Background: an optimization exercise with open tools, aiming at small area and a short achievable clock period. Do not read the settings as production practice. At most, simulation tests tie the RTL to the original design; equivalence was not proved. Some runs may be left out. An edit can pass the tests and still lose a function that they never use. For runs 5 to 7, only the layout was checked, not whether the RTL still works. Power figures rest on the tool's default switching activity, not on a simulated workload.

<file path="design/flow/run.sh">
#!/bin/bash
# synth_recipe.tcl (not shown) runs the flow's synth.tcl, then flattens the netlist and writes it again
# the make line also repeats each setting of config.mk as NAME=value (left out here)
make -C /OpenROAD-flow-scripts/flow DESIGN_CONFIG=/design/flow/config.mk WORK_HOME=/design/flow/orfs CLKGATE_MAP_FILE= SYNTH_SCRIPT=/design/flow/synth_recipe.tcl finish
</file>
<file path="design/flow/config.mk">
export PLATFORM = sky130hd
export DESIGN_NAME = radix3_fft
export DESIGN_NICKNAME = radix3_fft
export VERILOG_FILES = /design/flow/design.v
export SDC_FILE = /design/flow/constraint.sdc
export NUM_CORES = 8
export LEC_CHECK = 0
export CAP_MARGIN = 20
export CORE_MARGIN = 2
export CORE_UTILIZATION = 40
export SETUP_SLACK_MARGIN = 2.1
export SLEW_MARGIN = 20
</file>
<file path="design/flow/constraint.sdc">
create_clock -name core_clock -period 5.0 [get_ports {clk}]
set_input_delay 1.0000 -clock core_clock [delete_from_list [all_inputs] [get_ports {clk}]]
set_output_delay 1.0000 -clock core_clock [all_outputs]
set_load 0.01 [all_outputs]
</file>
<file path="design/flow/design.v">
`timescale 1ns / 1ps
module radix3_fft(
    input clk,
    input rst,
    input in_valid,
    input [31:0] a_re,
    input [31:0] a_img,
    input [31:0] b_re,
    input [31:0] b_img,
    input [31:0] c_re,
    input [31:0] c_img,
    output out_valid,
    output [31:0] ao_re,
    output [31:0] ao_img,
    output [31:0] bo_re,
    output [31:0] bo_img,
    output [31:0] co_re,
    output [31:0] co_img
    );
parameter [5:0] R1 = 6'b011111;     
parameter [5:0] R2 = 6'b011111;     
parameter [4:0] RM = 5'b10111;      
parameter [5:0] R3 = 6'b011111;     
function integer cnt;
    input [31:0] x;
    integer i;
    begin
        cnt = 0;
        for (i = 0; i < 32; i = i + 1) cnt = cnt + x[i];
    end
endfunction
localparam L1 = cnt(R1);
localparam L2 = cnt(R2);
localparam LM = cnt(RM);
localparam L3 = cnt(R3);
localparam LMID = (L2 > LM) ? L2 : LM;
localparam LAT = L1 + LMID + L3;
reg [LAT-1:0] v;
always @(posedge clk) begin
    if (rst)
        v <= {LAT{1'b0}};
    else
        v <= {v[LAT-2:0], in_valid};
end
assign out_valid = v[LAT-1];
wire [31:0] s_re, s_img, d_re, d_img, a1_re, a1_img;
r3_pair #(.R(R1)) P1R (.clk(clk), .x(b_re),  .y(c_re),  .zp(s_re),  .zm(d_re));
r3_pair #(.R(R1)) P1I (.clk(clk), .x(b_img), .y(c_img), .zp(s_img), .zm(d_img));
r3_pipe #(.W(64), .N(L1)) DA (.clk(clk), .d({a_re, a_img}), .q({a1_re, a1_img}));
wire [31:0] ao2_re, ao2_img, p_re, p_img, m_re, m_img;
wire [31:0] ao3_re, ao3_img, p3_re, p3_img, m3_re, m3_img;
r3_st2 #(.R(R2)) S2R (.clk(clk), .a(a1_re),  .s(s_re),  .ao(ao2_re),  .p(p_re));
r3_st2 #(.R(R2)) S2I (.clk(clk), .a(a1_img), .s(s_img), .ao(ao2_img), .p(p_img));
r3_mul #(.R(RM)) MR (.clk(clk), .d(d_re),  .m(m_re));
r3_mul #(.R(RM)) MI (.clk(clk), .d(d_img), .m(m_img));
r3_pipe #(.W(128), .N(LMID - L2)) DP (.clk(clk), .d({ao2_re, ao2_img, p_re, p_img}),
                                      .q({ao3_re, ao3_img, p3_re, p3_img}));
r3_pipe #(.W(64), .N(LMID - LM)) DM (.clk(clk), .d({m_re, m_img}), .q({m3_re, m3_img}));
r3_pair #(.R(R3)) P3R (.clk(clk), .x(p3_re),  .y(m3_img), .zp(co_re),  .zm(bo_re));
r3_pair #(.R(R3)) P3I (.clk(clk), .x(p3_img), .y(m3_re),  .zp(bo_img), .zm(co_img));
r3_pipe #(.W(64), .N(L3)) DAO (.clk(clk), .d({ao3_re, ao3_img}), .q({ao_re, ao_img}));
endmodule
module r3_pipe #(parameter W = 32, parameter N = 1) (
    input clk,
    input [W-1:0] d,
    output [W-1:0] q
    );
generate
    if (N == 0) begin : g_wire
        assign q = d;
    end else begin : g_reg
        reg [W-1:0] r [0:N-1];
        integer i;
        always @(posedge clk) begin
            r[0] <= d;
            for (i = 1; i < N; i = i + 1) r[i] <= r[i-1];
        end
        assign q = r[N-1];
    end
endgenerate
endmodule
module r3_cut #(parameter W = 32, parameter EN = 1) (
    input clk,
    input [W-1:0] d,
    output [W-1:0] q
    );
generate
    if (EN) begin : g_reg
        reg [W-1:0] r;
        always @(posedge clk) r <= d;
        assign q = r;
    end else begin : g_wire
        assign q = d;
    end
endgenerate
endmodule
module r3_nstep #(parameter K = 16) (
    input [23:0] z,
    input [7:0] e,
    input zero,
    output [23:0] n,
    output [7:0] en
    );
wire zk = ~|z[23:24-K];
assign n = zk ? (z << K) : z;
assign en = (zk & ~zero) ? e - K : e;
endmodule
module r3_norm1 #(parameter NS = 2) (
    input [23:0] z,
    input [7:0] e,
    output [23:0] n,
    output [7:0] en,
    output zero
    );
assign zero = ~|z;
wire [23:0] n1, n2, n3; wire [7:0] e1, e2, e3;
r3_nstep #(.K(16)) S16 (.z(z), .e(e), .zero(zero), .n(n1), .en(e1));
r3_nstep #(.K(8)) S8 (.z(n1), .e(e1), .zero(zero), .n(n2), .en(e2));
generate
    if (NS > 2) begin : g3
        r3_nstep #(.K(4)) S4 (.z(n2), .e(e2), .zero(zero), .n(n3), .en(e3));
    end else begin : g2
        assign n3 = n2;
        assign e3 = e2;
    end
endgenerate
assign n = n3;
assign en = e3;
endmodule
module r3_norm2 #(parameter NS = 2) (
    input [23:0] z,
    input [7:0] e,
    input zero,
    output [23:0] n,
    output [7:0] en
    );
wire [23:0] n3, n4; wire [7:0] e3, e4;
generate
    if (NS > 2) begin : g3
        assign n3 = z;
        assign e3 = e;
    end else begin : g2
        r3_nstep #(.K(4)) S4 (.z(z), .e(e), .zero(zero), .n(n3), .en(e3));
    end
endgenerate
r3_nstep #(.K(2)) S2 (.z(n3), .e(e3), .zero(zero), .n(n4), .en(e4));
r3_nstep #(.K(1)) S1 (.z(n4), .e(e4), .zero(zero), .n(n), .en(en));
endmodule
module r3_fin #(parameter [2:0] R = 0, parameter NS = 2) (
    input clk,
    input [23:0] la,
    input [23:0] sa,
    input [23:0] ls,
    input [23:0] ss,
    input [7:0] ea,
    input [7:0] es,
    input same,
    input sgn,
    input sgnd,
    output [31:0] zp,
    output [31:0] zm
    );
wire [24:0] sum = {1'b0, la} + {1'b0, sa};
wire [23:0] dif = ls - ss;
wire [24:0] sum_d; wire [23:0] dif_d; wire [7:0] ea_d, es_d; wire same_d, sgn_d, sgnd_d;
r3_cut #(.W(25+24+8+8+3), .EN(R[0])) C0 (.clk(clk),
    .d({sum, dif, ea, es, same, sgn, sgnd}),
    .q({sum_d, dif_d, ea_d, es_d, same_d, sgn_d, sgnd_d}));
wire [23:0] dn1; wire [7:0] en1; wire zero;
r3_norm1 #(.NS(NS)) N1 (.z(dif_d), .e(es_d), .n(dn1), .en(en1), .zero(zero));
wire [31:0] rs = {sgn_d, sum_d[24] ? ea_d + 8'd1 : ea_d, sum_d[24] ? sum_d[23:1] : sum_d[22:0]};
wire [23:0] dn1_e; wire [31:0] rs_e; wire [7:0] en1_e; wire zero_e, same_e, sgnd_e;
r3_cut #(.W(24+32+8+3), .EN(R[1])) C1 (.clk(clk),
    .d({dn1, rs, en1, zero, same_d, sgnd_d}),
    .q({dn1_e, rs_e, en1_e, zero_e, same_e, sgnd_e}));
wire [23:0] dn; wire [7:0] en;
r3_norm2 #(.NS(NS)) N2 (.z(dn1_e), .e(en1_e), .zero(zero_e), .n(dn), .en(en));
wire [31:0] rd = {sgnd_e, en, dn[22:0]};
wire [31:0] zp_e = same_e ? rs_e : rd;
wire [31:0] zm_e = same_e ? rd : rs_e;
r3_cut #(.W(64), .EN(R[2])) C2 (.clk(clk), .d({zp_e, zm_e}), .q({zp, zm}));
endmodule
module r3_pair #(parameter [5:0] R = 0) (
    input clk,
    input [31:0] x,
    input [31:0] y,
    output [31:0] zp,
    output [31:0] zm
    );
wire [31:0] xi, yi;
r3_cut #(.W(64), .EN(R[5])) C5 (.clk(clk), .d({x, y}), .q({xi, yi}));
wire [7:0] xe = xi[30:23], ye = yi[30:23];
wire xbig = xi[30:0] >= yi[30:0];
wire [7:0] dxy = xe - ye;
wire [7:0] dyx = ye - xe;
wire zxy = (|dxy[7:5]) | (dxy[4] & dxy[3]);
wire zyx = (|dyx[7:5]) | (dyx[4] & dyx[3]);
wire same_a = ~(xi[31] ^ yi[31]);
wire sgn_a = xi[31];
wire [22:0] xf_b, yf_b; wire [7:0] xe_b, ye_b; wire [4:0] dxy_b, dyx_b;
wire xbig_b, zxy_b, zyx_b, same_b, sgn_b;
r3_cut #(.W(23+23+8+8+5+5+5), .EN(R[0])) C0 (.clk(clk),
    .d({xi[22:0], yi[22:0], xe, ye, dxy[4:0], dyx[4:0], xbig, zxy, zyx, same_a, sgn_a}),
    .q({xf_b, yf_b, xe_b, ye_b, dxy_b, dyx_b, xbig_b, zxy_b, zyx_b, same_b, sgn_b}));
wire [4:0] sh = xbig_b ? dxy_b : dyx_b;
wire shz = xbig_b ? zxy_b : zyx_b;
wire [7:0] ea = xbig_b ? xe_b : ye_b;
wire sgnd_b = sgn_b ^ ~xbig_b;
wire [22:0] lf = xbig_b ? xf_b : yf_b;
wire [22:0] sf = xbig_b ? yf_b : xf_b;
wire [23:0] sm = shz ? 24'd0 : ({1'b1, sf} >> sh);
wire [22:0] lf_c; wire [23:0] sm_c; wire same_c, sgn_c, sgnd_c; wire [7:0] e_c;
r3_cut #(.W(23+24+3+8), .EN(R[1])) C1 (.clk(clk),
    .d({lf, sm, same_b, sgn_b, sgnd_b, ea}),
    .q({lf_c, sm_c, same_c, sgn_c, sgnd_c, e_c}));
r3_fin #(.R(R[4:2])) F (.clk(clk), .la({1'b1, lf_c}), .sa(sm_c), .ls({1'b1, lf_c}), .ss(sm_c),
    .ea(e_c), .es(e_c), .same(same_c), .sgn(sgn_c), .sgnd(sgnd_c), .zp(zp), .zm(zm));
endmodule
module r3_st2 #(parameter [5:0] R = 0) (
    input clk,
    input [31:0] a,
    input [31:0] s,
    output [31:0] ao,
    output [31:0] p
    );
wire [31:0] ai, si;
r3_cut #(.W(64), .EN(R[5])) C5 (.clk(clk), .d({a, s}), .q({ai, si}));
wire sa = ai[31];
wire same = ~(ai[31] ^ si[31]);
wire [7:0] ea = ai[30:23];
wire [7:0] es = si[30:23];
wire [22:0] fa = ai[22:0];
wire [22:0] fs = si[22:0];
wire [8:0] t9 = {1'b0, ea} - {1'b0, es};
wire tneg = t9[8];                  
wire [7:0] d0 = t9[7:0];            
wire [7:0] n1 = es + ~ea;           
wire [7:0] es1 = es - 8'd1;
wire esz = ~|es;
wire w = esz & ea[7];
wire mp1 = tneg | w;                
wire [7:0] sg = mp1 ? n1 : d0;
wire sgz = (|sg[7:5]) | (sg[4] & sg[3]);
wire feq0 = ~|d0;                   
wire feq1 = ~|n1;                   
wire fge = fa >= fs;
wire [7:0] e0 = tneg ? es : ea;
wire [7:0] e1 = (tneg | esz) ? es1 : ea;
wire abig0 = mp1 ? w : ~(feq0 & ~fge);
wire abig1 = mp1 ? (feq1 & fge) : ~esz;
wire [3:0] sel0 = mp1 ? (w ? 4'b0000 : 4'b0100) : (abig0 ? 4'b1000 : 4'b0010);
wire [3:0] sel1 = mp1 ? (abig1 ? 4'b0001 : 4'b1000) : (esz ? 4'b0000 : 4'b0100);
wire [3:0] selA = same ? sel0 : sel1;
wire [3:0] selS = same ? sel1 : sel0;
wire abigA = same ? abig0 : abig1;
wire abigS = same ? abig1 : abig0;
wire [7:0] eA = same ? e0 : e1;
wire [7:0] eS = same ? e1 : e0;
wire sgnd = sa ^ ~abigS;
wire [22:0] fa_b, fs_b; wire [4:0] sg_b; wire [3:0] selA_b, selS_b; wire [7:0] eA_b, eS_b;
wire sgz_b, mp1_b, abigA_b, abigS_b, same_b, sa_b, sgnd_b;
r3_cut #(.W(23+23+5+4+4+8+8+7), .EN(R[0])) C0 (.clk(clk),
    .d({fa, fs, sg[4:0], selA, selS, eA, eS, sgz, mp1, abigA, abigS, same, sa, sgnd}),
    .q({fa_b, fs_b, sg_b, selA_b, selS_b, eA_b, eS_b, sgz_b, mp1_b, abigA_b, abigS_b, same_b, sa_b, sgnd_b}));
wire [23:0] ma = {1'b1, fa_b};
wire [23:0] ms = {1'b1, fs_b};
wire [23:0] xs = mp1_b ? ma : ms;
wire [23:0] base = sgz_b ? 24'd0 : (xs >> sg_b);
wire [23:0] base1 = {1'b0, base[23:1]};
wire [23:0] smA = ({24{selA_b[3]}} & base) | ({24{selA_b[2]}} & base1) |
                  ({24{selA_b[1]}} & ma) | ({24{selA_b[0]}} & ms);
wire [23:0] smS = ({24{selS_b[3]}} & base) | ({24{selS_b[2]}} & base1) |
                  ({24{selS_b[1]}} & ma) | ({24{selS_b[0]}} & ms);
wire [22:0] lfA = abigA_b ? fa_b : fs_b;
wire [22:0] lfS = abigS_b ? fa_b : fs_b;
wire [22:0] lfA_c, lfS_c; wire [23:0] smA_c, smS_c; wire [7:0] eA_c, eS_c; wire same_c, sa_c, sgnd_c;
r3_cut #(.W(2*(23+24+8)+3), .EN(R[1])) C1 (.clk(clk),
    .d({lfA, smA, eA_b, lfS, smS, eS_b, same_b, sa_b, sgnd_b}),
    .q({lfA_c, smA_c, eA_c, lfS_c, smS_c, eS_c, same_c, sa_c, sgnd_c}));
r3_fin #(.R(R[4:2])) F (.clk(clk), .la({1'b1, lfA_c}), .sa(smA_c), .ls({1'b1, lfS_c}), .ss(smS_c),
    .ea(eA_c), .es(eS_c), .same(same_c), .sgn(sa_c), .sgnd(sgnd_c), .zp(ao), .zm(p));
endmodule
module r3_mul #(parameter [4:0] R = 0) (
    input clk,
    input [31:0] d,
    output [31:0] m
    );
wire [31:0] di;
r3_cut #(.W(32), .EN(R[3])) C3 (.clk(clk), .d(d), .q(di));
wire sd = di[31];
wire [7:0] e = di[30:23];
wire [23:0] mm = {1'b1, di[22:0]};
wire [24:0] t = {1'b0, mm} + {2'b0, mm[23:1]};
wire [23:0] u = mm - {4'd0, mm[23:4]};
wire [22:0] f_b; wire [24:0] t_b; wire [23:0] u_b; wire [7:0] e_b; wire sd_b;
r3_cut #(.W(23+25+24+8+1), .EN(R[0])) C0 (.clk(clk),
    .d({di[22:0], t, u, e, sd}), .q({f_b, t_b, u_b, e_b, sd_b}));
wire c1 = t_b[24];
wire u23 = u_b[23];
wire ez = (e_b == 8'd0);
wire byp1 = (e_b == 8'd1) | ((e_b == 8'd255) & c1);
wire byp2 = (e_b[7:1] == 7'd1) | (e_b[7:1] == 7'd2);    
wire byp = byp1 | byp2;
wire [23:0] s2 = u23 ? u_b : {u_b[22:0], 1'b0};
wire [23:0] s1 = byp2 ? {1'b1, f_b} :
                 byp1 ? s2 :
                 ez   ? {1'b1, f_b} :
                 c1   ? t_b[24:1] : t_b[23:0];
wire [23:0] s2k = byp ? 24'd0 :
                  ez  ? {1'd0, u_b[23:1]} :
                  c1  ? {3'd0, u_b[23:3]} : {2'd0, u_b[23:2]};
wire [7:0] e1 = byp2 ? e_b + 8'd250 :
                byp1 ? (e_b[1] ? 8'd252 : 8'd254) + {7'd0, u23} :
                ez   ? 8'd255 : e_b + {7'd0, c1};
wire sg = byp2 ? sd_b : ~sd_b;
wire [7:0] e0 = e1 - 8'd1;
wire [23:0] s1_c, s2k_c; wire [7:0] e1_c, e0_c; wire sg_c;
r3_cut #(.W(24+24+8+8+1), .EN(R[1])) C1 (.clk(clk),
    .d({s1, s2k, e1, e0, sg}), .q({s1_c, s2k_c, e1_c, e0_c, sg_c}));
wire [24:0] h = {1'b0, s1_c} + {1'b0, s2k_c};
wire [24:0] h_d; wire [7:0] e1_d, e0_d; wire sg_d;
r3_cut #(.W(25+8+8+1), .EN(R[4])) C4 (.clk(clk),
    .d({h, e1_c, e0_c, sg_c}), .q({h_d, e1_d, e0_d, sg_d}));
wire [31:0] m_e = {sg_d, h_d[24] ? e1_d : e0_d, h_d[24] ? h_d[23:1] : h_d[22:0]};
r3_cut #(.W(32), .EN(R[2])) C2 (.clk(clk), .d(m_e), .q(m));
endmodule
</file>
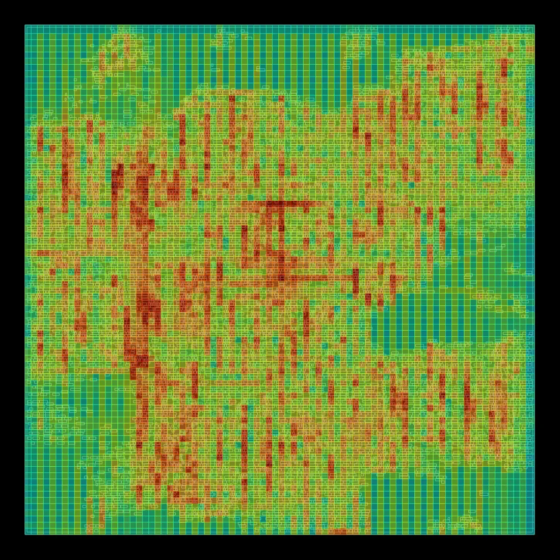
*Routing congestion, run 1*
grt met1 use: 25.7%
Layout Utilization: 47.5%

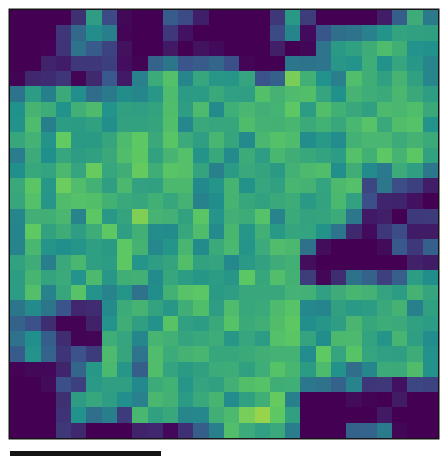
*Cell area per tile, run 1*
Bar = 200 um. 28 x 28 tiles, from dark purple (low) to yellow (high), 0 to 100% covered.
- mean over tiles: 45%
- nearly empty tiles: 12%
- fullest tile: 84%
core area: 318,000 um2
Starting Density: 40.1%

==> metrics.md, run 1 <==
| Metric | Value |
|---|---|
| CTS Buf Count | 339 |
| Via Count | 85,000 |
| RSZ-0062 raised after global routing | yes |
| Crit start category | register |
| Post-synthesis mux area share | 12.4% |
| CLK BUF | 458 |
| Warnings from Yosys | 16 |
| Synth Area in Adders | 7.26% |
| Post-synthesis sequential area ratio | 50.9% |
| GRT overflow | 0 |
| Inverters, non-clock | 854 |
| Tap cells | 4,180 |
| Die width | 568 um |
| Row count | 207 |
| Mean Syn Cell Area | 10.5 um2 |
| Area growth syn-to-layout | 18.3% |
| Largest net degree at the start of global routing | 86 |
| Area of the multi-input gates | 59,700 um2 |
| Via density | 4.98 |
| Layout clock area frac | 7.90% |
| Endpoints failing hold | 0 |
| Critical Path Source | P1R.F.C1.g_reg.r[66] |
| Initial DRC count | 5,905 |
| Max FO, Critical Path | 2 |
| Total power | 112 mW |
| Io pins | 388 |
| F_max | 0.322 GHz |
| Outcome | finished clean |
| Htree depth | 5 |
| CTS sink cnt | 3,241 |
| Crit-path slowest cell | or4_4 |
| DP Wirelength | 228,000 um |
| Largest family of logic cells by synthesized area | multiplexers |
| Largest class | registers |
| P_leak | 64.6 nW |
| Vias in the first global route | 81,300 |
| Gate Count Post-Synth | 12,200 |
| CP required | 5.75 ns |
| Sequential cell area | 65,100 um2 |
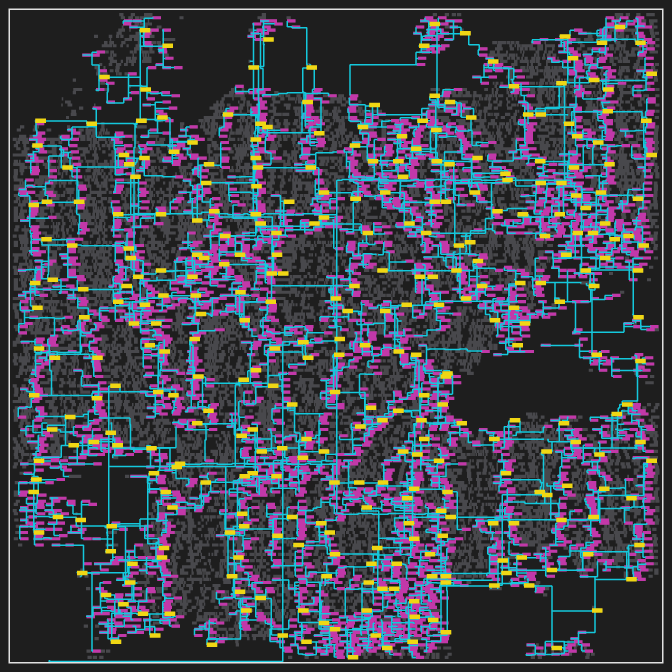
*Clock wires, drivers and flops, run 1*
- flip-flops: magenta (count 3,241)
- clock wires: cyan (length 37.3 mm)
- cells driving clock nets: yellow (count 339)
- flops lie: all over the die
clock network fraction of total power: 23.3%
worst skew pair latency: 0.93 ns
Fin Clk Skew: 0.0609 ns
clock-net power: 26.2 mW

run 1: cells in the mapped netlist, types with 69 or more instances:
| master | instances |
|---|---|
| o21a_1 | 80 |
| dfxtp_1 | 3241 |
| a222oi_1 | 77 |
| nor2b_1 | 160 |
| a21oi_1 | 681 |
| clkbuf_1 | 383 |
| nand3_1 | 228 |
| a211oi_1 | 108 |
| nand2b_1 | 88 |
| nand4_1 | 75 |
| a21o_1 | 173 |
| nor2_1 | 866 |
| mux2i_1 | 650 |
| o21ai_0 | 353 |
| xor2_1 | 164 |
| nand2_1 | 791 |
| mux2_2 | 612 |
| mux4_2 | 104 |
| nor3_1 | 155 |
| inv_1 | 844 |
| a22oi_1 | 69 |
| ha_1 | 692 |
| xnor2_1 | 456 |
run 1: metrics by stage:
stage	setup WS [ns]	std cells	hold slack (ns)	util, %
after floorplan	1.97	12200	0.310	-
after global placement	1.29	16300	0.310	42.7
after detailed placement	1.25	16300	0.312	42.7
after CTS	1.88	17000	0.259	46.8
after global routing	1.70	17100	0.275	47.4
final	1.89	17100	0.268	47.5
run 1: report_power, final:
group	total, mW	leakage, nW	switching, mW	internal [mW]
combinational	42.8	31.6	23.0	19.7
clock	26.2	5.79	10.5	15.8
sequential	43.4	27.3	7.04	36.4
run 1: registers in the layout, summed over array words and instances, names as in the netlist, 81 cells and up:
register,flops
DA.g_reg.r,320
DAO.g_reg.r,320
S2I.C1.g_reg.r,113
S2R.C1.g_reg.r,113
S2I.C0.g_reg.r,82
S2R.C0.g_reg.r,82
MI.C0.g_reg.r,81
MR.C0.g_reg.r,81
run 1: worst paths after layout:
check,endpoint,cells past startpoint
setup / recovery,P1R.F.C2.g_reg.r[61],12
hold reg to reg,DAO.g_reg.r[2][63],0
setup reg to reg,P1R.F.C2.g_reg.r[61],12
hold / removal,DAO.g_reg.r[2][63],0
run 1: per-layer routing:
metal  up-vias  track usage, %  routed length [um]
met1     39200            25.7              148000
met5         -               0                 151
met4        22            5.53                8490
met2      2196            27.4              130000
met3       428            3.23               16700
li1      43200               -                   -
run 1: what timing repair did:
action                     in CTS  in global routing
cloned                          0                  5
resized for setup             243                313
setup endpoints to repair     270                265
pin swaps                      65                127
buffers inserted               48                 73
run 1: worst reg2reg max path: cells and delay by family (launching register included):
kind            cells  cell delay [ns]
simple gates        4             0.98
mux                 2             0.63
fa+ha+maj           2             0.56
flops               1             0.35
compound gates      2             0.25
xor+xnor            2             0.21
### Wiring by layer, run 1

Bar = 200 um. Two of the layers only.
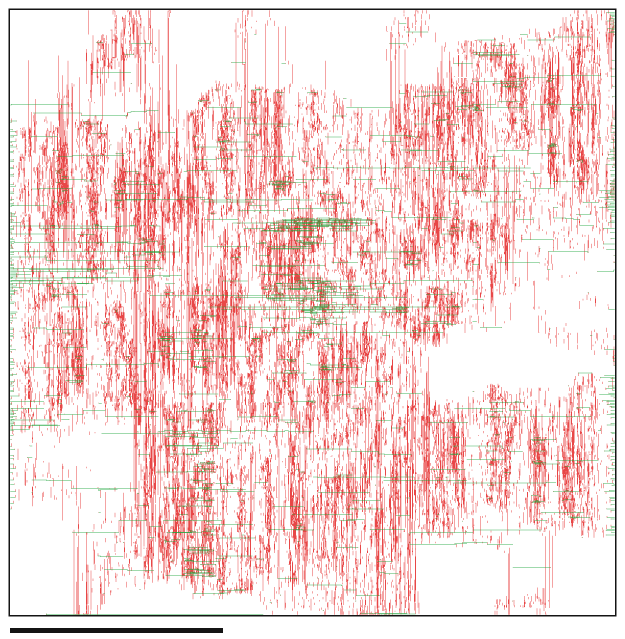

## Run 2: what changed since run 1
--- a/design/flow/config.mk
+++ b/design/flow/config.mk
@@ -10,2 +10,3 @@
 export CORE_UTILIZATION = 40
+export CTS_BUF_LIST = sky130_fd_sc_hd__clkbuf_8
 export SETUP_SLACK_MARGIN = 2.1
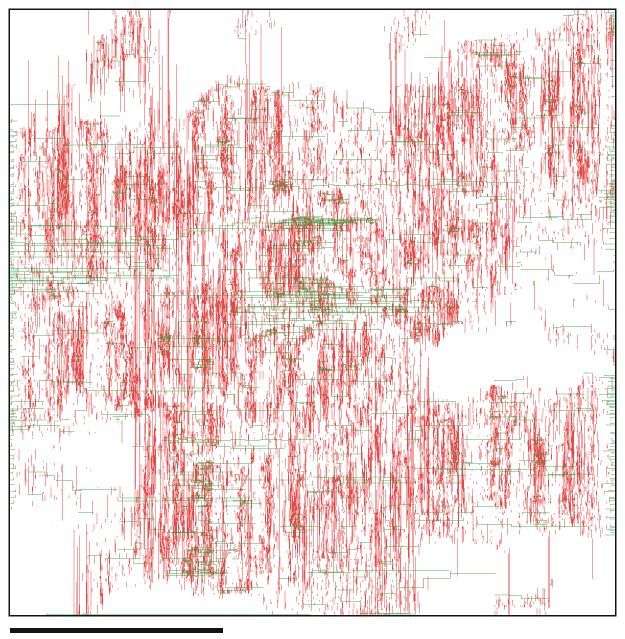
*Wiring by layer, run 2*
Bar = 200 um. Two of the layers only.
- met2: red (wire length 130 mm)
- met3: green (wire length 18,100 um)
Via Count: 86,200
GRT Total Usage: 18.1%

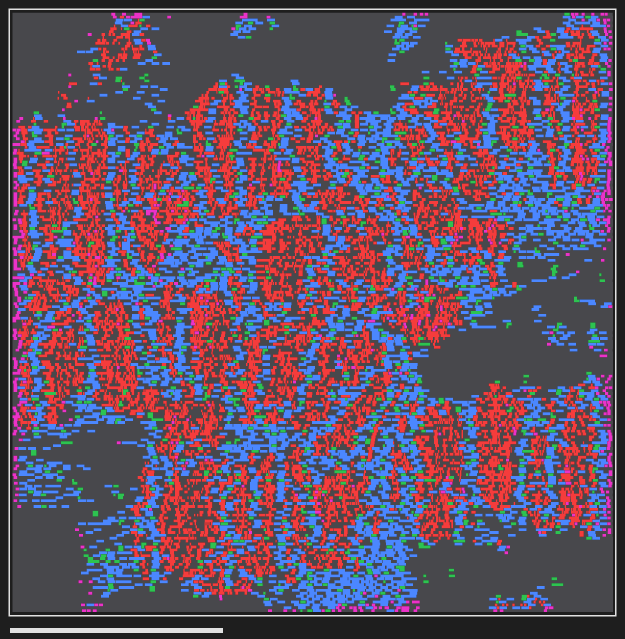
*Cell classes on the final placement, run 2*
Bar = 200 um. Fill, decap, tap and diode cells in grey.
- flip-flops: blue (cells 3,241; share of their area 45%)
- clock drivers and dummy loads: green (cells 941; share of their area 7.9%)
- other buffers and delay cells: magenta (cells 599; share of their area 3.7%)
- all other logic: red (cells 8,440; share of their area 43%)
fin area: 150,000 um2
register share of the cell area: 43.4%
Layout Utilization: 47.3%
row count: 207

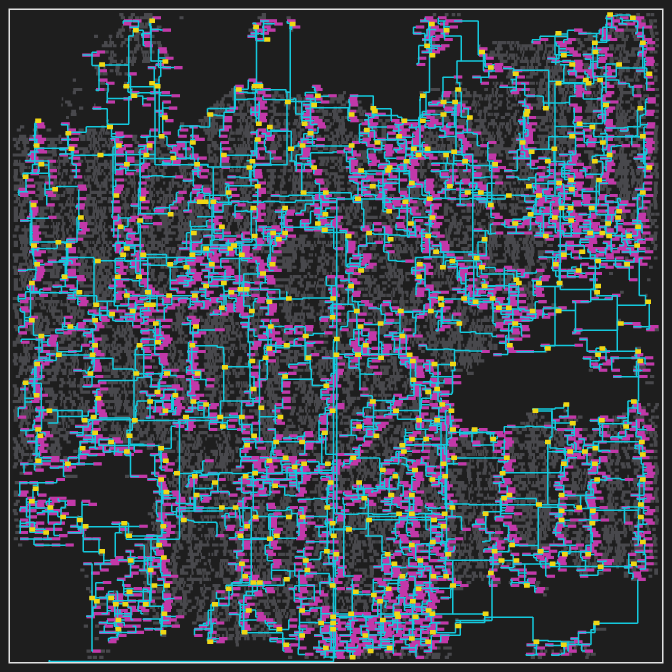
*Clock wires, drivers and flops, run 2*
- flip-flops: magenta (count 3,241)
- cells driving clock nets: yellow (count 538)
- clock wires: cyan (length 40.0 mm)
- flops lie: all over the die
- routed clock nets: 539
clock network fraction of total power: 22.0%
worst skew pair latency: 1.14 ns
Fin Clk Skew: 0.0465 ns

==> metrics.md, run 2 <==
| Metric | Value |
|---|---|
| Outcome | finished clean |
| Delay-heaviest family, CP | simple AND/OR/NAND/NOR gates |
| Worst flop-to-flop path endpoint | P1R.F.C2.g_reg.r[29] |
| Area growth syn-to-layout | 17.8% |
| Initial antenna violation count | 43 |
| WHS | 0.301 ns (+0.0326 ns) |
| Via density | 4.94 (-0.61%) |
| Post-synth top cells | dfxtp_1, nor2_1, inv_1 |
| GP Congestion | 0.885 |
| Area of the multi-input gates | 59,700 um2 (about the same) |
| Post-route setup slack | 1.87 ns (-0.0197 ns) |
| Warnings from Yosys | 16 (unchanged) |
| CTS Buf Count | 538 (+59%) |
| Gate Count Post-Synth | 12,200 (unchanged) |
| Pre-CTS setup slack | 1.25 ns (unchanged) |
| WHS Path Cells | 0 (unchanged) |
| CP required | 6.00 ns (+0.25 ns) |
| Total power | 110 mW (-2.2%) |
| Initial DRC count | 5,835 (-1.2%) |
| Starting Density | 40.1% (unchanged) |
| Endpoints failing hold | 0 (unchanged) |
| Largest net degree at the start of global routing | 86 (unchanged) |
| P_leak | 65.4 nW (+1.2%) |
| Htree depth | 6 (+1) |
| Global Route met3 Usage | 3.76% (+0.53 points) |
| Crit-path slowest cell | or4_4 |
| Max FO, Critical Path | 2 (unchanged) |
| Vias in the first global route | 83,200 (+2.3%) |
| Non-filler cells, final | 17,400 (+2.0%) |
| GR peak layer | met2 |
| Die width | 568 um (unchanged) |
| Hold endpoint | DA.g_reg.r[3][56] |
| WL final | 306,000 um |
| GRT overflow | 0 (unchanged) |
| Io pins | 388 (unchanged) |
| Grt met1 use | 25.5% (-0.21 points) |
| CTS sink cnt | 3,241 (unchanged) |
| Post-synthesis sequential area ratio | 50.9% (unchanged) |
| Met2 global-route usage | 27.5% (+0.10 points) |
| Crit start category | register |
| Count leader, synth | dfxtp_1 |
| F_max | 0.319 GHz (-0.63%) |
| Fin nets | 13,700 |
| #FFs+latches synth | 3,241 |
| Stages on worst setup path | 12 (unchanged) |
| RSZ-0062 raised after global routing | yes |
| Placed Cells incl. Taps | 16,300 (unchanged) |
| Worst Reg-to-Reg Cells | 12 (unchanged) |
| DP Wirelength | 228,000 um (unchanged) |
| Mean Syn Cell Area | 10.5 um2 (unchanged) |
| Core area | 318,000 um2 (unchanged) |
| Share of cells above drive strength 1 | 17.2% |
| Sequential cell area | 65,100 um2 (about the same) |
run 2: cell type report:
| class | instances | area share (%) |
|---|---|---|
| flip-flops and latches | 3241 | 43.4 |
| multi-input cells | 7586 | 39.8 |
| clock buffers | 672 | 6.16 |
| repair buffers | 599 | 3.58 |
| well taps | 4180 | 3.48 |
| inverters | 853 | 2.15 |
| clock inverters | 269 | 1.44 |
| diodes | 29 | 0.0484 |
| repair inverters | 1 | 0.00500 |
run 2: cells by family after synthesis:
group / after synthesis / synth area share [%]
flops: 3241 / 50.9
compound gates: 2187 / 11.4
buf+inv: 1333 / 3.98
fa+ha+maj: 723 / 7.26
mux: 1366 / 12.4
simple gates: 2689 / 9.79
xor+xnor: 620 / 4.26
run 2: metal layers:
| metal | up-vias | part of all wire, % |
|---|---|---|
| met2 | 2294 | 43 |
| met4 | 34 | 3.0 |
| li1 | 43700 | - |
| met1 | 39600 | 48 |
| met3 | 550 | 5.9 |
| met5 | - | 0.083 |
run 2: worst max path at each step:
stage / endpoint / start / slack (ns)
detailed placement: P1I.F.C2.g_reg.r[60] / P1I.F.C1.g_reg.r[63] / 1.25
finish: P1R.F.C2.g_reg.r[29] / P1R.F.C1.g_reg.r[65] / 1.87
global placement: P1I.F.C2.g_reg.r[60] / P1I.F.C1.g_reg.r[63] / 1.29
CTS: P3I.F.C2.g_reg.r[30] / P3I.F.C1.g_reg.r[66] / 1.90
floorplan: P3I.F.C2.g_reg.r[30] / P3I.F.C1.g_reg.r[64] / 1.97
global route: P3I.F.C2.g_reg.r[30] / P3I.F.C1.g_reg.r[66] / 1.73
run 2: worst register-to-register path: cells and delay by family, from the launching register on:
family / cells / cell delay (ns)
simple gates: 4 / 1.02
mux: 2 / 0.63
fa+ha+maj: 2 / 0.56
flops: 1 / 0.34
compound gates: 2 / 0.26
xor+xnor: 2 / 0.22
run 2: report_power, final:
part           internal, mW  leakage [nW]  total (mW)  switching, mW
Combinational          19.3          31.8        42.3           23.1
Sequential             36.4          27.3        43.4           7.01
Clock                  13.5          6.29        24.2           10.7
Total                  69.2          65.4         110           40.7
run 2: timing repair:
action,CTS,global route
resized for setup,453,320
setup buffers,50,82
hold endpoints to repair,0,0
gates cloned,0,5
setup endpoints to repair,444,249
pin swaps,70,126
hold buffers,0,0
### Cell area per tile, run 2

Bar = 200 um. 28 x 28 tiles, from dark purple (low) to yellow (high), 0 to 100% covered.
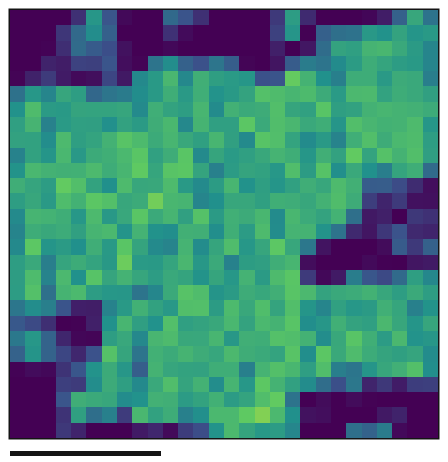

## Run 3: what changed since run 2
--- a/design/flow/config.mk
+++ b/design/flow/config.mk
@@ -10,4 +10,3 @@
 export CORE_UTILIZATION = 40
-export CTS_BUF_LIST = sky130_fd_sc_hd__clkbuf_8
-export SETUP_SLACK_MARGIN = 2.1
+export SETUP_SLACK_MARGIN = 1.7
 export SLEW_MARGIN = 20
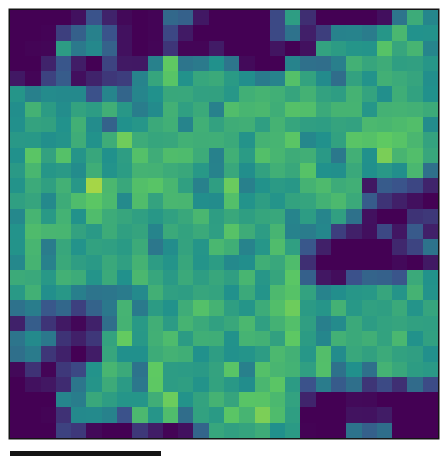
*Cell area per tile, run 3*
Bar = 200 um. 28 x 28 tiles, from dark purple (low) to yellow (high), 0 to 100% covered.
- mean over tiles: 44%
- tiles over 75% full: 1.1%
- nearly empty tiles: 11%
- fullest tile: 86%
Layout Utilization: 46.7%

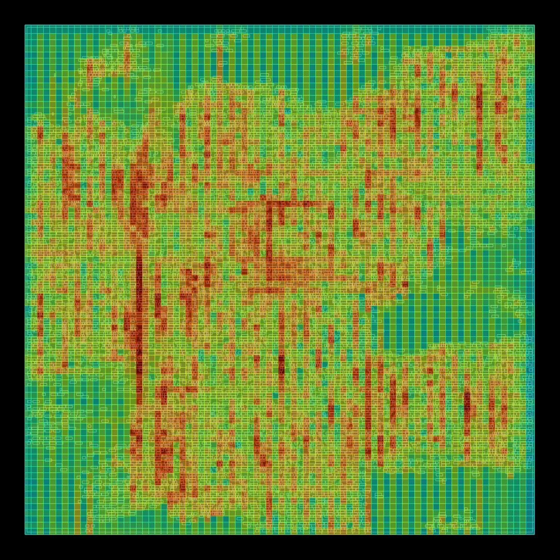
*Routing congestion, run 3*
Global Route met3 Usage: 3.14%
GRT Total Usage: 18.0%
met2 global-route usage: 26.8%
grt met1 use: 26.1%
WL per Instance: 17.6 um

==> metrics.md, run 3 <==
| Metric | Value |
|---|---|
| Outcome | finished clean |
| Vias in the first global route | 80,300 (-3.6%) |
| CTS sink cnt | 3,241 (unchanged) |
| Largest family of logic cells by synthesized area | multiplexers |
| GP Congestion | 0.882 (-0.43%) |
| Switching pwr | 39.9 mW (-2.1%) |
| Crit-path slowest cell | or4_4 |
| #FFs+latches synth | 3,241 (unchanged) |
| Row count | 207 (unchanged) |
| Xor/xnor share of the synthesized area | 4.26% (unchanged) |
| P_leak | 63.8 nW (-2.4%) |
| Sequential share of power | 39.3% (-0.2 points) |
| Via Count | 84,600 (-1.8%) |
| Io pins | 388 (unchanged) |
| Fin nets | 13,400 (-2.2%) |
| Post-synthesis mux area share | 12.4% (unchanged) |
| F_max | 0.308 GHz (-3.6%) |
| Endpoints failing hold | 0 (unchanged) |
| Worst skew pair latency | 0.93 ns (-0.21 ns) |
| Count leader, synth | dfxtp_1 |
| Compound-Gate Fraction of Synth Area | 11.4% (unchanged) |
| Core area | 318,000 um2 (unchanged) |
| Fin area | 148,000 um2 (-1.3%) |
| Largest net degree at the start of global routing | 95 (+10%) |
| CTS Buf Count | 340 (-37%) |
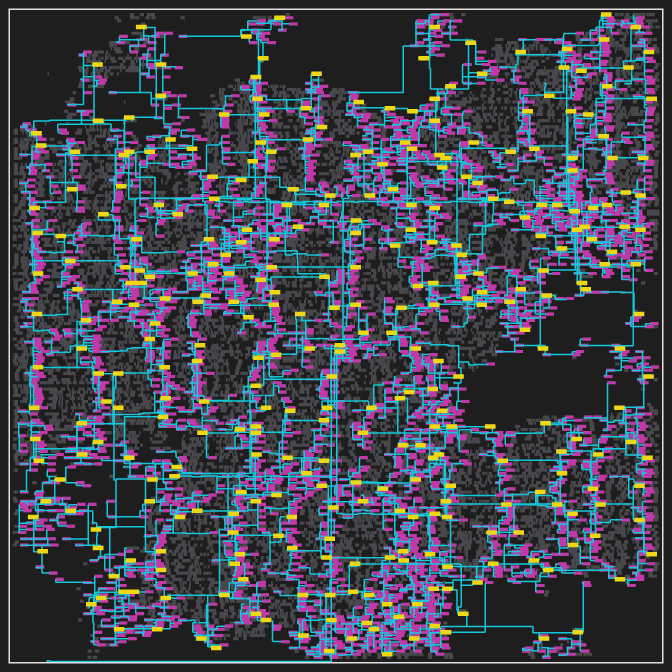
*Clock wires, drivers and flops, run 3*
- clock wires: cyan (length 37.8 mm)
- cells driving clock nets: yellow (count 340)
- flip-flops: magenta (count 3,241)
- routed clock nets: 341
clock network fraction of total power: 23.9%
clock-net power: 26.6 mW
Fin Clk Skew: 0.0393 ns

==> run 3: cell counts after synthesis <==
Identical to the previous run, type by type.
==> run 3: worst paths after layout <==
path / start / to / slack, ns / cells past startpoint
worst min-delay path: MI.C2.g_reg.r[23] / DM.g_reg.r[0][23] / 0.31 / 0
worst max-delay path: P1R.F.C1.g_reg.r[63] / P1R.F.C2.g_reg.r[59] / 1.75 / 11
worst min register to register: MI.C2.g_reg.r[23] / DM.g_reg.r[0][23] / 0.31 / 0
worst max register to register: P1R.F.C1.g_reg.r[63] / P1R.F.C2.g_reg.r[59] / 1.75 / 11
==> run 3: timing repair <==
item	4_1_cts	5_1_grt
setup buffers	4	17
gates resized for setup	25	88
pin swaps	5	16
endpoints found under the setup margin	49	105
==> run 3: area by class of cell <==
type	count	area, um2
antenna	69	173
clock buffer	450	9550
clock inverter	161	2430
fill	29400	169000
inverter	853	3200
multi-input combinational	7585	58000
sequential	3241	65000
tap	4180	5230
timing repair buffer	490	4650
==> run 3: cell families (layout without fill, tap and decap cells) <==
family	after synthesis	in the layout
DFF	3241	3241
and+or+nand+nor	2689	2689
AOI/OAI and AO/OA	2187	2187
muxes	1366	1366
buffers and inverters	1333	1954
adders and majority gates	723	723
xor gates and xnor gates	620	620
other	0	69
==> run 3: metal layers <==
metal / track usage [%] / routed length [um] / vias up
met3: 3.14 / 16100 / 420
met2: 26.8 / 127000 / 2048
met1: 26.1 / 148000 / 39100
met4: 5.99 / 8190 / 24
li1: - / - / 43100
met5: 0 / 145 / -
==> run 3: power by group through the flow <==
stage / Clock [mW] / Sequential (mW) / Combinational, mW
3_3_place_gp: 0 / 44.0 / 40.2
5_1_grt: 28.4 / 44.8 / 45.4
3_5_place_dp: 0 / 44.2 / 40.2
2_1_floorplan: 0 / 40.6 / 30.5
4_1_cts: 27.2 / 43.7 / 40.6
6_report: 26.6 / 43.6 / 40.9
==> run 3: metrics by stage <==
| stage | total power, mW | setup slack [ns] |
|---|---|---|
| floorplan | 71.0 | 1.83 |
| global route | 119 | 1.59 |
| detailed placement | 84.4 | 1.09 |
| CTS | 112 | 1.70 |
| global placement | 84.3 | 1.05 |
| finish | 111 | 1.75 |
### Cell classes on the final placement, run 3

Bar = 200 um. Fill, decap, tap and diode cells in grey.
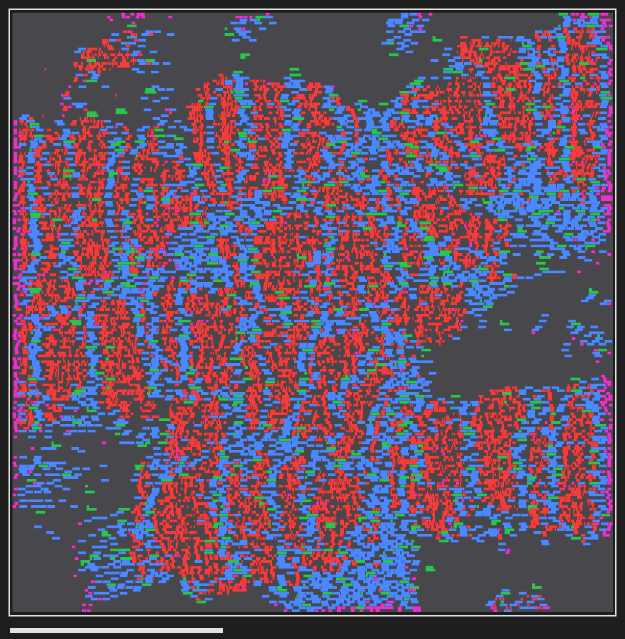

## Run 4: what changed since run 3
--- a/design/flow/config.mk
+++ b/design/flow/config.mk
@@ -10,3 +10,3 @@
 export CORE_UTILIZATION = 40
-export SETUP_SLACK_MARGIN = 1.7
+export SETUP_SLACK_MARGIN = 2.6
 export SLEW_MARGIN = 20
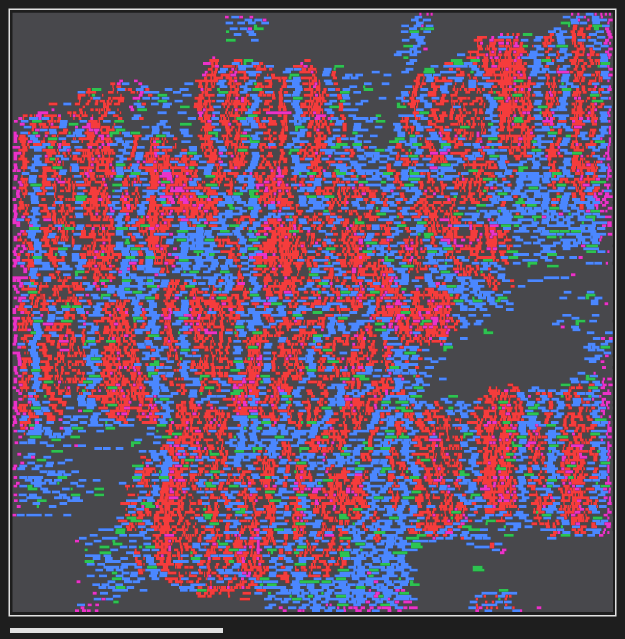
*Cell classes on the final placement, run 4*
Bar = 200 um. Fill, decap, tap and diode cells in grey.
- clock drivers and dummy loads: green (cells 628; share of their area 7.6%)
- all other logic: red (cells 8,446; share of their area 44%)
- other buffers and delay cells: magenta (cells 1,153; share of their area 6.7%)
- flip-flops: blue (cells 3,241; share of their area 42%)
register share of the cell area: 40.3%
fin area: 162,000 um2
Layout Utilization: 51.1%

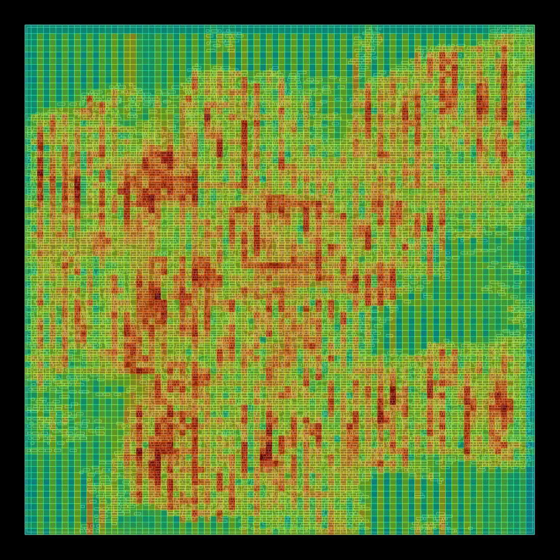
*Routing congestion, run 4*
met2 global-route usage: 28.6%
grt met1 use: 26.5%
Global Route met3 Usage: 3.15%

==> metrics.md, run 4 <==
| Metric | Value |
|---|---|
| Endpoints failing hold | 0 (unchanged) |
| Clock-pin transition on the worst setup and hold timing paths | 0.06 ns |
| #FFs+latches synth | 3,241 (unchanged) |
| Max FO, Critical Path | 2 |
| DP Wirelength | 228,000 um |
| Max VDD drop | 0.343 mV |
| CTS sink cnt | 3,241 (unchanged) |
| F_max | 0.326 GHz (+5.9%) |
| Die Area | 323,000 um2 |
| Max clock buf depth | 4 |
| EDFF count, synth | 0 |
| Final period util | 61.3% |
| Worst Reg-to-Reg Cells | 12 (+1) |
| Io pins | 388 (unchanged) |
| Delay-heaviest family, CP | simple AND/OR/NAND/NOR gates |
| Critical path type | register to register |
| Most common cell after layout, fill and taps aside | dfxtp_1 |
| Via Count | 89,000 (+5.1%) |
| Syn Std Cell Area | 127,000 um2 |
| Fin nets | 14,100 (+5.0%) |
| WL per Instance | 18.2 um (+3.5%) |
| Max stage delay on crit path | 0.55 ns |
| Core area | 318,000 um2 (unchanged) |
| Stages on worst setup path | 12 (+1) |
| GRT Total Usage | 18.7% (+0.77 points) |
| Count leader, synth | dfxtp_1 |
| Vias in the first global route | 84,600 (+5.4%) |
| P_leak | 69.0 nW (+8.2%) |
| WL final | 322,000 um |
| Synth top area cells | dfxtp_1, ha_1, mux2_2 |
| Largest regs | DA.g_reg.r (320), DAO.g_reg.r (320) |
| Switching pwr | 44.3 mW (+11%) |
| CTS Buf Count | 340 (unchanged) |
| Row count | 207 (unchanged) |
| Non-filler cells, final | 17,700 |
| GP Congestion | 0.885 (+0.35%) |
| Worst hold path class | input pin to register |
| Pre-CTS setup slack | 1.31 ns (+0.218 ns) |
| WHS Path Cells | 1 (+1) |
| Die width | 568 um |
| Critical Path, Cell by Cell | or4_4, nor2_4, xnor2_2, ha_1, inv_1, a221oi_2, nand4_1, or3_4, a2111oi_4, a31oi_1, xor2_1, mux2i_1 |
| Routed Antenna Nets | 0 |
| Fin Clk Skew | 0.0655 ns (+0.0262 ns) |
| Initial DRC count | 6,595 |
| Reg-to-reg setup timing slack | 1.93 ns (+0.18 ns) |
| Largest net degree at the start of global routing | 85 (-11%) |
| Outcome | finished clean |
| Crit-path slowest cell | or4_4 |
| Setup violators final | 0 |
| Sequential share of power | 36.3% (-3.0 points) |
| Post-route setup slack | 1.93 ns (+0.180 ns) |
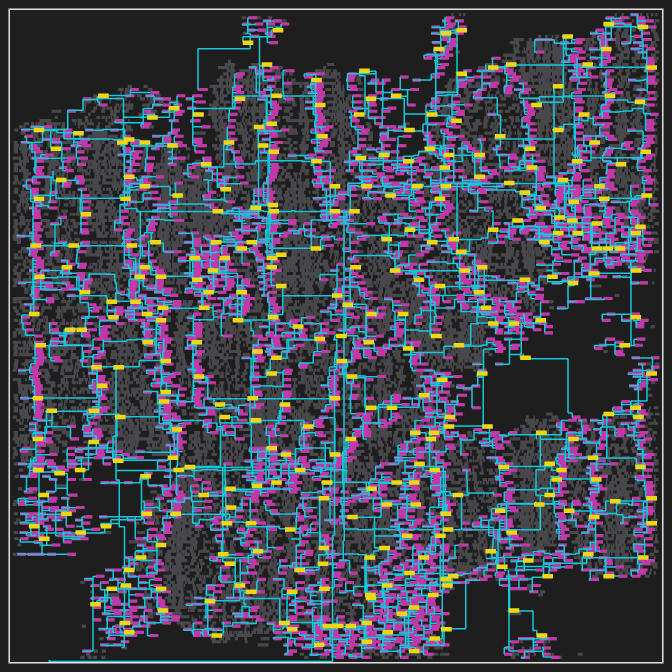
*Clock wires, drivers and flops, run 4*
- clock wires: cyan (length 37.6 mm)
- cells driving clock nets: yellow (count 340)
- flip-flops: magenta (count 3,241)
- routed clock nets: 341
- flops lie: all over the die
worst skew pair latency: 0.94 ns
clock network fraction of total power: 21.6%
clock-net power: 26.2 mW

[run 4: cell types whose count changed in the layout (fill, tap and decap cells not counted), sizes merged, moves of 10 or more]
cell,previous run,this run
clkinvlp,20,42
clkdlybuf4s50,387,181
bufinv,47,36
buf,103,944
diode,69,45
inv,874,864
clkbuf,450,471
[run 4: worst paths after layout]
path	startpoint	to
setup / recovery	P3I.F.C1.g_reg.r[63]	P3I.F.C2.g_reg.r[30]
hold / removal	c_img[1]	P1I.C0.g_reg.r[32]
setup reg to reg	P3I.F.C1.g_reg.r[63]	P3I.F.C2.g_reg.r[30]
hold reg to reg	MI.C2.g_reg.r[9]	DM.g_reg.r[0][9]
[run 4: cell families after synthesis]
logic type / Yosys count / share of synthesized area (%)
AND/OR/NAND/NOR: 2689 / 9.79
flip-flops: 3241 / 50.9
adder cells (fa/ha/maj): 723 / 7.26
buffers and inverters: 1333 / 3.98
multiplexers: 1366 / 12.4
AO/OA/AOI/OAI: 2187 / 11.4
XOR/XNOR: 620 / 4.26
[run 4: area by class of cell]
| cell class | count | area [um2] |
|---|---|---|
| multi-input cells | 7589 | 65800 |
| flip-flops and latches | 3241 | 65500 |
| clock inverters | 166 | 2080 |
| repair buffers | 1153 | 10500 |
| repair inverters | 4 | 27.5 |
| inverters | 853 | 3310 |
| diodes | 45 | 113 |
| well taps | 4180 | 5230 |
| clock buffers | 462 | 9810 |
| fillers | 27900 | 155000 |
[run 4: metrics by stage]
stage | power (mW) | area [um2]
finish | 122 | 162000
global route | 129 | 162000
CTS | 117 | 156000
detailed placement | 85.3 | 137000
global placement | 85.1 | 137000
floorplan | 72.0 | 129000
[run 4: timing repair]
item                       4_1_cts  5_1_grt
setup buffers                  377      285
gates cloned                    17       14
pin swaps                      469      525
resized for setup             1978      891
setup endpoints to repair     1044      706
[run 4: metal layers]
metal	share of wire, %	up-vias	global-route usage, %
li1	-	44400	-
met1	48	41700	26.5
met2	44	2285	28.6
met3	5.3	561	3.15
met4	3.3	16	6.54
met5	0.032	-	0
[run 4: power by group through the flow]
stage                     logic, mW  clock network [mW]  registers [mW]
after floorplan                31.3                   0            40.7
after global placement         41.1                   0            44.0
after detailed placement       41.1                   0            44.1
after CTS                      46.1                26.9            43.9
after global routing           55.7                28.0            45.2
final                          51.2                26.2            44.1
### Wiring by layer, run 4

Bar = 200 um. Two of the layers only.
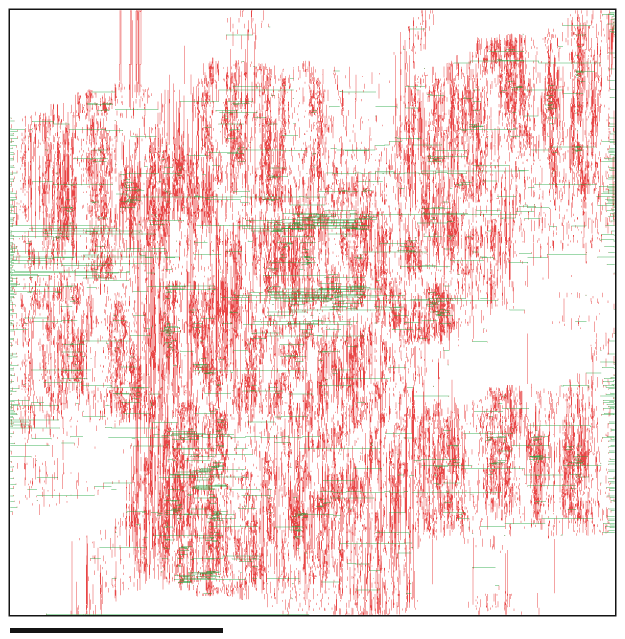

## Run 5: what changed since run 4
--- a/design/flow/design.v
+++ b/design/flow/design.v
@@ -289,4 +289,2 @@
 r3_cut #(.W(32), .EN(R[3])) C3 (.clk(clk), .d(d), .q(di));
-wire sd = di[31];
-wire [7:0] e = di[30:23];
 wire [23:0] mm = {1'b1, di[22:0]};
@@ -294,6 +292,5 @@
 wire [23:0] u = mm - {4'd0, mm[23:4]};
-wire [22:0] f_b; wire [24:0] t_b; wire [23:0] u_b; wire [7:0] e_b; wire sd_b;
-r3_cut #(.W(23+25+24+8+1), .EN(R[0])) C0 (.clk(clk),
-    .d({di[22:0], t, u, e, sd}), .q({f_b, t_b, u_b, e_b, sd_b}));
-wire c1 = t_b[24];
+wire [22:0] f_b; wire c1; wire [23:0] u_b; wire [7:0] e_b; wire sd_b;
+r3_cut #(.W(23+1+24+8+1), .EN(R[0])) C0 (.clk(clk),
+    .d({di[22:0], t[24], u, di[30:23], di[31]}), .q({f_b, c1, u_b, e_b, sd_b}));
 wire u23 = u_b[23];
@@ -303,10 +300,10 @@
 wire byp = byp1 | byp2;
+wire nrm = ~byp & ~ez;
+wire [23:0] m_b = {1'b1, f_b};
 wire [23:0] s2 = u23 ? u_b : {u_b[22:0], 1'b0};
-wire [23:0] s1 = byp2 ? {1'b1, f_b} :
-                 byp1 ? s2 :
-                 ez   ? {1'b1, f_b} :
-                 c1   ? t_b[24:1] : t_b[23:0];
-wire [23:0] s2k = byp ? 24'd0 :
-                  ez  ? {1'd0, u_b[23:1]} :
-                  c1  ? {3'd0, u_b[23:3]} : {2'd0, u_b[23:2]};
+wire [24:0] o1 = {1'b0, byp1 ? s2 : m_b};
+wire [24:0] o2 = nrm ? {2'd0, m_b[23:1]} : 25'd0;
+wire [24:0] o3 = nrm ? {3'd0, u_b[23:3], 1'b0} : ez ? {2'd0, u_b[23:1]} : 25'd0;
+wire cin = nrm & ~c1 & u_b[2];
+wire sh = nrm & c1;
 wire [7:0] e1 = byp2 ? e_b + 8'd250 :
@@ -314,12 +311,15 @@
                 ez   ? 8'd255 : e_b + {7'd0, c1};
-wire sg = byp2 ? sd_b : ~sd_b;
 wire [7:0] e0 = e1 - 8'd1;
-wire [23:0] s1_c, s2k_c; wire [7:0] e1_c, e0_c; wire sg_c;
-r3_cut #(.W(24+24+8+8+1), .EN(R[1])) C1 (.clk(clk),
-    .d({s1, s2k, e1, e0, sg}), .q({s1_c, s2k_c, e1_c, e0_c, sg_c}));
-wire [24:0] h = {1'b0, s1_c} + {1'b0, s2k_c};
-wire [24:0] h_d; wire [7:0] e1_d, e0_d; wire sg_d;
-r3_cut #(.W(25+8+8+1), .EN(R[4])) C4 (.clk(clk),
-    .d({h, e1_c, e0_c, sg_c}), .q({h_d, e1_d, e0_d, sg_d}));
-wire [31:0] m_e = {sg_d, h_d[24] ? e1_d : e0_d, h_d[24] ? h_d[23:1] : h_d[22:0]};
+wire sg = byp2 ? sd_b : ~sd_b;
+wire [24:0] cs_s = o1 ^ o2 ^ o3;
+wire [24:0] cs_c = (o1 & o2) | (o1 & o3) | (o2 & o3);
+wire [24:0] cs_s_c, cs_c_c; wire cin_c, sh_c, sg_c; wire [7:0] e1_c, e0_c;
+r3_cut #(.W(25+25+3+8+8), .EN(R[1])) C1 (.clk(clk),
+    .d({cs_s, cs_c, cin, sh, sg, e1, e0}), .q({cs_s_c, cs_c_c, cin_c, sh_c, sg_c, e1_c, e0_c}));
+wire [25:0] w = {1'b0, cs_s_c} + {cs_c_c, cin_c};
+wire [25:0] w_d; wire sh_d, sg_d; wire [7:0] e1_d, e0_d;
+r3_cut #(.W(26+2+8+8), .EN(R[4])) C4 (.clk(clk),
+    .d({w, sh_c, sg_c, e1_c, e0_c}), .q({w_d, sh_d, sg_d, e1_d, e0_d}));
+wire [24:0] h = sh_d ? w_d[25:1] : w_d[24:0];
+wire [31:0] m_e = {sg_d, h[24] ? e1_d : e0_d, h[24] ? h[23:1] : h[22:0]};
 r3_cut #(.W(32), .EN(R[2])) C2 (.clk(clk), .d(m_e), .q(m));
--- a/design/flow/config.mk
+++ b/design/flow/config.mk
@@ -10,3 +10,3 @@
 export CORE_UTILIZATION = 40
-export SETUP_SLACK_MARGIN = 2.6
+export SETUP_SLACK_MARGIN = 2.1
 export SLEW_MARGIN = 20
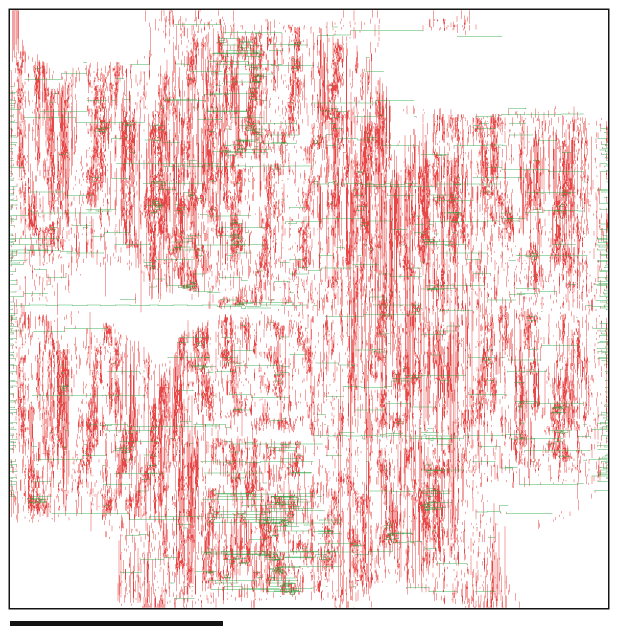
*Wiring by layer, run 5*
Bar = 200 um. Two of the layers only.
- met3: green (wire length 14,900 um)
- met2: red (wire length 140 mm)
WL per Instance: 18.7 um
Via Count: 83,600

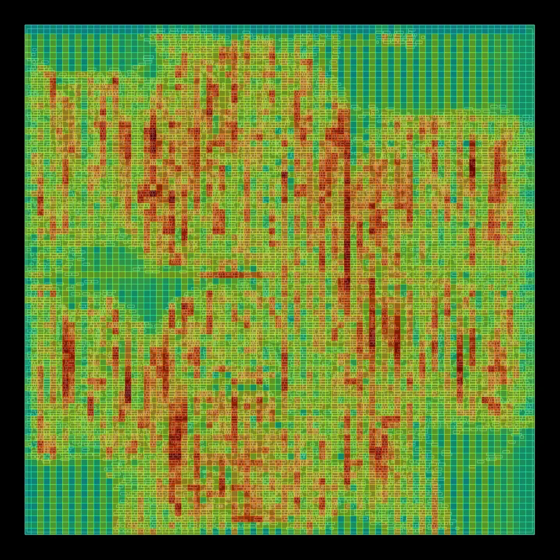
*Routing congestion, run 5*
grt met1 use: 25.8%
met2 global-route usage: 30.4%
GRT Total Usage: 18.9%
GR peak layer: met2

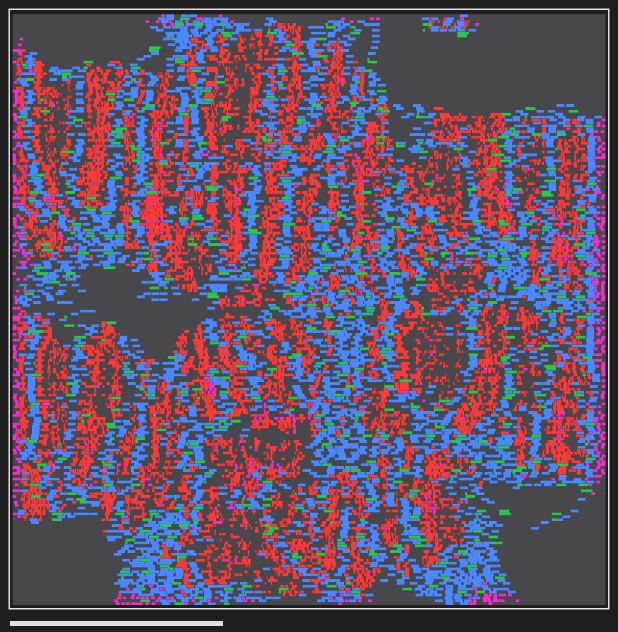
*Cell classes on the final placement, run 5*
Bar = 200 um. Fill, decap, tap and diode cells in grey.
- flip-flops: blue (cells 3,199; share of their area 45%)
- all other logic: red (cells 8,137; share of their area 43%)
- clock drivers and dummy loads: green (cells 600; share of their area 8.1%)
- other buffers and delay cells: magenta (cells 624; share of their area 4.1%)
register share of the cell area: 43.5%
Layout Utilization: 47.7%
core area: 309,000 um2
row count: 204

==> metrics.md, run 5 <==
| Metric | Value |
|---|---|
| Initial DRC count | 5,331 (-19%) |
| Max VDD drop | 0.317 mV (-7.5%) |
| FILL cells | 27,800 (-0.51%) |
| CTS Buf Count | 330 (-2.9%) |
| Worst hold path class | register to register |
| GP Congestion | 0.908 (+2.6%) |
| Xor/xnor share of the synthesized area | 4.17% (-0.090 points) |
| Syn Std Cell Area | 124,000 um2 (-2.4%) |
| Die Area | 315,000 um2 (-2.3%) |
| Vias in the first global route | 82,200 (-2.9%) |
| Max FO, Critical Path | 8 (+6) |
| Post-synthesis mux area share | 11.8% (-0.54 points) |
| Fin Clk Skew | 0.0460 ns (-0.0195 ns) |
| Worst Reg-to-Reg Cells | 11 (-1) |
| Post-Synth Simple-Gate Area | 9.71% (-0.079 points) |
| Max clock buf depth | 4 (unchanged) |
| Post-route setup slack | 1.94 ns (+0.00569 ns) |
| Critical hold path startpoint | S2I.C1.g_reg.r[8] |
| Synth Area in Adders | 8.11% (+0.86 points) |
| Fin nets | 13,200 (-6.0%) |
| WL final | 313,000 um (-3.0%) |
| Worst flop-to-flop path endpoint | P1R.F.C2.g_reg.r[62] |
| #FFs+latches synth | 3,199 (-1.3%) |
| Critical path type | register to register |
| Largest net degree at the start of global routing | 95 (+12%) |
| Largest family of logic cells by synthesized area | multiplexers |
| Fin area | 148,000 um2 (-9.1%) |
| CTS sink cnt | 3,199 (-1.3%) |
| Most common cell after layout, fill and taps aside | dfxtp_1 |
| Setup violators final | 0 (unchanged) |
| WHS Path Cells | 0 (-1) |
| Largest regs | DA.g_reg.r (320), DAO.g_reg.r (320) |
| Io pins | 388 (unchanged) |
| F_max | 0.327 GHz (+0.19%) |
| Final period util | 61.2% (-0.11 points) |
| DP Wirelength | 239,000 um (+5.0%) |
| Die width | 562 um (-1.2%) |
| EDFF count, synth | 0 (unchanged) |
| Count leader, synth | dfxtp_1 |
| Setup crit end | P1R.F.C2.g_reg.r[62] |
| Worst skew pair latency | 0.91 ns (-0.03 ns) |
| Worst reg2reg startpoint | P1R.F.C1.g_reg.r[63] |
| Outcome | finished clean |
| Compound-Gate Fraction of Synth Area | 10.8% (-0.62 points) |
## run 5: cell count changes in the layout (fill, tap and decap cells not counted), moves of 66 or more
cell             delta
a21oi_1            +66
a21oi_2            -86
buf_2             -108
buf_4             -368
buf_6             -200
clkdlybuf4s50_1   +191
dfxtp_1           +169
dfxtp_2           -162
ha_1              +123
ha_4              -118
nand2_1           +167
o21ai_0           +133
## run 5: final cells by class
class	instances	area [um2]	share of cell area [%]
well taps	4120	5150	3.49
clock inverters	143	2020	1.37
repair buffers	624	5820	3.94
diodes	4	10.0	0.00678
multi-input cells	7307	57700	39.1
flip-flops and latches	3199	64200	43.5
repair inverters	1	7.51	0.00509
inverters	829	3130	2.12
clock buffers	457	9480	6.43
## run 5: routing by layer
layer	track usage [%]	share of wire, %
met1	25.8	47
met2	30.4	45
met3	2.79	4.8
met4	6.43	3.4
met5	0	0.0035
## run 5: critical path, stage by stage, from the launching register on
cell	delay [ns]
dfxtp_4	0.34
or4_4	0.59
buf_8	0.17
or3_4	0.35
nor3_4	0.30
xnor2_4	0.20
nand3_2	0.14
xor2_2	0.25
nor2b_4	0.06
o21ai_2	0.18
xor2_2	0.10
mux2_2	0.27
## run 5: logic make-up after synthesis
family	Yosys count
AOI/OAI and AO/OA	2074
buffers and inverters	1280
and+or+nand+nor	2635
adders and majority gates	764
DFF	3199
muxes	1241
xor gates and xnor gates	591
## run 5: report_power, final
group          internal [mW]  switching [mW]  total [mW]
Combinational           19.2            22.2        41.4
Sequential              35.9            8.20        44.1
Clock                   15.2            10.3        25.5
## run 5: through the flow
stage	hold slack (ns)	instances	total power, mW	utilization (%)
6_report	0.292	16700	111	47.7
5_1_grt	0.301	16700	118	47.7
4_1_cts	0.290	16600	110	47.0
3_5_place_dp	0.312	15900	83.4	42.9
3_3_place_gp	0.310	15900	82.8	42.9
2_1_floorplan	0.310	11800	68.8	-
## run 5: repair_timing
item                                    in CTS  in global routing
buffers inserted                            79                 76
endpoints found under the hold margin        0                  0
cloned                                       1                  5
endpoints found under the setup margin     341                283
resized for setup                          258                369
pin swaps                                   76                148
### Cell area per tile, run 5

Bar = 200 um. 28 x 28 tiles, from dark purple (low) to yellow (high), 0 to 100% covered.
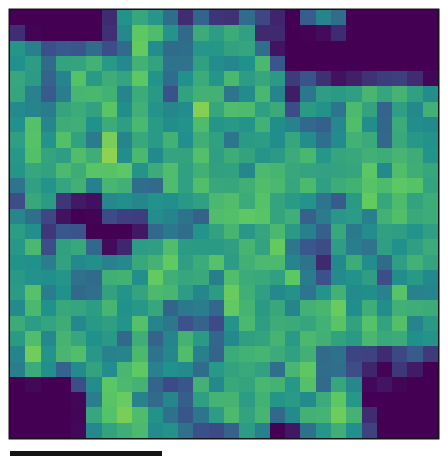

## Run 6: what changed since run 5
--- a/design/flow/design.v
+++ b/design/flow/design.v
@@ -96,18 +96,36 @@
 endmodule
-module r3_nstep #(parameter K = 16) (
+module r3_lzc (
     input [23:0] z,
-    input [7:0] e,
-    input zero,
-    output [23:0] n,
-    output [7:0] en
+    output [4:0] c
     );
-wire zk = ~|z[23:24-K];
-assign n = zk ? (z << K) : z;
-assign en = (zk & ~zero) ? e - K : e;
+wire [31:0] v = {z, 8'hff};
+wire [15:0] a1; wire [15:0] c1;
+wire [7:0] a2; wire [15:0] c2;
+wire [3:0] a3; wire [11:0] c3;
+wire [1:0] a4; wire [7:0] c4;
+genvar i;
+generate
+    for (i = 0; i < 16; i = i + 1) begin : g1
+        assign a1[i] = ~v[2*i+1] & ~v[2*i];
+        assign c1[i] = ~v[2*i+1];
+    end
+    for (i = 0; i < 8; i = i + 1) begin : g2
+        assign a2[i] = a1[2*i+1] & a1[2*i];
+        assign c2[2*i+1:2*i] = a1[2*i+1] ? {1'b1, c1[2*i]} : {1'b0, c1[2*i+1]};
+    end
+    for (i = 0; i < 4; i = i + 1) begin : g3
+        assign a3[i] = a2[2*i+1] & a2[2*i];
+        assign c3[3*i+2:3*i] = a2[2*i+1] ? {1'b1, c2[4*i+1:4*i]} : {1'b0, c2[4*i+3:4*i+2]};
+    end
+    for (i = 0; i < 2; i = i + 1) begin : g4
+        assign a4[i] = a3[2*i+1] & a3[2*i];
+        assign c4[4*i+3:4*i] = a3[2*i+1] ? {1'b1, c3[6*i+2:6*i]} : {1'b0, c3[6*i+5:6*i+3]};
+    end
+endgenerate
+assign c = a4[1] ? {1'b1, c4[3:0]} : {1'b0, c4[7:4]};
 endmodule
-module r3_norm1 #(parameter NS = 2) (
+module r3_norm1 (
     input [23:0] z,
-    input [7:0] e,
     output [23:0] n,
-    output [7:0] en,
+    output [4:0] c,
     output zero
@@ -115,20 +133,14 @@
 assign zero = ~|z;
-wire [23:0] n1, n2, n3; wire [7:0] e1, e2, e3;
-r3_nstep #(.K(16)) S16 (.z(z), .e(e), .zero(zero), .n(n1), .en(e1));
-r3_nstep #(.K(8)) S8 (.z(n1), .e(e1), .zero(zero), .n(n2), .en(e2));
-generate
-    if (NS > 2) begin : g3
-        r3_nstep #(.K(4)) S4 (.z(n2), .e(e2), .zero(zero), .n(n3), .en(e3));
-    end else begin : g2
-        assign n3 = n2;
-        assign e3 = e2;
-    end
-endgenerate
-assign n = n3;
-assign en = e3;
+wire z16 = ~|z[23:8];
+wire [23:0] n1 = z16 ? {z[7:0], 16'd0} : z;
+wire z8 = ~|n1[23:16];
+assign n = z8 ? {n1[15:0], 8'd0} : n1;
+wire [4:0] lz;
+r3_lzc L (.z(z), .c(lz));
+assign c = zero ? 5'd0 : lz;
 endmodule
-module r3_norm2 #(parameter NS = 2) (
+module r3_norm2 (
     input [23:0] z,
     input [7:0] e,
-    input zero,
+    input [4:0] c,
     output [23:0] n,
@@ -136,15 +148,11 @@
     );
-wire [23:0] n3, n4; wire [7:0] e3, e4;
-generate
-    if (NS > 2) begin : g3
-        assign n3 = z;
-        assign e3 = e;
-    end else begin : g2
-        r3_nstep #(.K(4)) S4 (.z(z), .e(e), .zero(zero), .n(n3), .en(e3));
-    end
-endgenerate
-r3_nstep #(.K(2)) S2 (.z(n3), .e(e3), .zero(zero), .n(n4), .en(e4));
-r3_nstep #(.K(1)) S1 (.z(n4), .e(e4), .zero(zero), .n(n), .en(en));
+wire z4 = ~|z[23:20];
+wire [23:0] n3 = z4 ? {z[19:0], 4'd0} : z;
+wire z2 = ~|n3[23:22];
+wire [23:0] n4 = z2 ? {n3[21:0], 2'd0} : n3;
+wire z1 = ~n4[23];
+assign n = z1 ? {n4[22:0], 1'b0} : n4;
+assign en = e - {3'd0, c};
 endmodule
-module r3_fin #(parameter [2:0] R = 0, parameter NS = 2) (
+module r3_fin #(parameter [2:0] R = 0) (
     input clk,
@@ -168,11 +176,11 @@
     .q({sum_d, dif_d, ea_d, es_d, same_d, sgn_d, sgnd_d}));
-wire [23:0] dn1; wire [7:0] en1; wire zero;
-r3_norm1 #(.NS(NS)) N1 (.z(dif_d), .e(es_d), .n(dn1), .en(en1), .zero(zero));
+wire [23:0] dn1; wire [4:0] lz; wire zero;
+r3_norm1 N1 (.z(dif_d), .n(dn1), .c(lz), .zero(zero));
 wire [31:0] rs = {sgn_d, sum_d[24] ? ea_d + 8'd1 : ea_d, sum_d[24] ? sum_d[23:1] : sum_d[22:0]};
-wire [23:0] dn1_e; wire [31:0] rs_e; wire [7:0] en1_e; wire zero_e, same_e, sgnd_e;
-r3_cut #(.W(24+32+8+3), .EN(R[1])) C1 (.clk(clk),
-    .d({dn1, rs, en1, zero, same_d, sgnd_d}),
-    .q({dn1_e, rs_e, en1_e, zero_e, same_e, sgnd_e}));
+wire [23:0] dn1_e; wire [31:0] rs_e; wire [7:0] es_e; wire [4:0] lz_e; wire same_e, sgnd_e;
+r3_cut #(.W(24+32+8+5+2), .EN(R[1])) C1 (.clk(clk),
+    .d({dn1, rs, es_d, lz, same_d, sgnd_d}),
+    .q({dn1_e, rs_e, es_e, lz_e, same_e, sgnd_e}));
 wire [23:0] dn; wire [7:0] en;
-r3_norm2 #(.NS(NS)) N2 (.z(dn1_e), .e(en1_e), .zero(zero_e), .n(dn), .en(en));
+r3_norm2 N2 (.z(dn1_e), .e(es_e), .c(lz_e), .n(dn), .en(en));
 wire [31:0] rd = {sgnd_e, en, dn[22:0]};
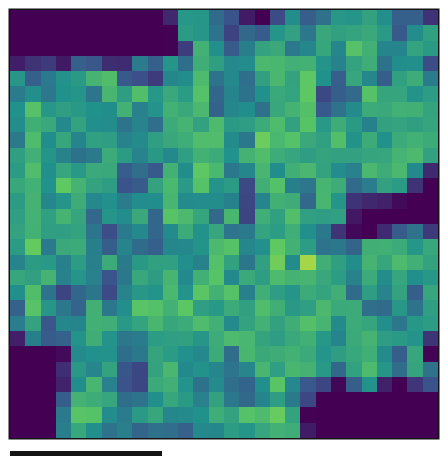
*Cell area per tile, run 6*
Bar = 200 um. 28 x 28 tiles, from dark purple (low) to yellow (high), 0 to 100% covered.
- tiles over 75% full: 0.80%
- nearly empty tiles: 11%
- mean over tiles: 45%
- fullest tile: 86%
core area: 311,000 um2
Starting Density: 40.2%
Layout Utilization: 47.4%

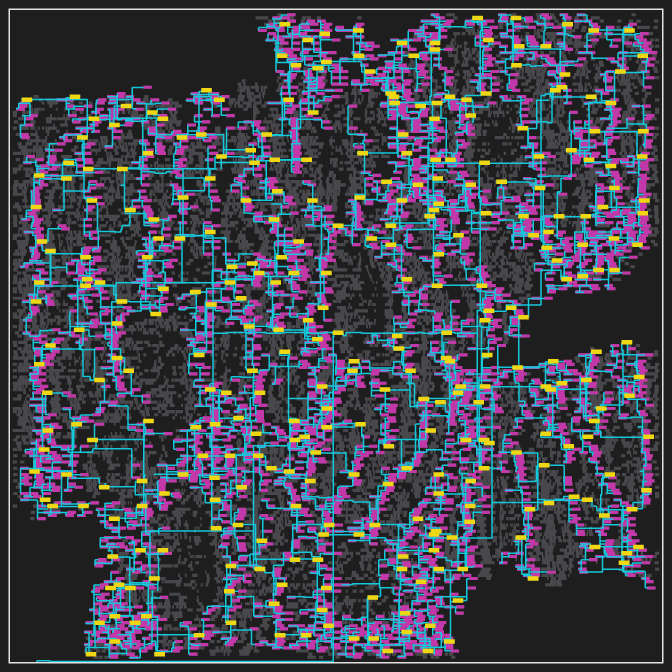
*Clock wires, drivers and flops, run 6*
- flip-flops: magenta (count 3,223)
- clock wires: cyan (length 36.3 mm)
- cells driving clock nets: yellow (count 335)
- routed clock nets: 336
- flops lie: all over the die
clock-net power: 25.7 mW
Fin Clk Skew: 0.0695 ns
clock network fraction of total power: 23.1%
worst skew pair latency: 0.92 ns

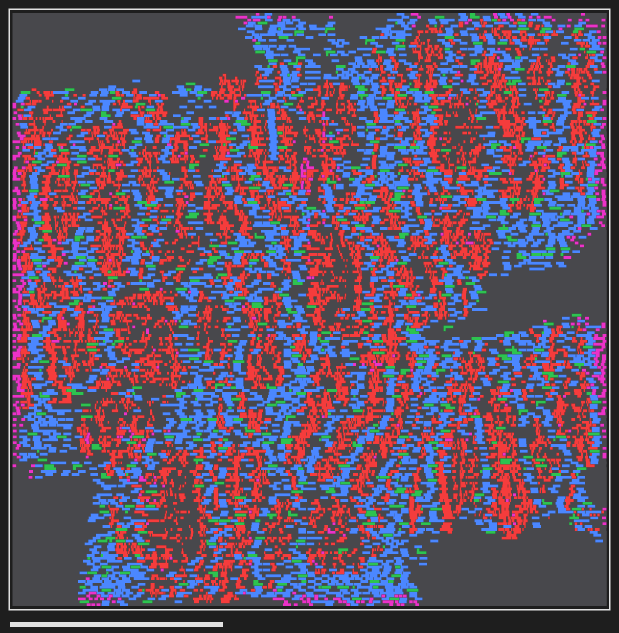
*Cell classes on the final placement, run 6*
Bar = 200 um. Fill, decap, tap and diode cells in grey.
- flip-flops: blue (cells 3,223; share of their area 45%)
- clock drivers and dummy loads: green (cells 617; share of their area 8.2%)
- other buffers and delay cells: magenta (cells 571; share of their area 3.8%)
- all other logic: red (cells 8,084; share of their area 43%)
fin area: 147,000 um2
row count: 205
register share of the cell area: 43.8%

==> metrics.md, run 6 <==
| Metric | Value |
|---|---|
| Outcome | finished clean |
| CTS Buf Count | 335 (+1.5%) |
| Die width | 563 um (+0.25%) |
| #FFs+latches synth | 3,223 (+0.75%) |
| EDFF count, synth | 0 (unchanged) |
| Fin nets | 13,200 (-0.57%) |
| Most common cell after layout, fill and taps aside | dfxtp_1 |
| Final period util | 58.8% (-2.4 points) |
| Largest regs | DA.g_reg.r (320), DAO.g_reg.r (320) |
| Count leader, synth | dfxtp_1 |
| GR peak layer | met2 |
| Total power | 111 mW (+0.30%) |
| Critical path type | register to register |
| Grt met1 use | 25.5% (-0.35 points) |
| Setup violators final | 0 (unchanged) |
| Non-filler cells, final | 16,700 (-0.13%) |
| GRT Total Usage | 18.5% (-0.36 points) |
| Worst hold path class | register to register |
| Io pins | 388 (unchanged) |
| Global Route met3 Usage | 2.11% (-0.68 points) |
| CTS sink cnt | 3,223 (+0.75%) |
| Met2 global-route usage | 30.4% (-0.072 points) |
| F_max | 0.340 GHz (+4.1%) |
| WL per Instance | 18.3 um (-2.1%) |
| Die Area | 317,000 um2 (+0.50%) |
run 6: where the power goes:
| part | total, mW | switching, mW | internal (mW) | leakage [nW] |
|---|---|---|---|---|
| clock | 25.7 | 10.4 | 15.3 | 5.67 |
| combinational | 41.7 | 22.3 | 19.4 | 30.4 |
| sequential | 43.8 | 7.60 | 36.2 | 27.1 |
run 6: per-layer routing:
layer	part of all wire [%]	wire length, um
met4	3.0	9040
met1	48	145000
met5	0.0088	27
met3	3.9	12100
met2	46	139000
run 6: area by class of cell:
| cell class | instances | area [um2] | share of cell area [%] |
|---|---|---|---|
| tap | 4140 | 5180 | 3.51 |
| inverter | 916 | 3450 | 2.34 |
| clock inverter | 159 | 2180 | 1.48 |
| timing repair inverter | 1 | 7.51 | 0.00509 |
| sequential | 3223 | 64600 | 43.8 |
| timing repair buffer | 571 | 5390 | 3.65 |
| antenna | 28 | 70.1 | 0.0475 |
| clock buffer | 458 | 9550 | 6.47 |
| multi-input combinational | 7167 | 57000 | 38.7 |
run 6: what timing repair did:
| action | CTS | global route |
|---|---|---|
| buffers inserted | 60 | 59 |
| hold endpoints to repair | 0 | 0 |
| endpoints found under the setup margin | 416 | 264 |
| hold buffers | 0 | 0 |
| resized for setup | 190 | 254 |
| cloned | 2 | 2 |
| pin swaps | 55 | 119 |
run 6: critical path, stage by stage (launching register included):
cell and delay [ns]:
dfxtp_2 0.44, inv_1 0.16, ha_4 0.32, o21ai_0 0.19
o21bai_1 0.11, or4b_1 0.48, a22o_1 0.22, a21oi_2 0.16
nand4_1 0.19, a21oi_2 0.25, buf_4 0.14, buf_6 0.09
a221oi_2 0.06
run 6: path summary, 6_finish.rpt:
kind                              from                end  cells past startpoint
setup / recovery  P1I.F.C2.g_reg.r[58]  S2I.C0.g_reg.r[0]                     12
hold / removal       DA.g_reg.r[3][43]  DA.g_reg.r[4][43]                      0
setup reg to reg  P1I.F.C2.g_reg.r[58]  S2I.C0.g_reg.r[0]                     12
hold reg to reg      DA.g_reg.r[3][43]  DA.g_reg.r[4][43]                      0
run 6: kinds of logic (layout without fill, tap and decap cells):
group	Yosys count	count (layout)	share of synthesized area, %
DFF	3223	3223	51.6
muxes	1290	1290	12.2
and+or+nand+nor	2449	2449	9.02
adders and majority gates	764	764	8.11
other	0	28	0
xor gates and xnor gates	476	476	3.33
buffers and inverters	1340	2105	4.24
AOI/OAI and AO/OA	2186	2188	11.5
### Wiring by layer, run 6

Bar = 200 um. Two of the layers only.
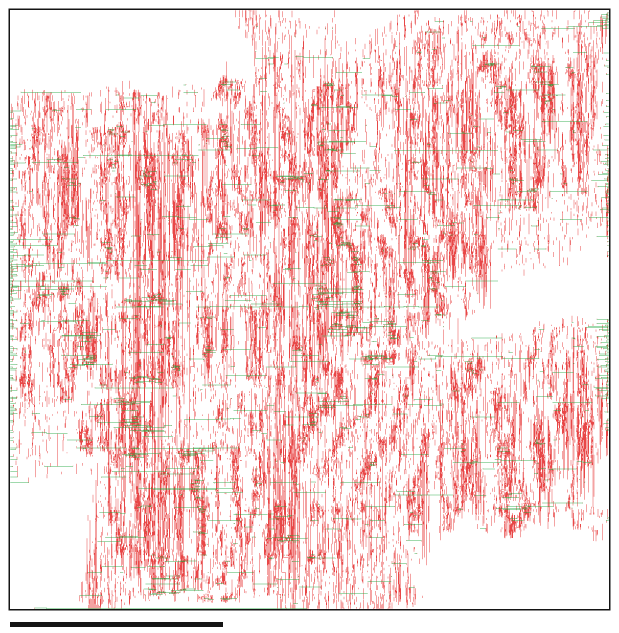

## Run 7: what changed since run 6
--- a/design/flow/config.mk
+++ b/design/flow/config.mk
@@ -10,3 +10,3 @@
 export CORE_UTILIZATION = 40
-export SETUP_SLACK_MARGIN = 2.1
+export SETUP_SLACK_MARGIN = 2.4
 export SLEW_MARGIN = 20
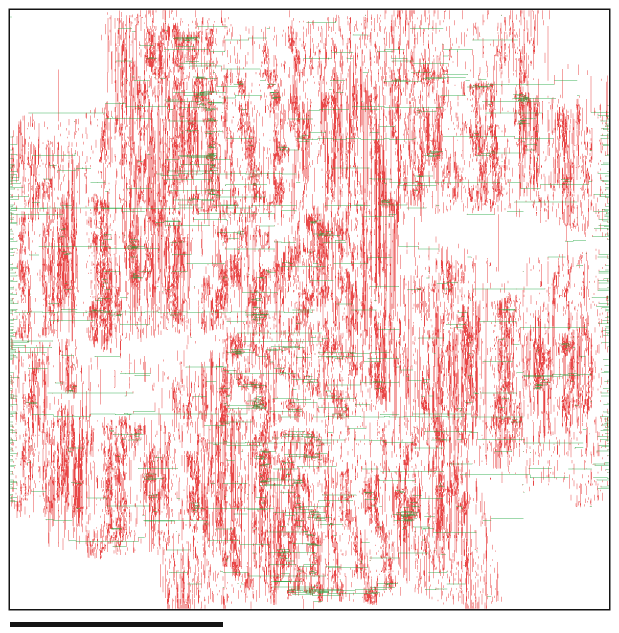
*Wiring by layer, run 7*
Bar = 200 um. Two of the layers only.
- met2: red (wire length 137 mm)
- met3: green (wire length 14,000 um)
WL final: 306,000 um
WL per Instance: 18.2 um
Via Count: 84,300
GRT Total Usage: 18.4%

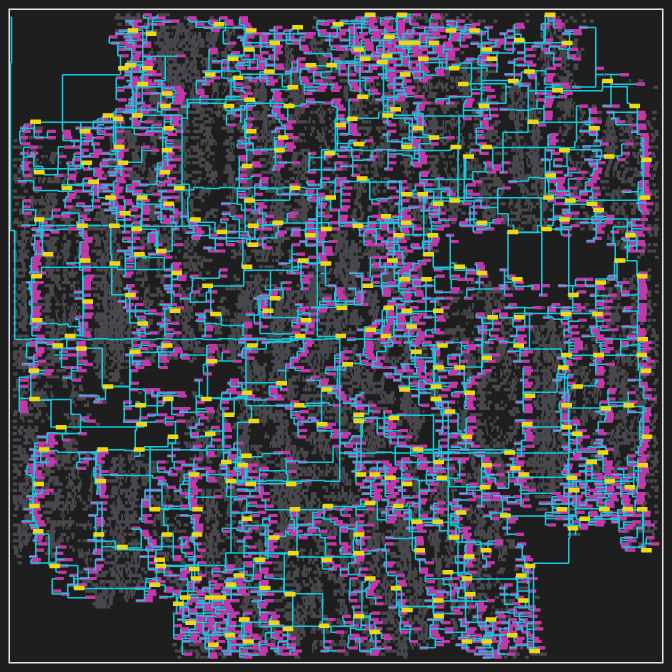
*Clock wires, drivers and flops, run 7*
- clock wires: cyan (length 37.5 mm)
- flip-flops: magenta (count 3,223)
- cells driving clock nets: yellow (count 333)
- routed clock nets: 334
worst skew pair latency: 0.93 ns
Fin Clk Skew: 0.0636 ns
clock-net power: 25.8 mW
clock network fraction of total power: 22.7%

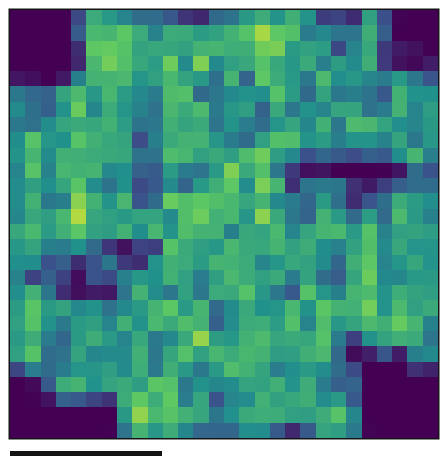
*Cell area per tile, run 7*
Bar = 200 um. 28 x 28 tiles, from dark purple (low) to yellow (high), 0 to 100% covered.
- fullest tile: 88%
- mean over tiles: 46%
- nearly empty tiles: 8.7%
- tiles over 75% full: 2.7%
Layout Utilization: 48.5%

==> metrics.md, run 7 <==
| Metric | Value |
|---|---|
| Fin area | 151,000 um2 (+2.5%) |
| Io pins | 388 (unchanged) |
| CTS sink cnt | 3,223 (unchanged) |
| Max clock buf depth | 4 |
| Worst hold path class | register to register |
| Critical Path, Cell by Cell | ha_4, inv_2, fa_2, a211oi_2, o21bai_1, or4b_1, a22o_1, a21oi_2, nand4_1, a21oi_4, nor3b_2, a221oi_2 |
| Critical Path Source | P1I.F.C2.g_reg.r[55] |
| Switching pwr | 41.5 mW (+3.1%) |
| Largest regs | DA.g_reg.r (320), DAO.g_reg.r (320) |
| Largest net degree at the start of global routing | 88 |
| Combinational power share | 38.7% (+1.2 points) |
| Most common cell after layout, fill and taps aside | dfxtp_1 |
| Count leader, synth | dfxtp_1 |
| Setup crit end | S2I.C0.g_reg.r[0] |
| Total sequential power | 43.9 mW (about the same) |
| Switching portion of total power | 36.6% (+0.33 points) |
| Worst flop-to-flop path endpoint | S2I.C0.g_reg.r[0] |
| Final period util | 61.0% (+2.1 points) |
| Die width | 563 um (unchanged) |
| Max FO, Critical Path | 5 |
| Die Area | 317,000 um2 (unchanged) |
| Most frequent cells in the layout | dfxtp_1, inv_1, nor2_1 |
| Post-synth top cells | dfxtp_1, inv_1, nor2_1 |
| Fin nets | 13,400 (+1.4%) |
| Comb power | 44.0 mW (+5.5%) |
| Worst Reg-to-Reg Cells | 12 (unchanged) |
| Crit-path slowest cell | or4b_1 |
| Outcome | finished clean |
| Core area | 311,000 um2 (unchanged) |
| Max stage delay on crit path | 0.50 ns (+0.02 ns) |
| Total power | 114 mW (+2.1%) |
| Sequential share of power | 38.6% (-0.8 points) |
| F_max | 0.328 GHz (-3.5%) |
| EDFF count, synth | 0 (unchanged) |
| Endpoints failing hold | 0 |
| Top pwr grp | combinational cells |
| Setup violators final | 0 (unchanged) |
| Critical path type | register to register |
| Global-route wire length before repair | 470,000 um |
| TritonRoute pass-1 iters | 9 |
| Post-CTS Hold Fix Bufs | 0 (unchanged) |
| WHS | 0.300 ns |
| #FFs+latches synth | 3,223 (unchanged) |
| Worst reg2reg startpoint | P1I.F.C2.g_reg.r[55] |
| Row count | 205 (unchanged) |
| Mean Syn Cell Area | 10.7 um2 |
| CTS Buf Count | 333 (-0.60%) |
| Starting Density | 40.2% (unchanged) |
| Non-filler cells, final | 16,800 (+0.86%) |
| Internal | 72.1 mW (+1.6%) |
| P_leak | 64.6 nW |
[run 7: worst max-delay path: cells and delay by family, from the launching register on]
| family | cells | cell delay (ns) |
|---|---|---|
| AOI/OAI and AO/OA | 6 | 1.22 |
| adders and majority gates | 2 | 0.54 |
| buffers and inverters | 1 | 0.04 |
| DFF | 1 | 0.40 |
| and+or+nand+nor | 3 | 0.82 |
[run 7: repair_timing]
| action | 4_1_cts | 5_1_grt |
|---|---|---|
| gates resized for setup | 694 | 521 |
| cloned | 8 | 13 |
| setup endpoints to repair | 870 | 410 |
| pin swaps | 203 | 303 |
| setup buffers | 166 | 118 |
[run 7: worst min path at each step]
stage / end / start / slack, ns / cells after the start
6_report: DA.g_reg.r[4][25] / DA.g_reg.r[3][25] / 0.30 / 0
5_1_grt: P1R.C0.g_reg.r[24] / b_re[24] / 0.29 / 1
4_1_cts: DA.g_reg.r[4][46] / DA.g_reg.r[3][46] / 0.30 / 0
3_5_place_dp: DA.g_reg.r[1][30] / DA.g_reg.r[0][30] / 0.31 / 0
3_3_place_gp: DA.g_reg.r[2][30] / DA.g_reg.r[1][30] / 0.31 / 0
2_1_floorplan: MR.C0.g_reg.r[6] / P1R.F.C2.g_reg.r[28] / 0.31 / 0
[run 7: cell families (layout without fill, tap and decap cells)]
family	after synthesis	in the layout	synth area share, %
AO/OA/AOI/OAI	2186	2187	11.5
XOR/XNOR	476	476	3.33
adder cells (fa/ha/maj)	764	764	8.11
buffers and inverters	1340	2262	4.24
flip-flops	3223	3223	51.6
multiplexers	1290	1290	12.2
other	0	3	0
AND/OR/NAND/NOR	2449	2461	9.02
[run 7: area by class of cell]
type / instances / area (um2)
diodes: 3 / 7.51
clock buffers: 463 / 9600
clock inverters: 141 / 2050
fillers: 28000 / 160000
inverters: 916 / 3480
multi-input cells: 7178 / 59200
flip-flops and latches: 3223 / 64700
well taps: 4140 / 5180
repair buffers: 740 / 6850
repair inverters: 2 / 12.5
[run 7: metal layers]
metal | vias up | global-route usage [%] | part of all wire [%] | wire length (um)
met4 | 4 | 5.44 | 2.9 | 8870
met2 | 2090 | 29.6 | 45 | 137000
met5 | - | 0 | 0.0088 | 27
met1 | 39800 | 25.4 | 48 | 146000
li1 | 42000 | - | - | -
met3 | 505 | 2.67 | 4.6 | 14000
### Routing congestion, run 7

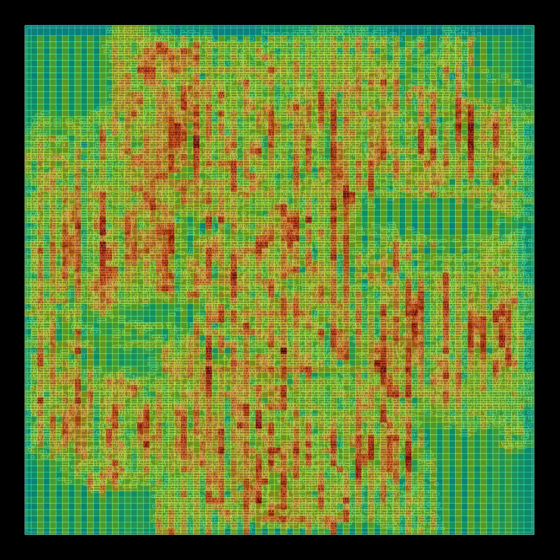

## Run 8: what changed since run 7
--- a/design/flow/design.v
+++ b/design/flow/design.v
@@ -260,14 +260,14 @@
 wire [3:0] sel1 = mp1 ? (abig1 ? 4'b0001 : 4'b1000) : (esz ? 4'b0000 : 4'b0100);
-wire [3:0] selA = same ? sel0 : sel1;
-wire [3:0] selS = same ? sel1 : sel0;
-wire abigA = same ? abig0 : abig1;
-wire abigS = same ? abig1 : abig0;
-wire [7:0] eA = same ? e0 : e1;
-wire [7:0] eS = same ? e1 : e0;
-wire sgnd = sa ^ ~abigS;
-wire [22:0] fa_b, fs_b; wire [4:0] sg_b; wire [3:0] selA_b, selS_b; wire [7:0] eA_b, eS_b;
-wire sgz_b, mp1_b, abigA_b, abigS_b, same_b, sa_b, sgnd_b;
-r3_cut #(.W(23+23+5+4+4+8+8+7), .EN(R[0])) C0 (.clk(clk),
-    .d({fa, fs, sg[4:0], selA, selS, eA, eS, sgz, mp1, abigA, abigS, same, sa, sgnd}),
-    .q({fa_b, fs_b, sg_b, selA_b, selS_b, eA_b, eS_b, sgz_b, mp1_b, abigA_b, abigS_b, same_b, sa_b, sgnd_b}));
+wire [22:0] fa_b, fs_b; wire [4:0] sg_b; wire [3:0] sel0_b, sel1_b; wire [7:0] e0_b, e1_b;
+wire sgz_b, mp1_b, abig0_b, abig1_b, same_b, sa_b;
+r3_cut #(.W(23+23+5+4+4+8+8+6), .EN(R[0])) C0 (.clk(clk),
+    .d({fa, fs, sg[4:0], sel0, sel1, e0, e1, sgz, mp1, abig0, abig1, same, sa}),
+    .q({fa_b, fs_b, sg_b, sel0_b, sel1_b, e0_b, e1_b, sgz_b, mp1_b, abig0_b, abig1_b, same_b, sa_b}));
+wire [3:0] selA = same_b ? sel0_b : sel1_b;
+wire [3:0] selS = same_b ? sel1_b : sel0_b;
+wire abigA = same_b ? abig0_b : abig1_b;
+wire abigS = same_b ? abig1_b : abig0_b;
+wire [7:0] eA = same_b ? e0_b : e1_b;
+wire [7:0] eS = same_b ? e1_b : e0_b;
+wire sgnd = sa_b ^ ~abigS;
 wire [23:0] ma = {1'b1, fa_b};
@@ -277,11 +277,11 @@
 wire [23:0] base1 = {1'b0, base[23:1]};
-wire [23:0] smA = ({24{selA_b[3]}} & base) | ({24{selA_b[2]}} & base1) |
-                  ({24{selA_b[1]}} & ma) | ({24{selA_b[0]}} & ms);
-wire [23:0] smS = ({24{selS_b[3]}} & base) | ({24{selS_b[2]}} & base1) |
-                  ({24{selS_b[1]}} & ma) | ({24{selS_b[0]}} & ms);
-wire [22:0] lfA = abigA_b ? fa_b : fs_b;
-wire [22:0] lfS = abigS_b ? fa_b : fs_b;
+wire [23:0] smA = ({24{selA[3]}} & base) | ({24{selA[2]}} & base1) |
+                  ({24{selA[1]}} & ma) | ({24{selA[0]}} & ms);
+wire [23:0] smS = ({24{selS[3]}} & base) | ({24{selS[2]}} & base1) |
+                  ({24{selS[1]}} & ma) | ({24{selS[0]}} & ms);
+wire [22:0] lfA = abigA ? fa_b : fs_b;
+wire [22:0] lfS = abigS ? fa_b : fs_b;
 wire [22:0] lfA_c, lfS_c; wire [23:0] smA_c, smS_c; wire [7:0] eA_c, eS_c; wire same_c, sa_c, sgnd_c;
 r3_cut #(.W(2*(23+24+8)+3), .EN(R[1])) C1 (.clk(clk),
-    .d({lfA, smA, eA_b, lfS, smS, eS_b, same_b, sa_b, sgnd_b}),
+    .d({lfA, smA, eA, lfS, smS, eS, same_b, sa_b, sgnd}),
     .q({lfA_c, smA_c, eA_c, lfS_c, smS_c, eS_c, same_c, sa_c, sgnd_c}));
@@ -300,9 +300,11 @@
 wire [23:0] u = mm - {4'd0, mm[23:4]};
-wire [22:0] f_b; wire c1; wire [23:0] u_b; wire [7:0] e_b; wire sd_b;
-r3_cut #(.W(23+1+24+8+1), .EN(R[0])) C0 (.clk(clk),
-    .d({di[22:0], t[24], u, di[30:23], di[31]}), .q({f_b, c1, u_b, e_b, sd_b}));
+wire [7:0] e = di[30:23];
+wire ez_a = (e == 8'd0);
+wire byp1_a = (e == 8'd1) | ((e == 8'd255) & t[24]);
+wire byp2_a = (e[7:1] == 7'd1) | (e[7:1] == 7'd2);    
+wire [22:0] f_b; wire c1; wire [23:0] u_b; wire [7:0] e_b; wire sd_b, ez, byp1, byp2;
+r3_cut #(.W(23+1+24+8+1+3), .EN(R[0])) C0 (.clk(clk),
+    .d({di[22:0], t[24], u, e, di[31], ez_a, byp1_a, byp2_a}),
+    .q({f_b, c1, u_b, e_b, sd_b, ez, byp1, byp2}));
 wire u23 = u_b[23];
-wire ez = (e_b == 8'd0);
-wire byp1 = (e_b == 8'd1) | ((e_b == 8'd255) & c1);
-wire byp2 = (e_b[7:1] == 7'd1) | (e_b[7:1] == 7'd2);    
 wire byp = byp1 | byp2;
--- a/design/flow/config.mk
+++ b/design/flow/config.mk
@@ -10,2 +10,4 @@
 export CORE_UTILIZATION = 40
+export CTS_CLUSTER_DIAMETER = 80
+export CTS_CLUSTER_SIZE = 24
 export SETUP_SLACK_MARGIN = 2.4
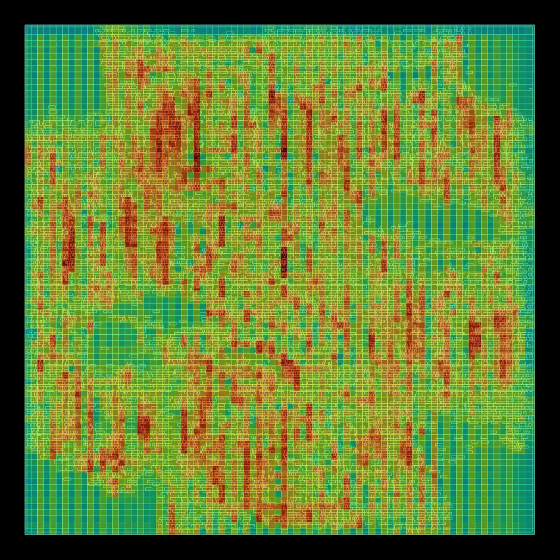
*Routing congestion, run 8*
grt met1 use: 25.0%
Global Route met3 Usage: 2.31%
Layout Utilization: 46.3%
met2 global-route usage: 30.1%
GRT Total Usage: 18.2%

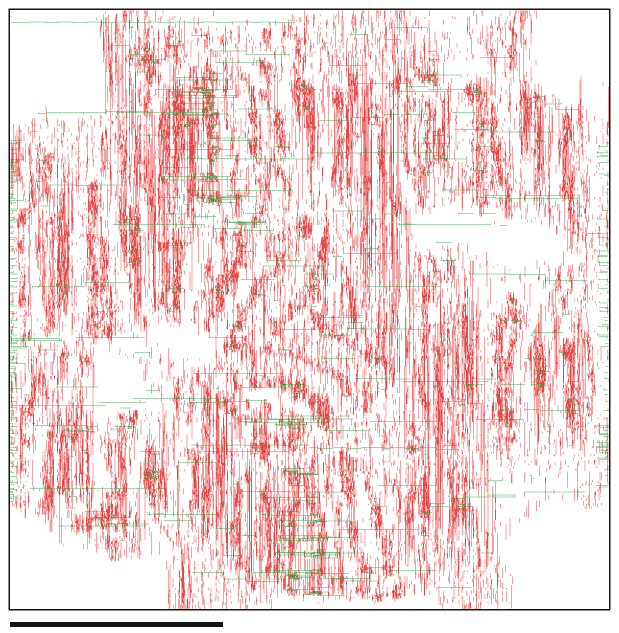
*Wiring by layer, run 8*
Bar = 200 um. Two of the layers only.
- met2: red (wire length 138 mm)
- met3: green (wire length 12,100 um)
WL per Instance: 18.4 um
WL final: 300,000 um
Via Count: 82,100

==> metrics.md, run 8 <==
| Metric | Value |
|---|---|
| Post-synth top cells | dfxtp_1, inv_1, nor2_1 |
| Core area | 311,000 um2 (about the same) |
| WHS Path Cells | 0 (unchanged) |
| Worst flop-to-flop path endpoint | P1R.F.C0.g_reg.r[67] |
| TritonRoute pass-1 iters | 10 (+1) |
| Sequential share of power | 42.6% (+4.0 points) |
| Fin nets | 13,100 (-2.1%) |
| #FFs+latches synth | 3,223 (unchanged) |
| Io pins | 388 (unchanged) |
| F_max | 0.350 GHz (+6.6%) |
| Most frequent cells in the layout | dfxtp_1, inv_1, nor2_1 |
| Critical path type | register to register |
| Most common cell after layout, fill and taps aside | dfxtp_1 |
| Starting Density | 40.1% (-0.057 points) |
| Worst reg2reg startpoint | P1R.C1.g_reg.r[35] |
| Row count | 205 (unchanged) |
| Internal | 63.3 mW (-12%) |
| Critical hold path startpoint | DA.g_reg.r[2][31] |
| Switching portion of total power | 38.0% (+1.5 points) |
| Outcome | finished clean |
| Largest net degree at the start of global routing | 88 (unchanged) |
| P_leak | 61.0 nW (-5.5%) |
| CTS sink cnt | 3,223 (unchanged) |
| Critical Path, Cell by Cell | ha_4, fa_2, nand2b_4, a221oi_2, o22a_1, o41a_1, a2111oi_4, o21bai_1, a31oi_2, o31ai_2, a211o_1 |
| WHS | 0.306 ns (+0.00552 ns) |
| Switching pwr | 38.8 mW (-6.5%) |
| Max stage delay on crit path | 0.40 ns (-0.10 ns) |
| Global-route wire length before repair | 464,000 um (-1.4%) |
| Max clock buf depth | 4 (unchanged) |
| Mean Syn Cell Area | 10.7 um2 (+0.27%) |
| CTS Buf Count | 179 (-46%) |
| EDFF count, synth | 0 (unchanged) |
| Fin area | 144,000 um2 (-4.6%) |
| Crit-path slowest cell | o41a_1 |
| Critical path buffers and inverters | 0 (-1) |
| Die width | 562 um (-0.11%) |
| Hold endpoint | DA.g_reg.r[3][31] |
| Max FO, Critical Path | 2 (-3) |
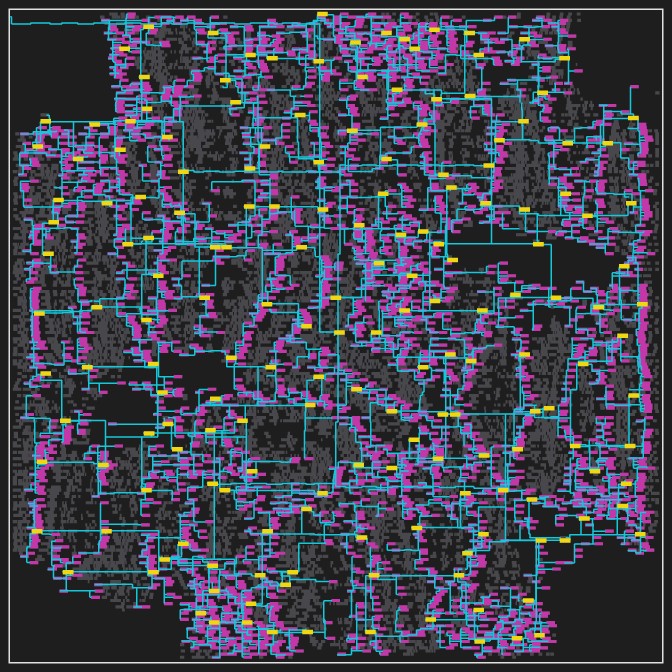
*Clock wires, drivers and flops, run 8*
- clock wires: cyan (length 33.4 mm)
- cells driving clock nets: yellow (count 179)
- flip-flops: magenta (count 3,223)
- flops lie: all over the die
worst skew pair latency: 0.89 ns
clock-net power: 15.9 mW
clock network fraction of total power: 15.6%
Fin Clk Skew: 0.0450 ns

==> run 8: worst max path at each step <==
stage,startpoint,endpoint,cells past startpoint
2_1_floorplan,b_img[25],P1I.C0.g_reg.r[3],11
3_3_place_gp,c_re[1],P1R.C0.g_reg.r[4],12
3_5_place_dp,c_re[1],P1R.C0.g_reg.r[4],12
4_1_cts,P1R.C1.g_reg.r[35],P1R.F.C0.g_reg.r[67],11
5_1_grt,P1R.C1.g_reg.r[35],P1R.F.C0.g_reg.r[67],11
6_report,P1R.C1.g_reg.r[35],P1R.F.C0.g_reg.r[67],11
==> run 8: layout make-up <==
cell class	count	area (um2)
Tap cell	4140	5180
Timing Repair inverter	1	7.51
Timing Repair Buffer	709	6430
Multi-Input combinational cell	7170	59000
Clock buffer	200	4710
Clock inverter	67	857
Fill cell	28500	167000
Inverter	830	3160
Sequential cell	3223	64800
Antenna cell	1	2.50
==> run 8: what timing repair did <==
action | 4_1_cts | 5_1_grt
pin swaps | 166 | 290
gates cloned | 5 | 4
endpoints found under the setup margin | 865 | 426
gates resized for setup | 670 | 466
endpoints found under the hold margin | 0 | 0
buffers inserted | 135 | 112
==> run 8: per-stage QoR <==
step,instances,setup slack (ns)
floorplan,11700,2.17
global placement,15800,1.23
detailed placement,15800,1.21
CTS,16200,2.14
global route,16300,2.01
finish,16300,2.14
==> run 8: power by group through the flow <==
| stage | sequential [mW] | clock, mW | combinational, mW |
|---|---|---|---|
| global route | 44.8 | 17.4 | 47.1 |
| floorplan | 40.4 | 0 | 28.5 |
| global placement | 44.0 | 0 | 38.1 |
| CTS | 43.6 | 16.5 | 40.4 |
| detailed placement | 44.1 | 0 | 38.4 |
| finish | 43.5 | 15.9 | 42.7 |
==> run 8: logic make-up after synthesis <==
family	share of synthesized area (%)
AO/OA/AOI/OAI	11.3
multiplexers	12.5
AND/OR/NAND/NOR	8.99
buffers and inverters	3.95
XOR/XNOR	3.46
flip-flops	51.7
adder cells (fa/ha/maj)	8.11
==> run 8: routing by layer <==
metal / GRT usage [%] / part of all wire, % / up-vias
li1: - / - / 41100
met1: 25.0 / 48 / 38800
met2: 30.1 / 46 / 1762
met3: 2.31 / 4.0 / 382
met4: 4.38 / 2.4 / 2
met5: 0 / 0.0043 / -
### Cell area per tile, run 8

Bar = 200 um. 28 x 28 tiles, from dark purple (low) to yellow (high), 0 to 100% covered.
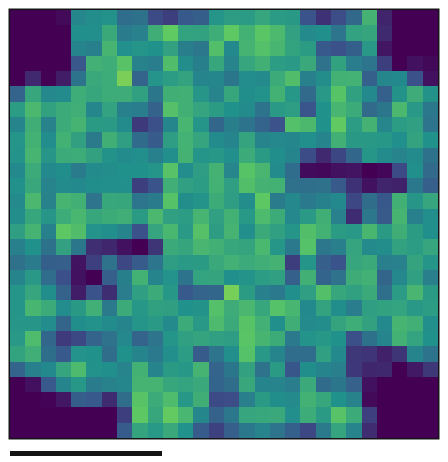

## Run 9: what changed since run 8
--- a/design/flow/config.mk
+++ b/design/flow/config.mk
@@ -12,3 +12,3 @@
 export CTS_CLUSTER_SIZE = 24
-export SETUP_SLACK_MARGIN = 2.4
+export SETUP_SLACK_MARGIN = 2.2
 export SLEW_MARGIN = 20
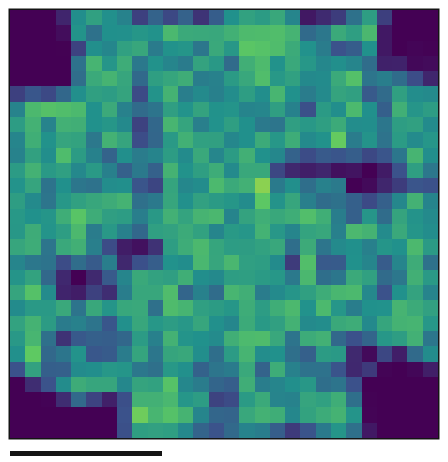
*Cell area per tile, run 9*
Bar = 200 um. 28 x 28 tiles, from dark purple (low) to yellow (high), 0 to 100% covered.
- tiles over 75% full: 0.40%
- nearly empty tiles: 8.9%
- mean over tiles: 43%
- fullest tile: 82%
Starting Density: 40.1%
core area: 311,000 um2
Layout Utilization: 45.3%

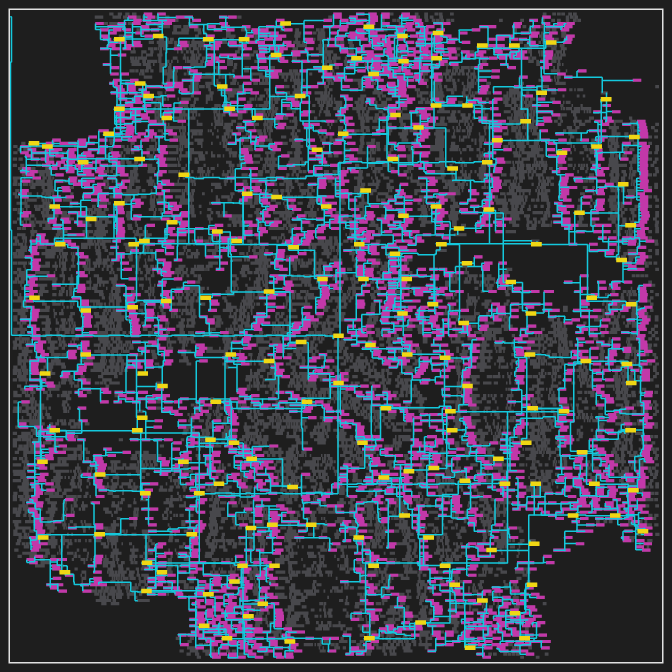
*Clock wires, drivers and flops, run 9*
- flip-flops: magenta (count 3,223)
- cells driving clock nets: yellow (count 177)
- clock wires: cyan (length 33.4 mm)
- flops lie: all over the die
- routed clock nets: 178
clock network fraction of total power: 16.1%
clock-net power: 16.0 mW
Fin Clk Skew: 0.0701 ns
worst skew pair latency: 0.90 ns

==> metrics.md, run 9 <==
| Metric | Value |
|---|---|
| Internal | 61.7 mW (-2.4%) |
| Post-synth top cells | dfxtp_1, inv_1, nor2_1 |
| Io pins | 388 (unchanged) |
| Sequential cell area | 64,700 um2 (-0.16%) |
| Share of cells above drive strength 1 | 13.7% |
| Fin nets | 12,900 (-1.0%) |
| #FFs+latches synth | 3,223 (unchanged) |
| Crit-path slowest cell | mux4_2 |
| Sequential share of power | 43.7% (+1.1 points) |
| CTS sink cnt | 3,223 (unchanged) |
| Clock-pin transition on the worst setup and hold timing paths | 0.09 ns |
| CTS Buf Count | 177 (-1.1%) |
| Global-route wire length before repair | 458,000 um (-1.3%) |
| Comb power | 40.0 mW (-6.3%) |
| Placed Cells incl. Taps | 15,800 (-0.025%) |
| Outcome | finished clean |
| Area growth syn-to-layout | 13.1% |
| Synth top area cells | dfxtp_1, ha_1, mux2_2 |
| Total sequential power | 43.4 mW (about the same) |
| Max stage delay on crit path | 0.51 ns (+0.11 ns) |
| Stages on worst setup path | 10 (-1) |
| Max clock buf depth | 4 (unchanged) |
| Setup crit end | S2R.C1.g_reg.r[17] |
| Final period util | 56.8% |
| Critical Path Source | S2R.C0.g_reg.r[4] |
| Max FO, Critical Path | 12 (+10) |
| Non-filler cells, final | 16,200 (-0.76%) |
| Most frequent cells in the layout | dfxtp_1, inv_1, nor2_1 |
| Most common cell after layout, fill and taps aside | dfxtp_1 |
| Top pwr grp | sequential cells |
| Switching pwr | 37.6 mW (-3.1%) |
| Mean Syn Cell Area | 10.7 um2 (unchanged) |
| Switching portion of total power | 37.9% (-0.17 points) |
| Critical Path, Cell by Cell | bufbuf_16, mux4_2, nand2_1, nand2_1, mux2i_1, a211oi_1, a21oi_1, nor2_1, a222oi_1, o21ai_1 |
| WHS | 0.302 ns (-0.00353 ns) |
| F_max | 0.352 GHz (+0.73%) |
| Die width | 562 um (unchanged) |
| Largest net degree at the start of global routing | 88 (unchanged) |
| Worst reg2reg startpoint | S2R.C0.g_reg.r[4] |
| TritonRoute pass-1 iters | 8 (-2) |
| Row count | 205 (unchanged) |
| Critical path type | register to register |
| FILL cells | 28,800 (+1.2%) |
| Post-CTS Hold Fix Bufs | 0 |
| Gate Count Post-Synth | 11,700 |
| EDFF count, synth | 0 (unchanged) |
| Area of the multi-input gates | 57,200 um2 (-3.1%) |
| Critical path buffers and inverters | 1 (+1) |
| Worst flop-to-flop path endpoint | S2R.C1.g_reg.r[17] |
| P_leak | 60.0 nW (-1.6%) |
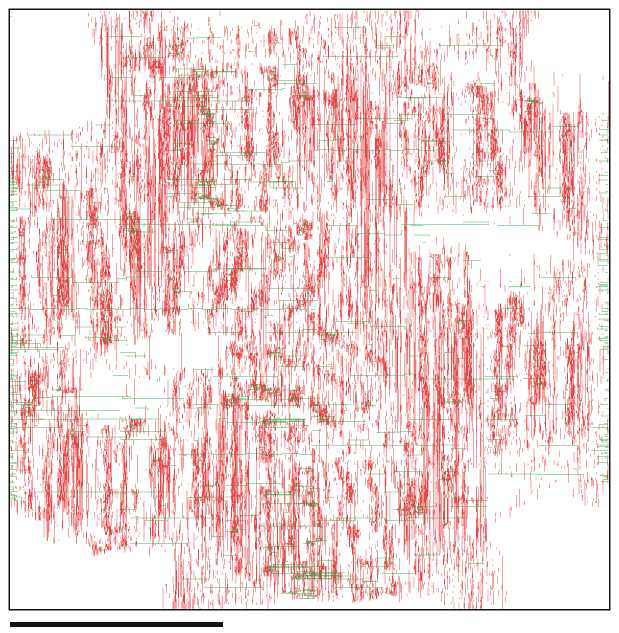
*Wiring by layer, run 9*
Bar = 200 um. Two of the layers only.
- met2: red (wire length 135 mm)
- met3: green (wire length 12,100 um)
Via Count: 81,200
GRT Total Usage: 17.9%
WL final: 295,000 um
WL per Instance: 18.2 um

run 9: changes by cell type in the layout (fill, tap and decap cells not counted), sizes merged, moves of 2 or more:
cell / previous run / this run
inv: 858 / 850
clkinvlp: 6 / 11
bufinv: 3 / 8
clkdlybuf4s15: 15 / 0
clkdlybuf4s50: 186 / 196
diode: 1 / 5
clkbuf: 205 / 203
dlymetal6s2s: 5 / 1
dlygate4sd2: 180 / 190
clkinv: 31 / 28
buf: 318 / 191
run 9: repair_timing:
item | in CTS | in global routing
gates resized for setup | 405 | 232
pin swaps | 65 | 120
buffers inserted | 62 | 62
setup endpoints to repair | 677 | 355
endpoints found under the hold margin | 0 | 0
cloned | 3 | 3
run 9: logic make-up (layout without fill, tap and decap cells):
family,after synthesis,in the layout,share of synthesized area (%)
AND/OR/NAND/NOR,2415,2416,8.99
multiplexers,1318,1318,12.5
AO/OA/AOI/OAI,2178,2180,11.3
flip-flops,3223,3223,51.7
buffers and inverters,1281,1679,3.95
adder cells (fa/ha/maj),762,762,8.11
other,0,5,0
XOR/XNOR,493,493,3.46
run 9: metrics by stage:
step | setup WS (ns) | total power, mW | area [um2]
floorplan | 2.17 | 68.8 | 125000
finish | 2.16 | 99.4 | 141000
global route | 2.04 | 106 | 141000
global placement | 1.27 | 82.0 | 133000
detailed placement | 1.22 | 82.5 | 133000
CTS | 1.95 | 99.1 | 140000
run 9: worst min-delay path by stage:
stage / start / end / depth (start not counted)
finish: DAO.g_reg.r[0][61] / DAO.g_reg.r[1][61] / 0
detailed placement: DA.g_reg.r[1][0] / DA.g_reg.r[2][0] / 0
global route: DAO.g_reg.r[0][60] / DAO.g_reg.r[1][60] / 0
floorplan: DA.g_reg.r[0][0] / DA.g_reg.r[1][0] / 0
global placement: DA.g_reg.r[0][20] / DA.g_reg.r[1][20] / 0
CTS: DAO.g_reg.r[0][61] / DAO.g_reg.r[1][61] / 0
run 9: area by class of cell:
cell class              instances  share of cell area (%)
diodes                          5                 0.00887
inverters                     830                    2.22
repair buffers                580                    3.73
clock inverters                66                   0.655
repair inverters                1                 0.00532
clock buffers                 202                    3.34
multi-input cells            7169                    40.5
flip-flops and latches       3223                    45.8
well taps                    4140                    3.67
run 9: metal layers:
layer	vias to the layer above	wire, um	GRT usage, %
li1	40800	-	-
met1	38300	142000	25.0
met2	1719	135000	29.5
met3	320	12100	2.28
met4	8	5980	3.85
met5	-	60	0
### Cell classes on the final placement, run 9

Bar = 200 um. Fill, decap, tap and diode cells in grey.
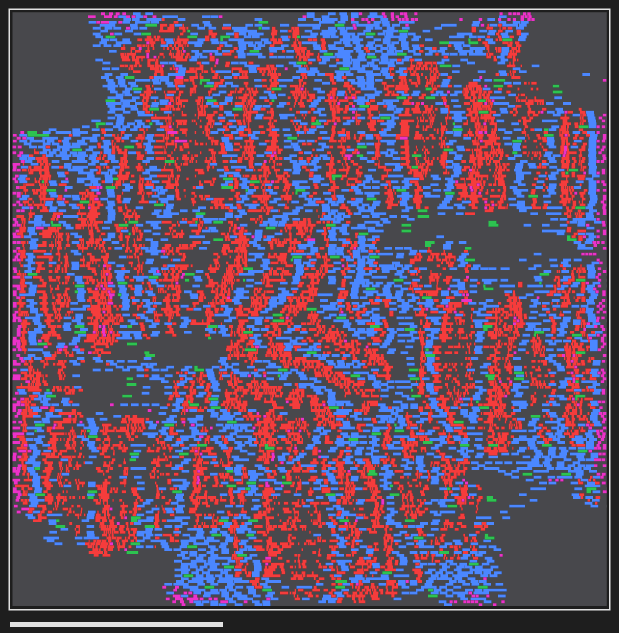

## Run 10: what changed since run 9
--- a/design/flow/config.mk
+++ b/design/flow/config.mk
@@ -12,3 +12,3 @@
 export CTS_CLUSTER_SIZE = 24
-export SETUP_SLACK_MARGIN = 2.2
+export SETUP_SLACK_MARGIN = 2.3
 export SLEW_MARGIN = 20
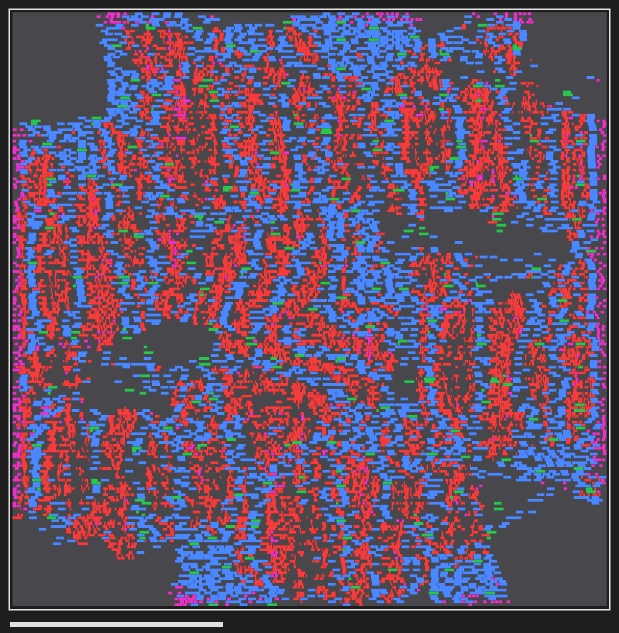
*Cell classes on the final placement, run 10*
Bar = 200 um. Fill, decap, tap and diode cells in grey.
- all other logic: red (cells 8,001; share of their area 45%)
- other buffers and delay cells: magenta (cells 635; share of their area 4.2%)
- flip-flops: blue (cells 3,223; share of their area 47%)
- clock drivers and dummy loads: green (cells 267; share of their area 4.0%)
Layout Utilization: 45.8%
fin area: 142,000 um2
register share of the cell area: 45.4%

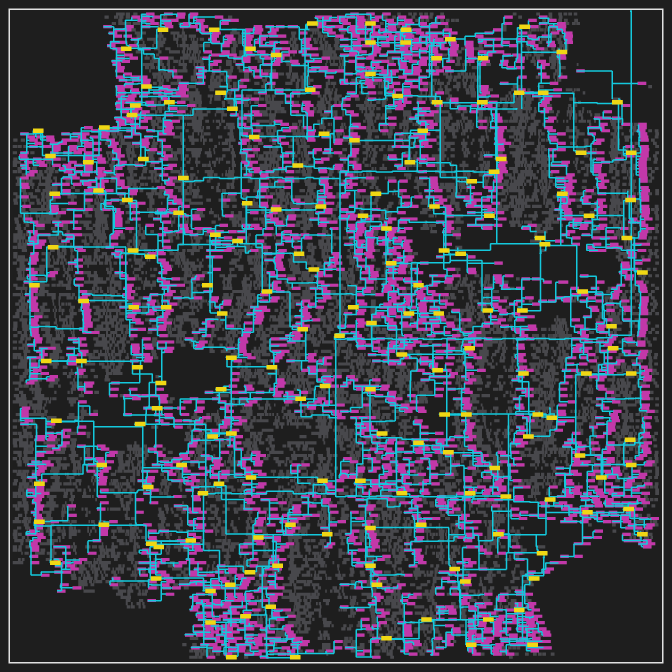
*Clock wires, drivers and flops, run 10*
- clock wires: cyan (length 33.5 mm)
- cells driving clock nets: yellow (count 178)
- flip-flops: magenta (count 3,223)
- flops lie: all over the die
- routed clock nets: 179
clock-net power: 15.9 mW
Fin Clk Skew: 0.0550 ns
clock network fraction of total power: 15.8%

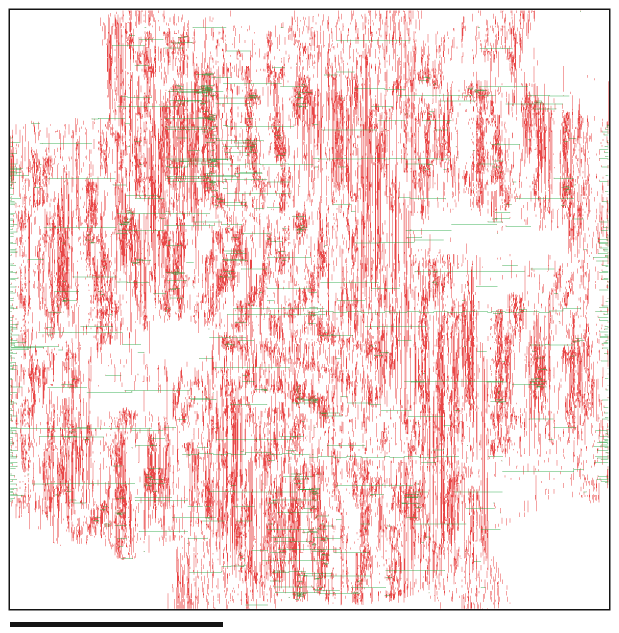
*Wiring by layer, run 10*
Bar = 200 um. Two of the layers only.
- met2: red (wire length 135 mm)
- met3: green (wire length 11,100 um)
Via Count: 81,300
WL final: 295,000 um

==> metrics.md, run 10 <==
| Metric | Value |
|---|---|
| Outcome | finished clean |
| Met3 wire length | 11,100 um (-8.7%) |
| Max clock buf depth | 4 (unchanged) |
| Routed wl met2 | 135,000 um (about the same) |
| F_max | 0.355 GHz (+0.80%) |
| #FFs+latches synth | 3,223 (unchanged) |
| Global-route wire length before repair | 458,000 um (+0.10%) |
| WL per Instance | 18.1 um (-0.24%) |
| GRT overflow | 0 |
| Htree depth | 4 |
| CTS sink cnt | 3,223 (unchanged) |
| Max stage delay on crit path | 0.39 ns (-0.12 ns) |
| Most common cell after layout, fill and taps aside | dfxtp_1 |
| CTS tree | yes |
| Share of cells above drive strength 1 | 15.2% (+1.6 points) |
| Crit start category | register |
| Post-synth top cells | dfxtp_1, inv_1, nor2_1 |
| EDFF count, synth | 0 (unchanged) |
| Post-route setup slack | 2.18 ns (+0.0226 ns) |
| Combinational power share | 40.9% |
| Synth top area cells | dfxtp_1, ha_1, mux2_2 |
| Switching portion of total power | 37.9% (+0.066 points) |
| Final period util | 56.3% (-0.45 points) |
| Most frequent cells in the layout | dfxtp_1, inv_1, nor2_1 |
| Critical path type | register to register |
| Internal | 62.4 mW (+1.1%) |
| Critical path buffers and inverters | 0 (-1) |
| Crit-path slowest cell | o41a_1 |
| Length of routed wiring on met1 | 143,000 um (+0.39%) |
| Io pins | 388 (unchanged) |
| Pre-CTS setup slack | 1.22 ns (+0.00173 ns) |
| Row count | 205 (unchanged) |
| Gate Count Post-Synth | 11,700 (unchanged) |
| Switching pwr | 38.2 mW (+1.4%) |
| CTS Buf Count | 178 (+0.56%) |
| Delay-heaviest family, CP | compound AO/OA/AOI/OAI gates |
| Tmin final | 2.82 ns |
| Sequential share of power | 43.3% (-0.4 points) |
| Max FO, Critical Path | 2 (-10) |
| Largest net degree at the start of global routing | 88 (unchanged) |
| Uppermost layer routed | met5 |
| P_leak | 60.5 nW (+0.68%) |
| Endpoints failing hold | 0 |
| GRT Total Usage | 17.9% (about the same) |
| I/O Buffers | 387 |
| Mean Syn Cell Area | 10.7 um2 (unchanged) |
| Core area | 311,000 um2 (unchanged) |
| Worst skew pair latency | 0.90 ns (about the same) |
| Critical Path, Cell by Cell | ha_4, fa_2, nand2b_4, a221oi_2, o22a_1, o41a_1, a2111oi_4, o21bai_1, a31oi_2, o31ai_2, a211o_1 |
| TritonRoute pass-1 iters | 10 (+2) |
| Area growth syn-to-layout | 14.1% |
| Die width | 562 um (unchanged) |
| Starting Density | 40.1% (unchanged) |
| Die Area | 316,000 um2 |
| Initial antenna violation count | 15 |
| CP required | 5.78 ns |
| Post-DP Area | 133,000 um2 (+0.11%) |
| Fin nets | 13,000 (+0.44%) |
| Clock-pin transition on the worst setup and hold timing paths | 0.09 ns (about the same) |
## run 10: cell counts after synthesis
No cell type changed its count.
## run 10: metrics by stage
stage,hold WS (ns),std cells,power (mW)
after floorplan,0.310,11700,68.9
after global placement,0.309,15800,82.0
after detailed placement,0.312,15800,82.5
after CTS,0.282,16200,99.6
after global routing,0.287,16300,108
final,0.295,16300,101
## run 10: cell families after synthesis
group,Yosys count,synth area share (%)
flip-flops,3223,51.7
AND/OR/NAND/NOR,2415,8.99
AO/OA/AOI/OAI,2178,11.3
multiplexers,1318,12.5
buffers and inverters,1281,3.95
adder cells (fa/ha/maj),762,8.11
XOR/XNOR,493,3.46
## run 10: layout make-up
type                            count  area (um2)
Clock inverter                     67         923
Antenna cell                       10        25.0
Timing Repair Buffer              635        5760
Inverter                          830        3160
Tap cell                         4140        5180
Sequential cell                  3223       64700
Fill cell                       28700      169000
Timing Repair inverter              1        7.51
Multi-Input combinational cell   7170       58000
Clock buffer                      200        4610
## run 10: metal layers
| layer | track usage, % | vias up |
|---|---|---|
| met5 | 0 | - |
| met1 | 25.0 | 38400 |
| met4 | 4.33 | 4 |
| met2 | 29.6 | 1571 |
| li1 | - | 41000 |
| met3 | 2.11 | 360 |
## run 10: timing repair
item                                    in CTS  in global routing
endpoints found under the setup margin     753                334
pin swaps                                   96                211
hold buffers                                 0                  0
cloned                                       5                  3
buffers inserted                            97                 83
resized for setup                          503                348
## run 10: power groups by stage
stage               logic (mW)  registers [mW]  clock network (mW)
global placement          37.9            44.1                   0
finish                    41.1            43.5                15.9
CTS                       39.4            43.7                16.5
floorplan                 28.5            40.4                   0
global route              45.5            44.8                17.4
detailed placement        38.2            44.3                   0
## run 10: worst paths after layout
check                     startpoint                   end  slack (ns)  cells past startpoint
setup / recovery  P1R.C1.g_reg.r[11]  P1R.F.C0.g_reg.r[67]        2.18                     11
hold / removal     DA.g_reg.r[2][31]     DA.g_reg.r[3][31]        0.30                      0
setup reg to reg  P1R.C1.g_reg.r[11]  P1R.F.C0.g_reg.r[67]        2.18                     11
hold reg to reg    DA.g_reg.r[2][31]     DA.g_reg.r[3][31]        0.30                      0

==> notes/layouts.md <==
Pictures saved along the way, in no particular order.

Routing congestion.
panel A
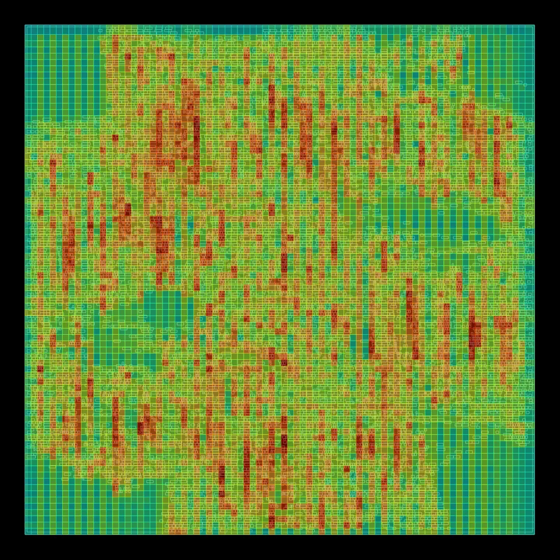
panel B
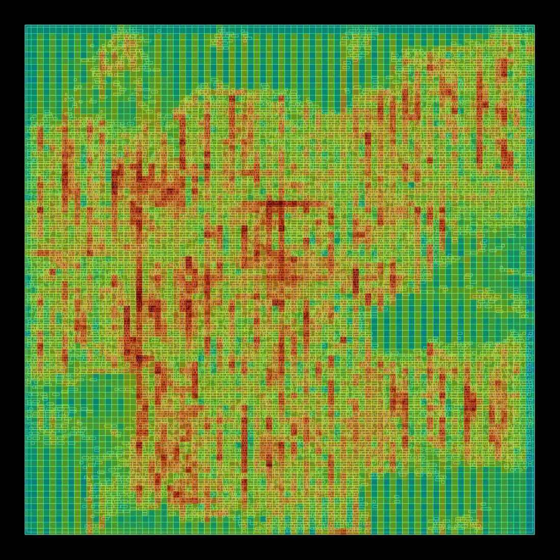
run 2 -> panel B
run 10 -> panel A

-- port drivers added, routing unchanged --
The results above use ideal ports. As a check the final layouts listed here were re-extracted and re-timed, cells and wires unchanged. Step 1 (the two cells are an assumption about what drives the block):
set clk [get_ports {clk}]
set_driving_cell -lib_cell sky130_fd_sc_hd__clkbuf_16 $clk
set_driving_cell -lib_cell sky130_fd_sc_hd__buf_2 [delete_from_list [all_inputs] $clk]
Step 2 adds t to the input delays and takes it off the output delays; t is the mean of the earliest and latest rising clock arrival at the registers after step 1. Input paths then give back, and output paths get back, about the clock's delay inside the block. Slacks: ideal ports / drivers / drivers and shift; pairs: ideal ports / drivers.
run	shift t [ns]	setup slack, ns	worst setup path at the end	worst slew at a driven data input, ns	pins driven straight from the clock port
run 1	0.990	1.890 / 1.890 / 1.355	input to register	0.17	1
run 2	1.200	1.870 / 1.870 / 1.357	input to register	0.16	1
run 3	0.994	1.752 / 1.752 / 1.111	input to register	0.15	1
run 4	0.996	1.933 / 1.933 / 1.685	input to register	0.15	1
run 5	0.989	1.938 / 1.938 / 1.350	input to register	0.08	1
run 6	0.987	2.058 / 2.058 / 1.438	input to register	0.11	1
run 7	1.003	1.952 / 1.952 / 1.632	input to register	0.10	1
run 8	0.978	2.140 / 2.140 / 1.575	input to register	0.10	1
run 9	0.960	2.160 / 2.160 / 1.348	input to register	0.15	1
run 10	0.981	2.183 / 2.183 / 1.472	input to register	0.14	1
After both steps setup and hold are still met in every run listed. For run 9, which loses most, drivers alone change the setup slack by 0.000 ns; drivers and shift together by -0.812 ns.
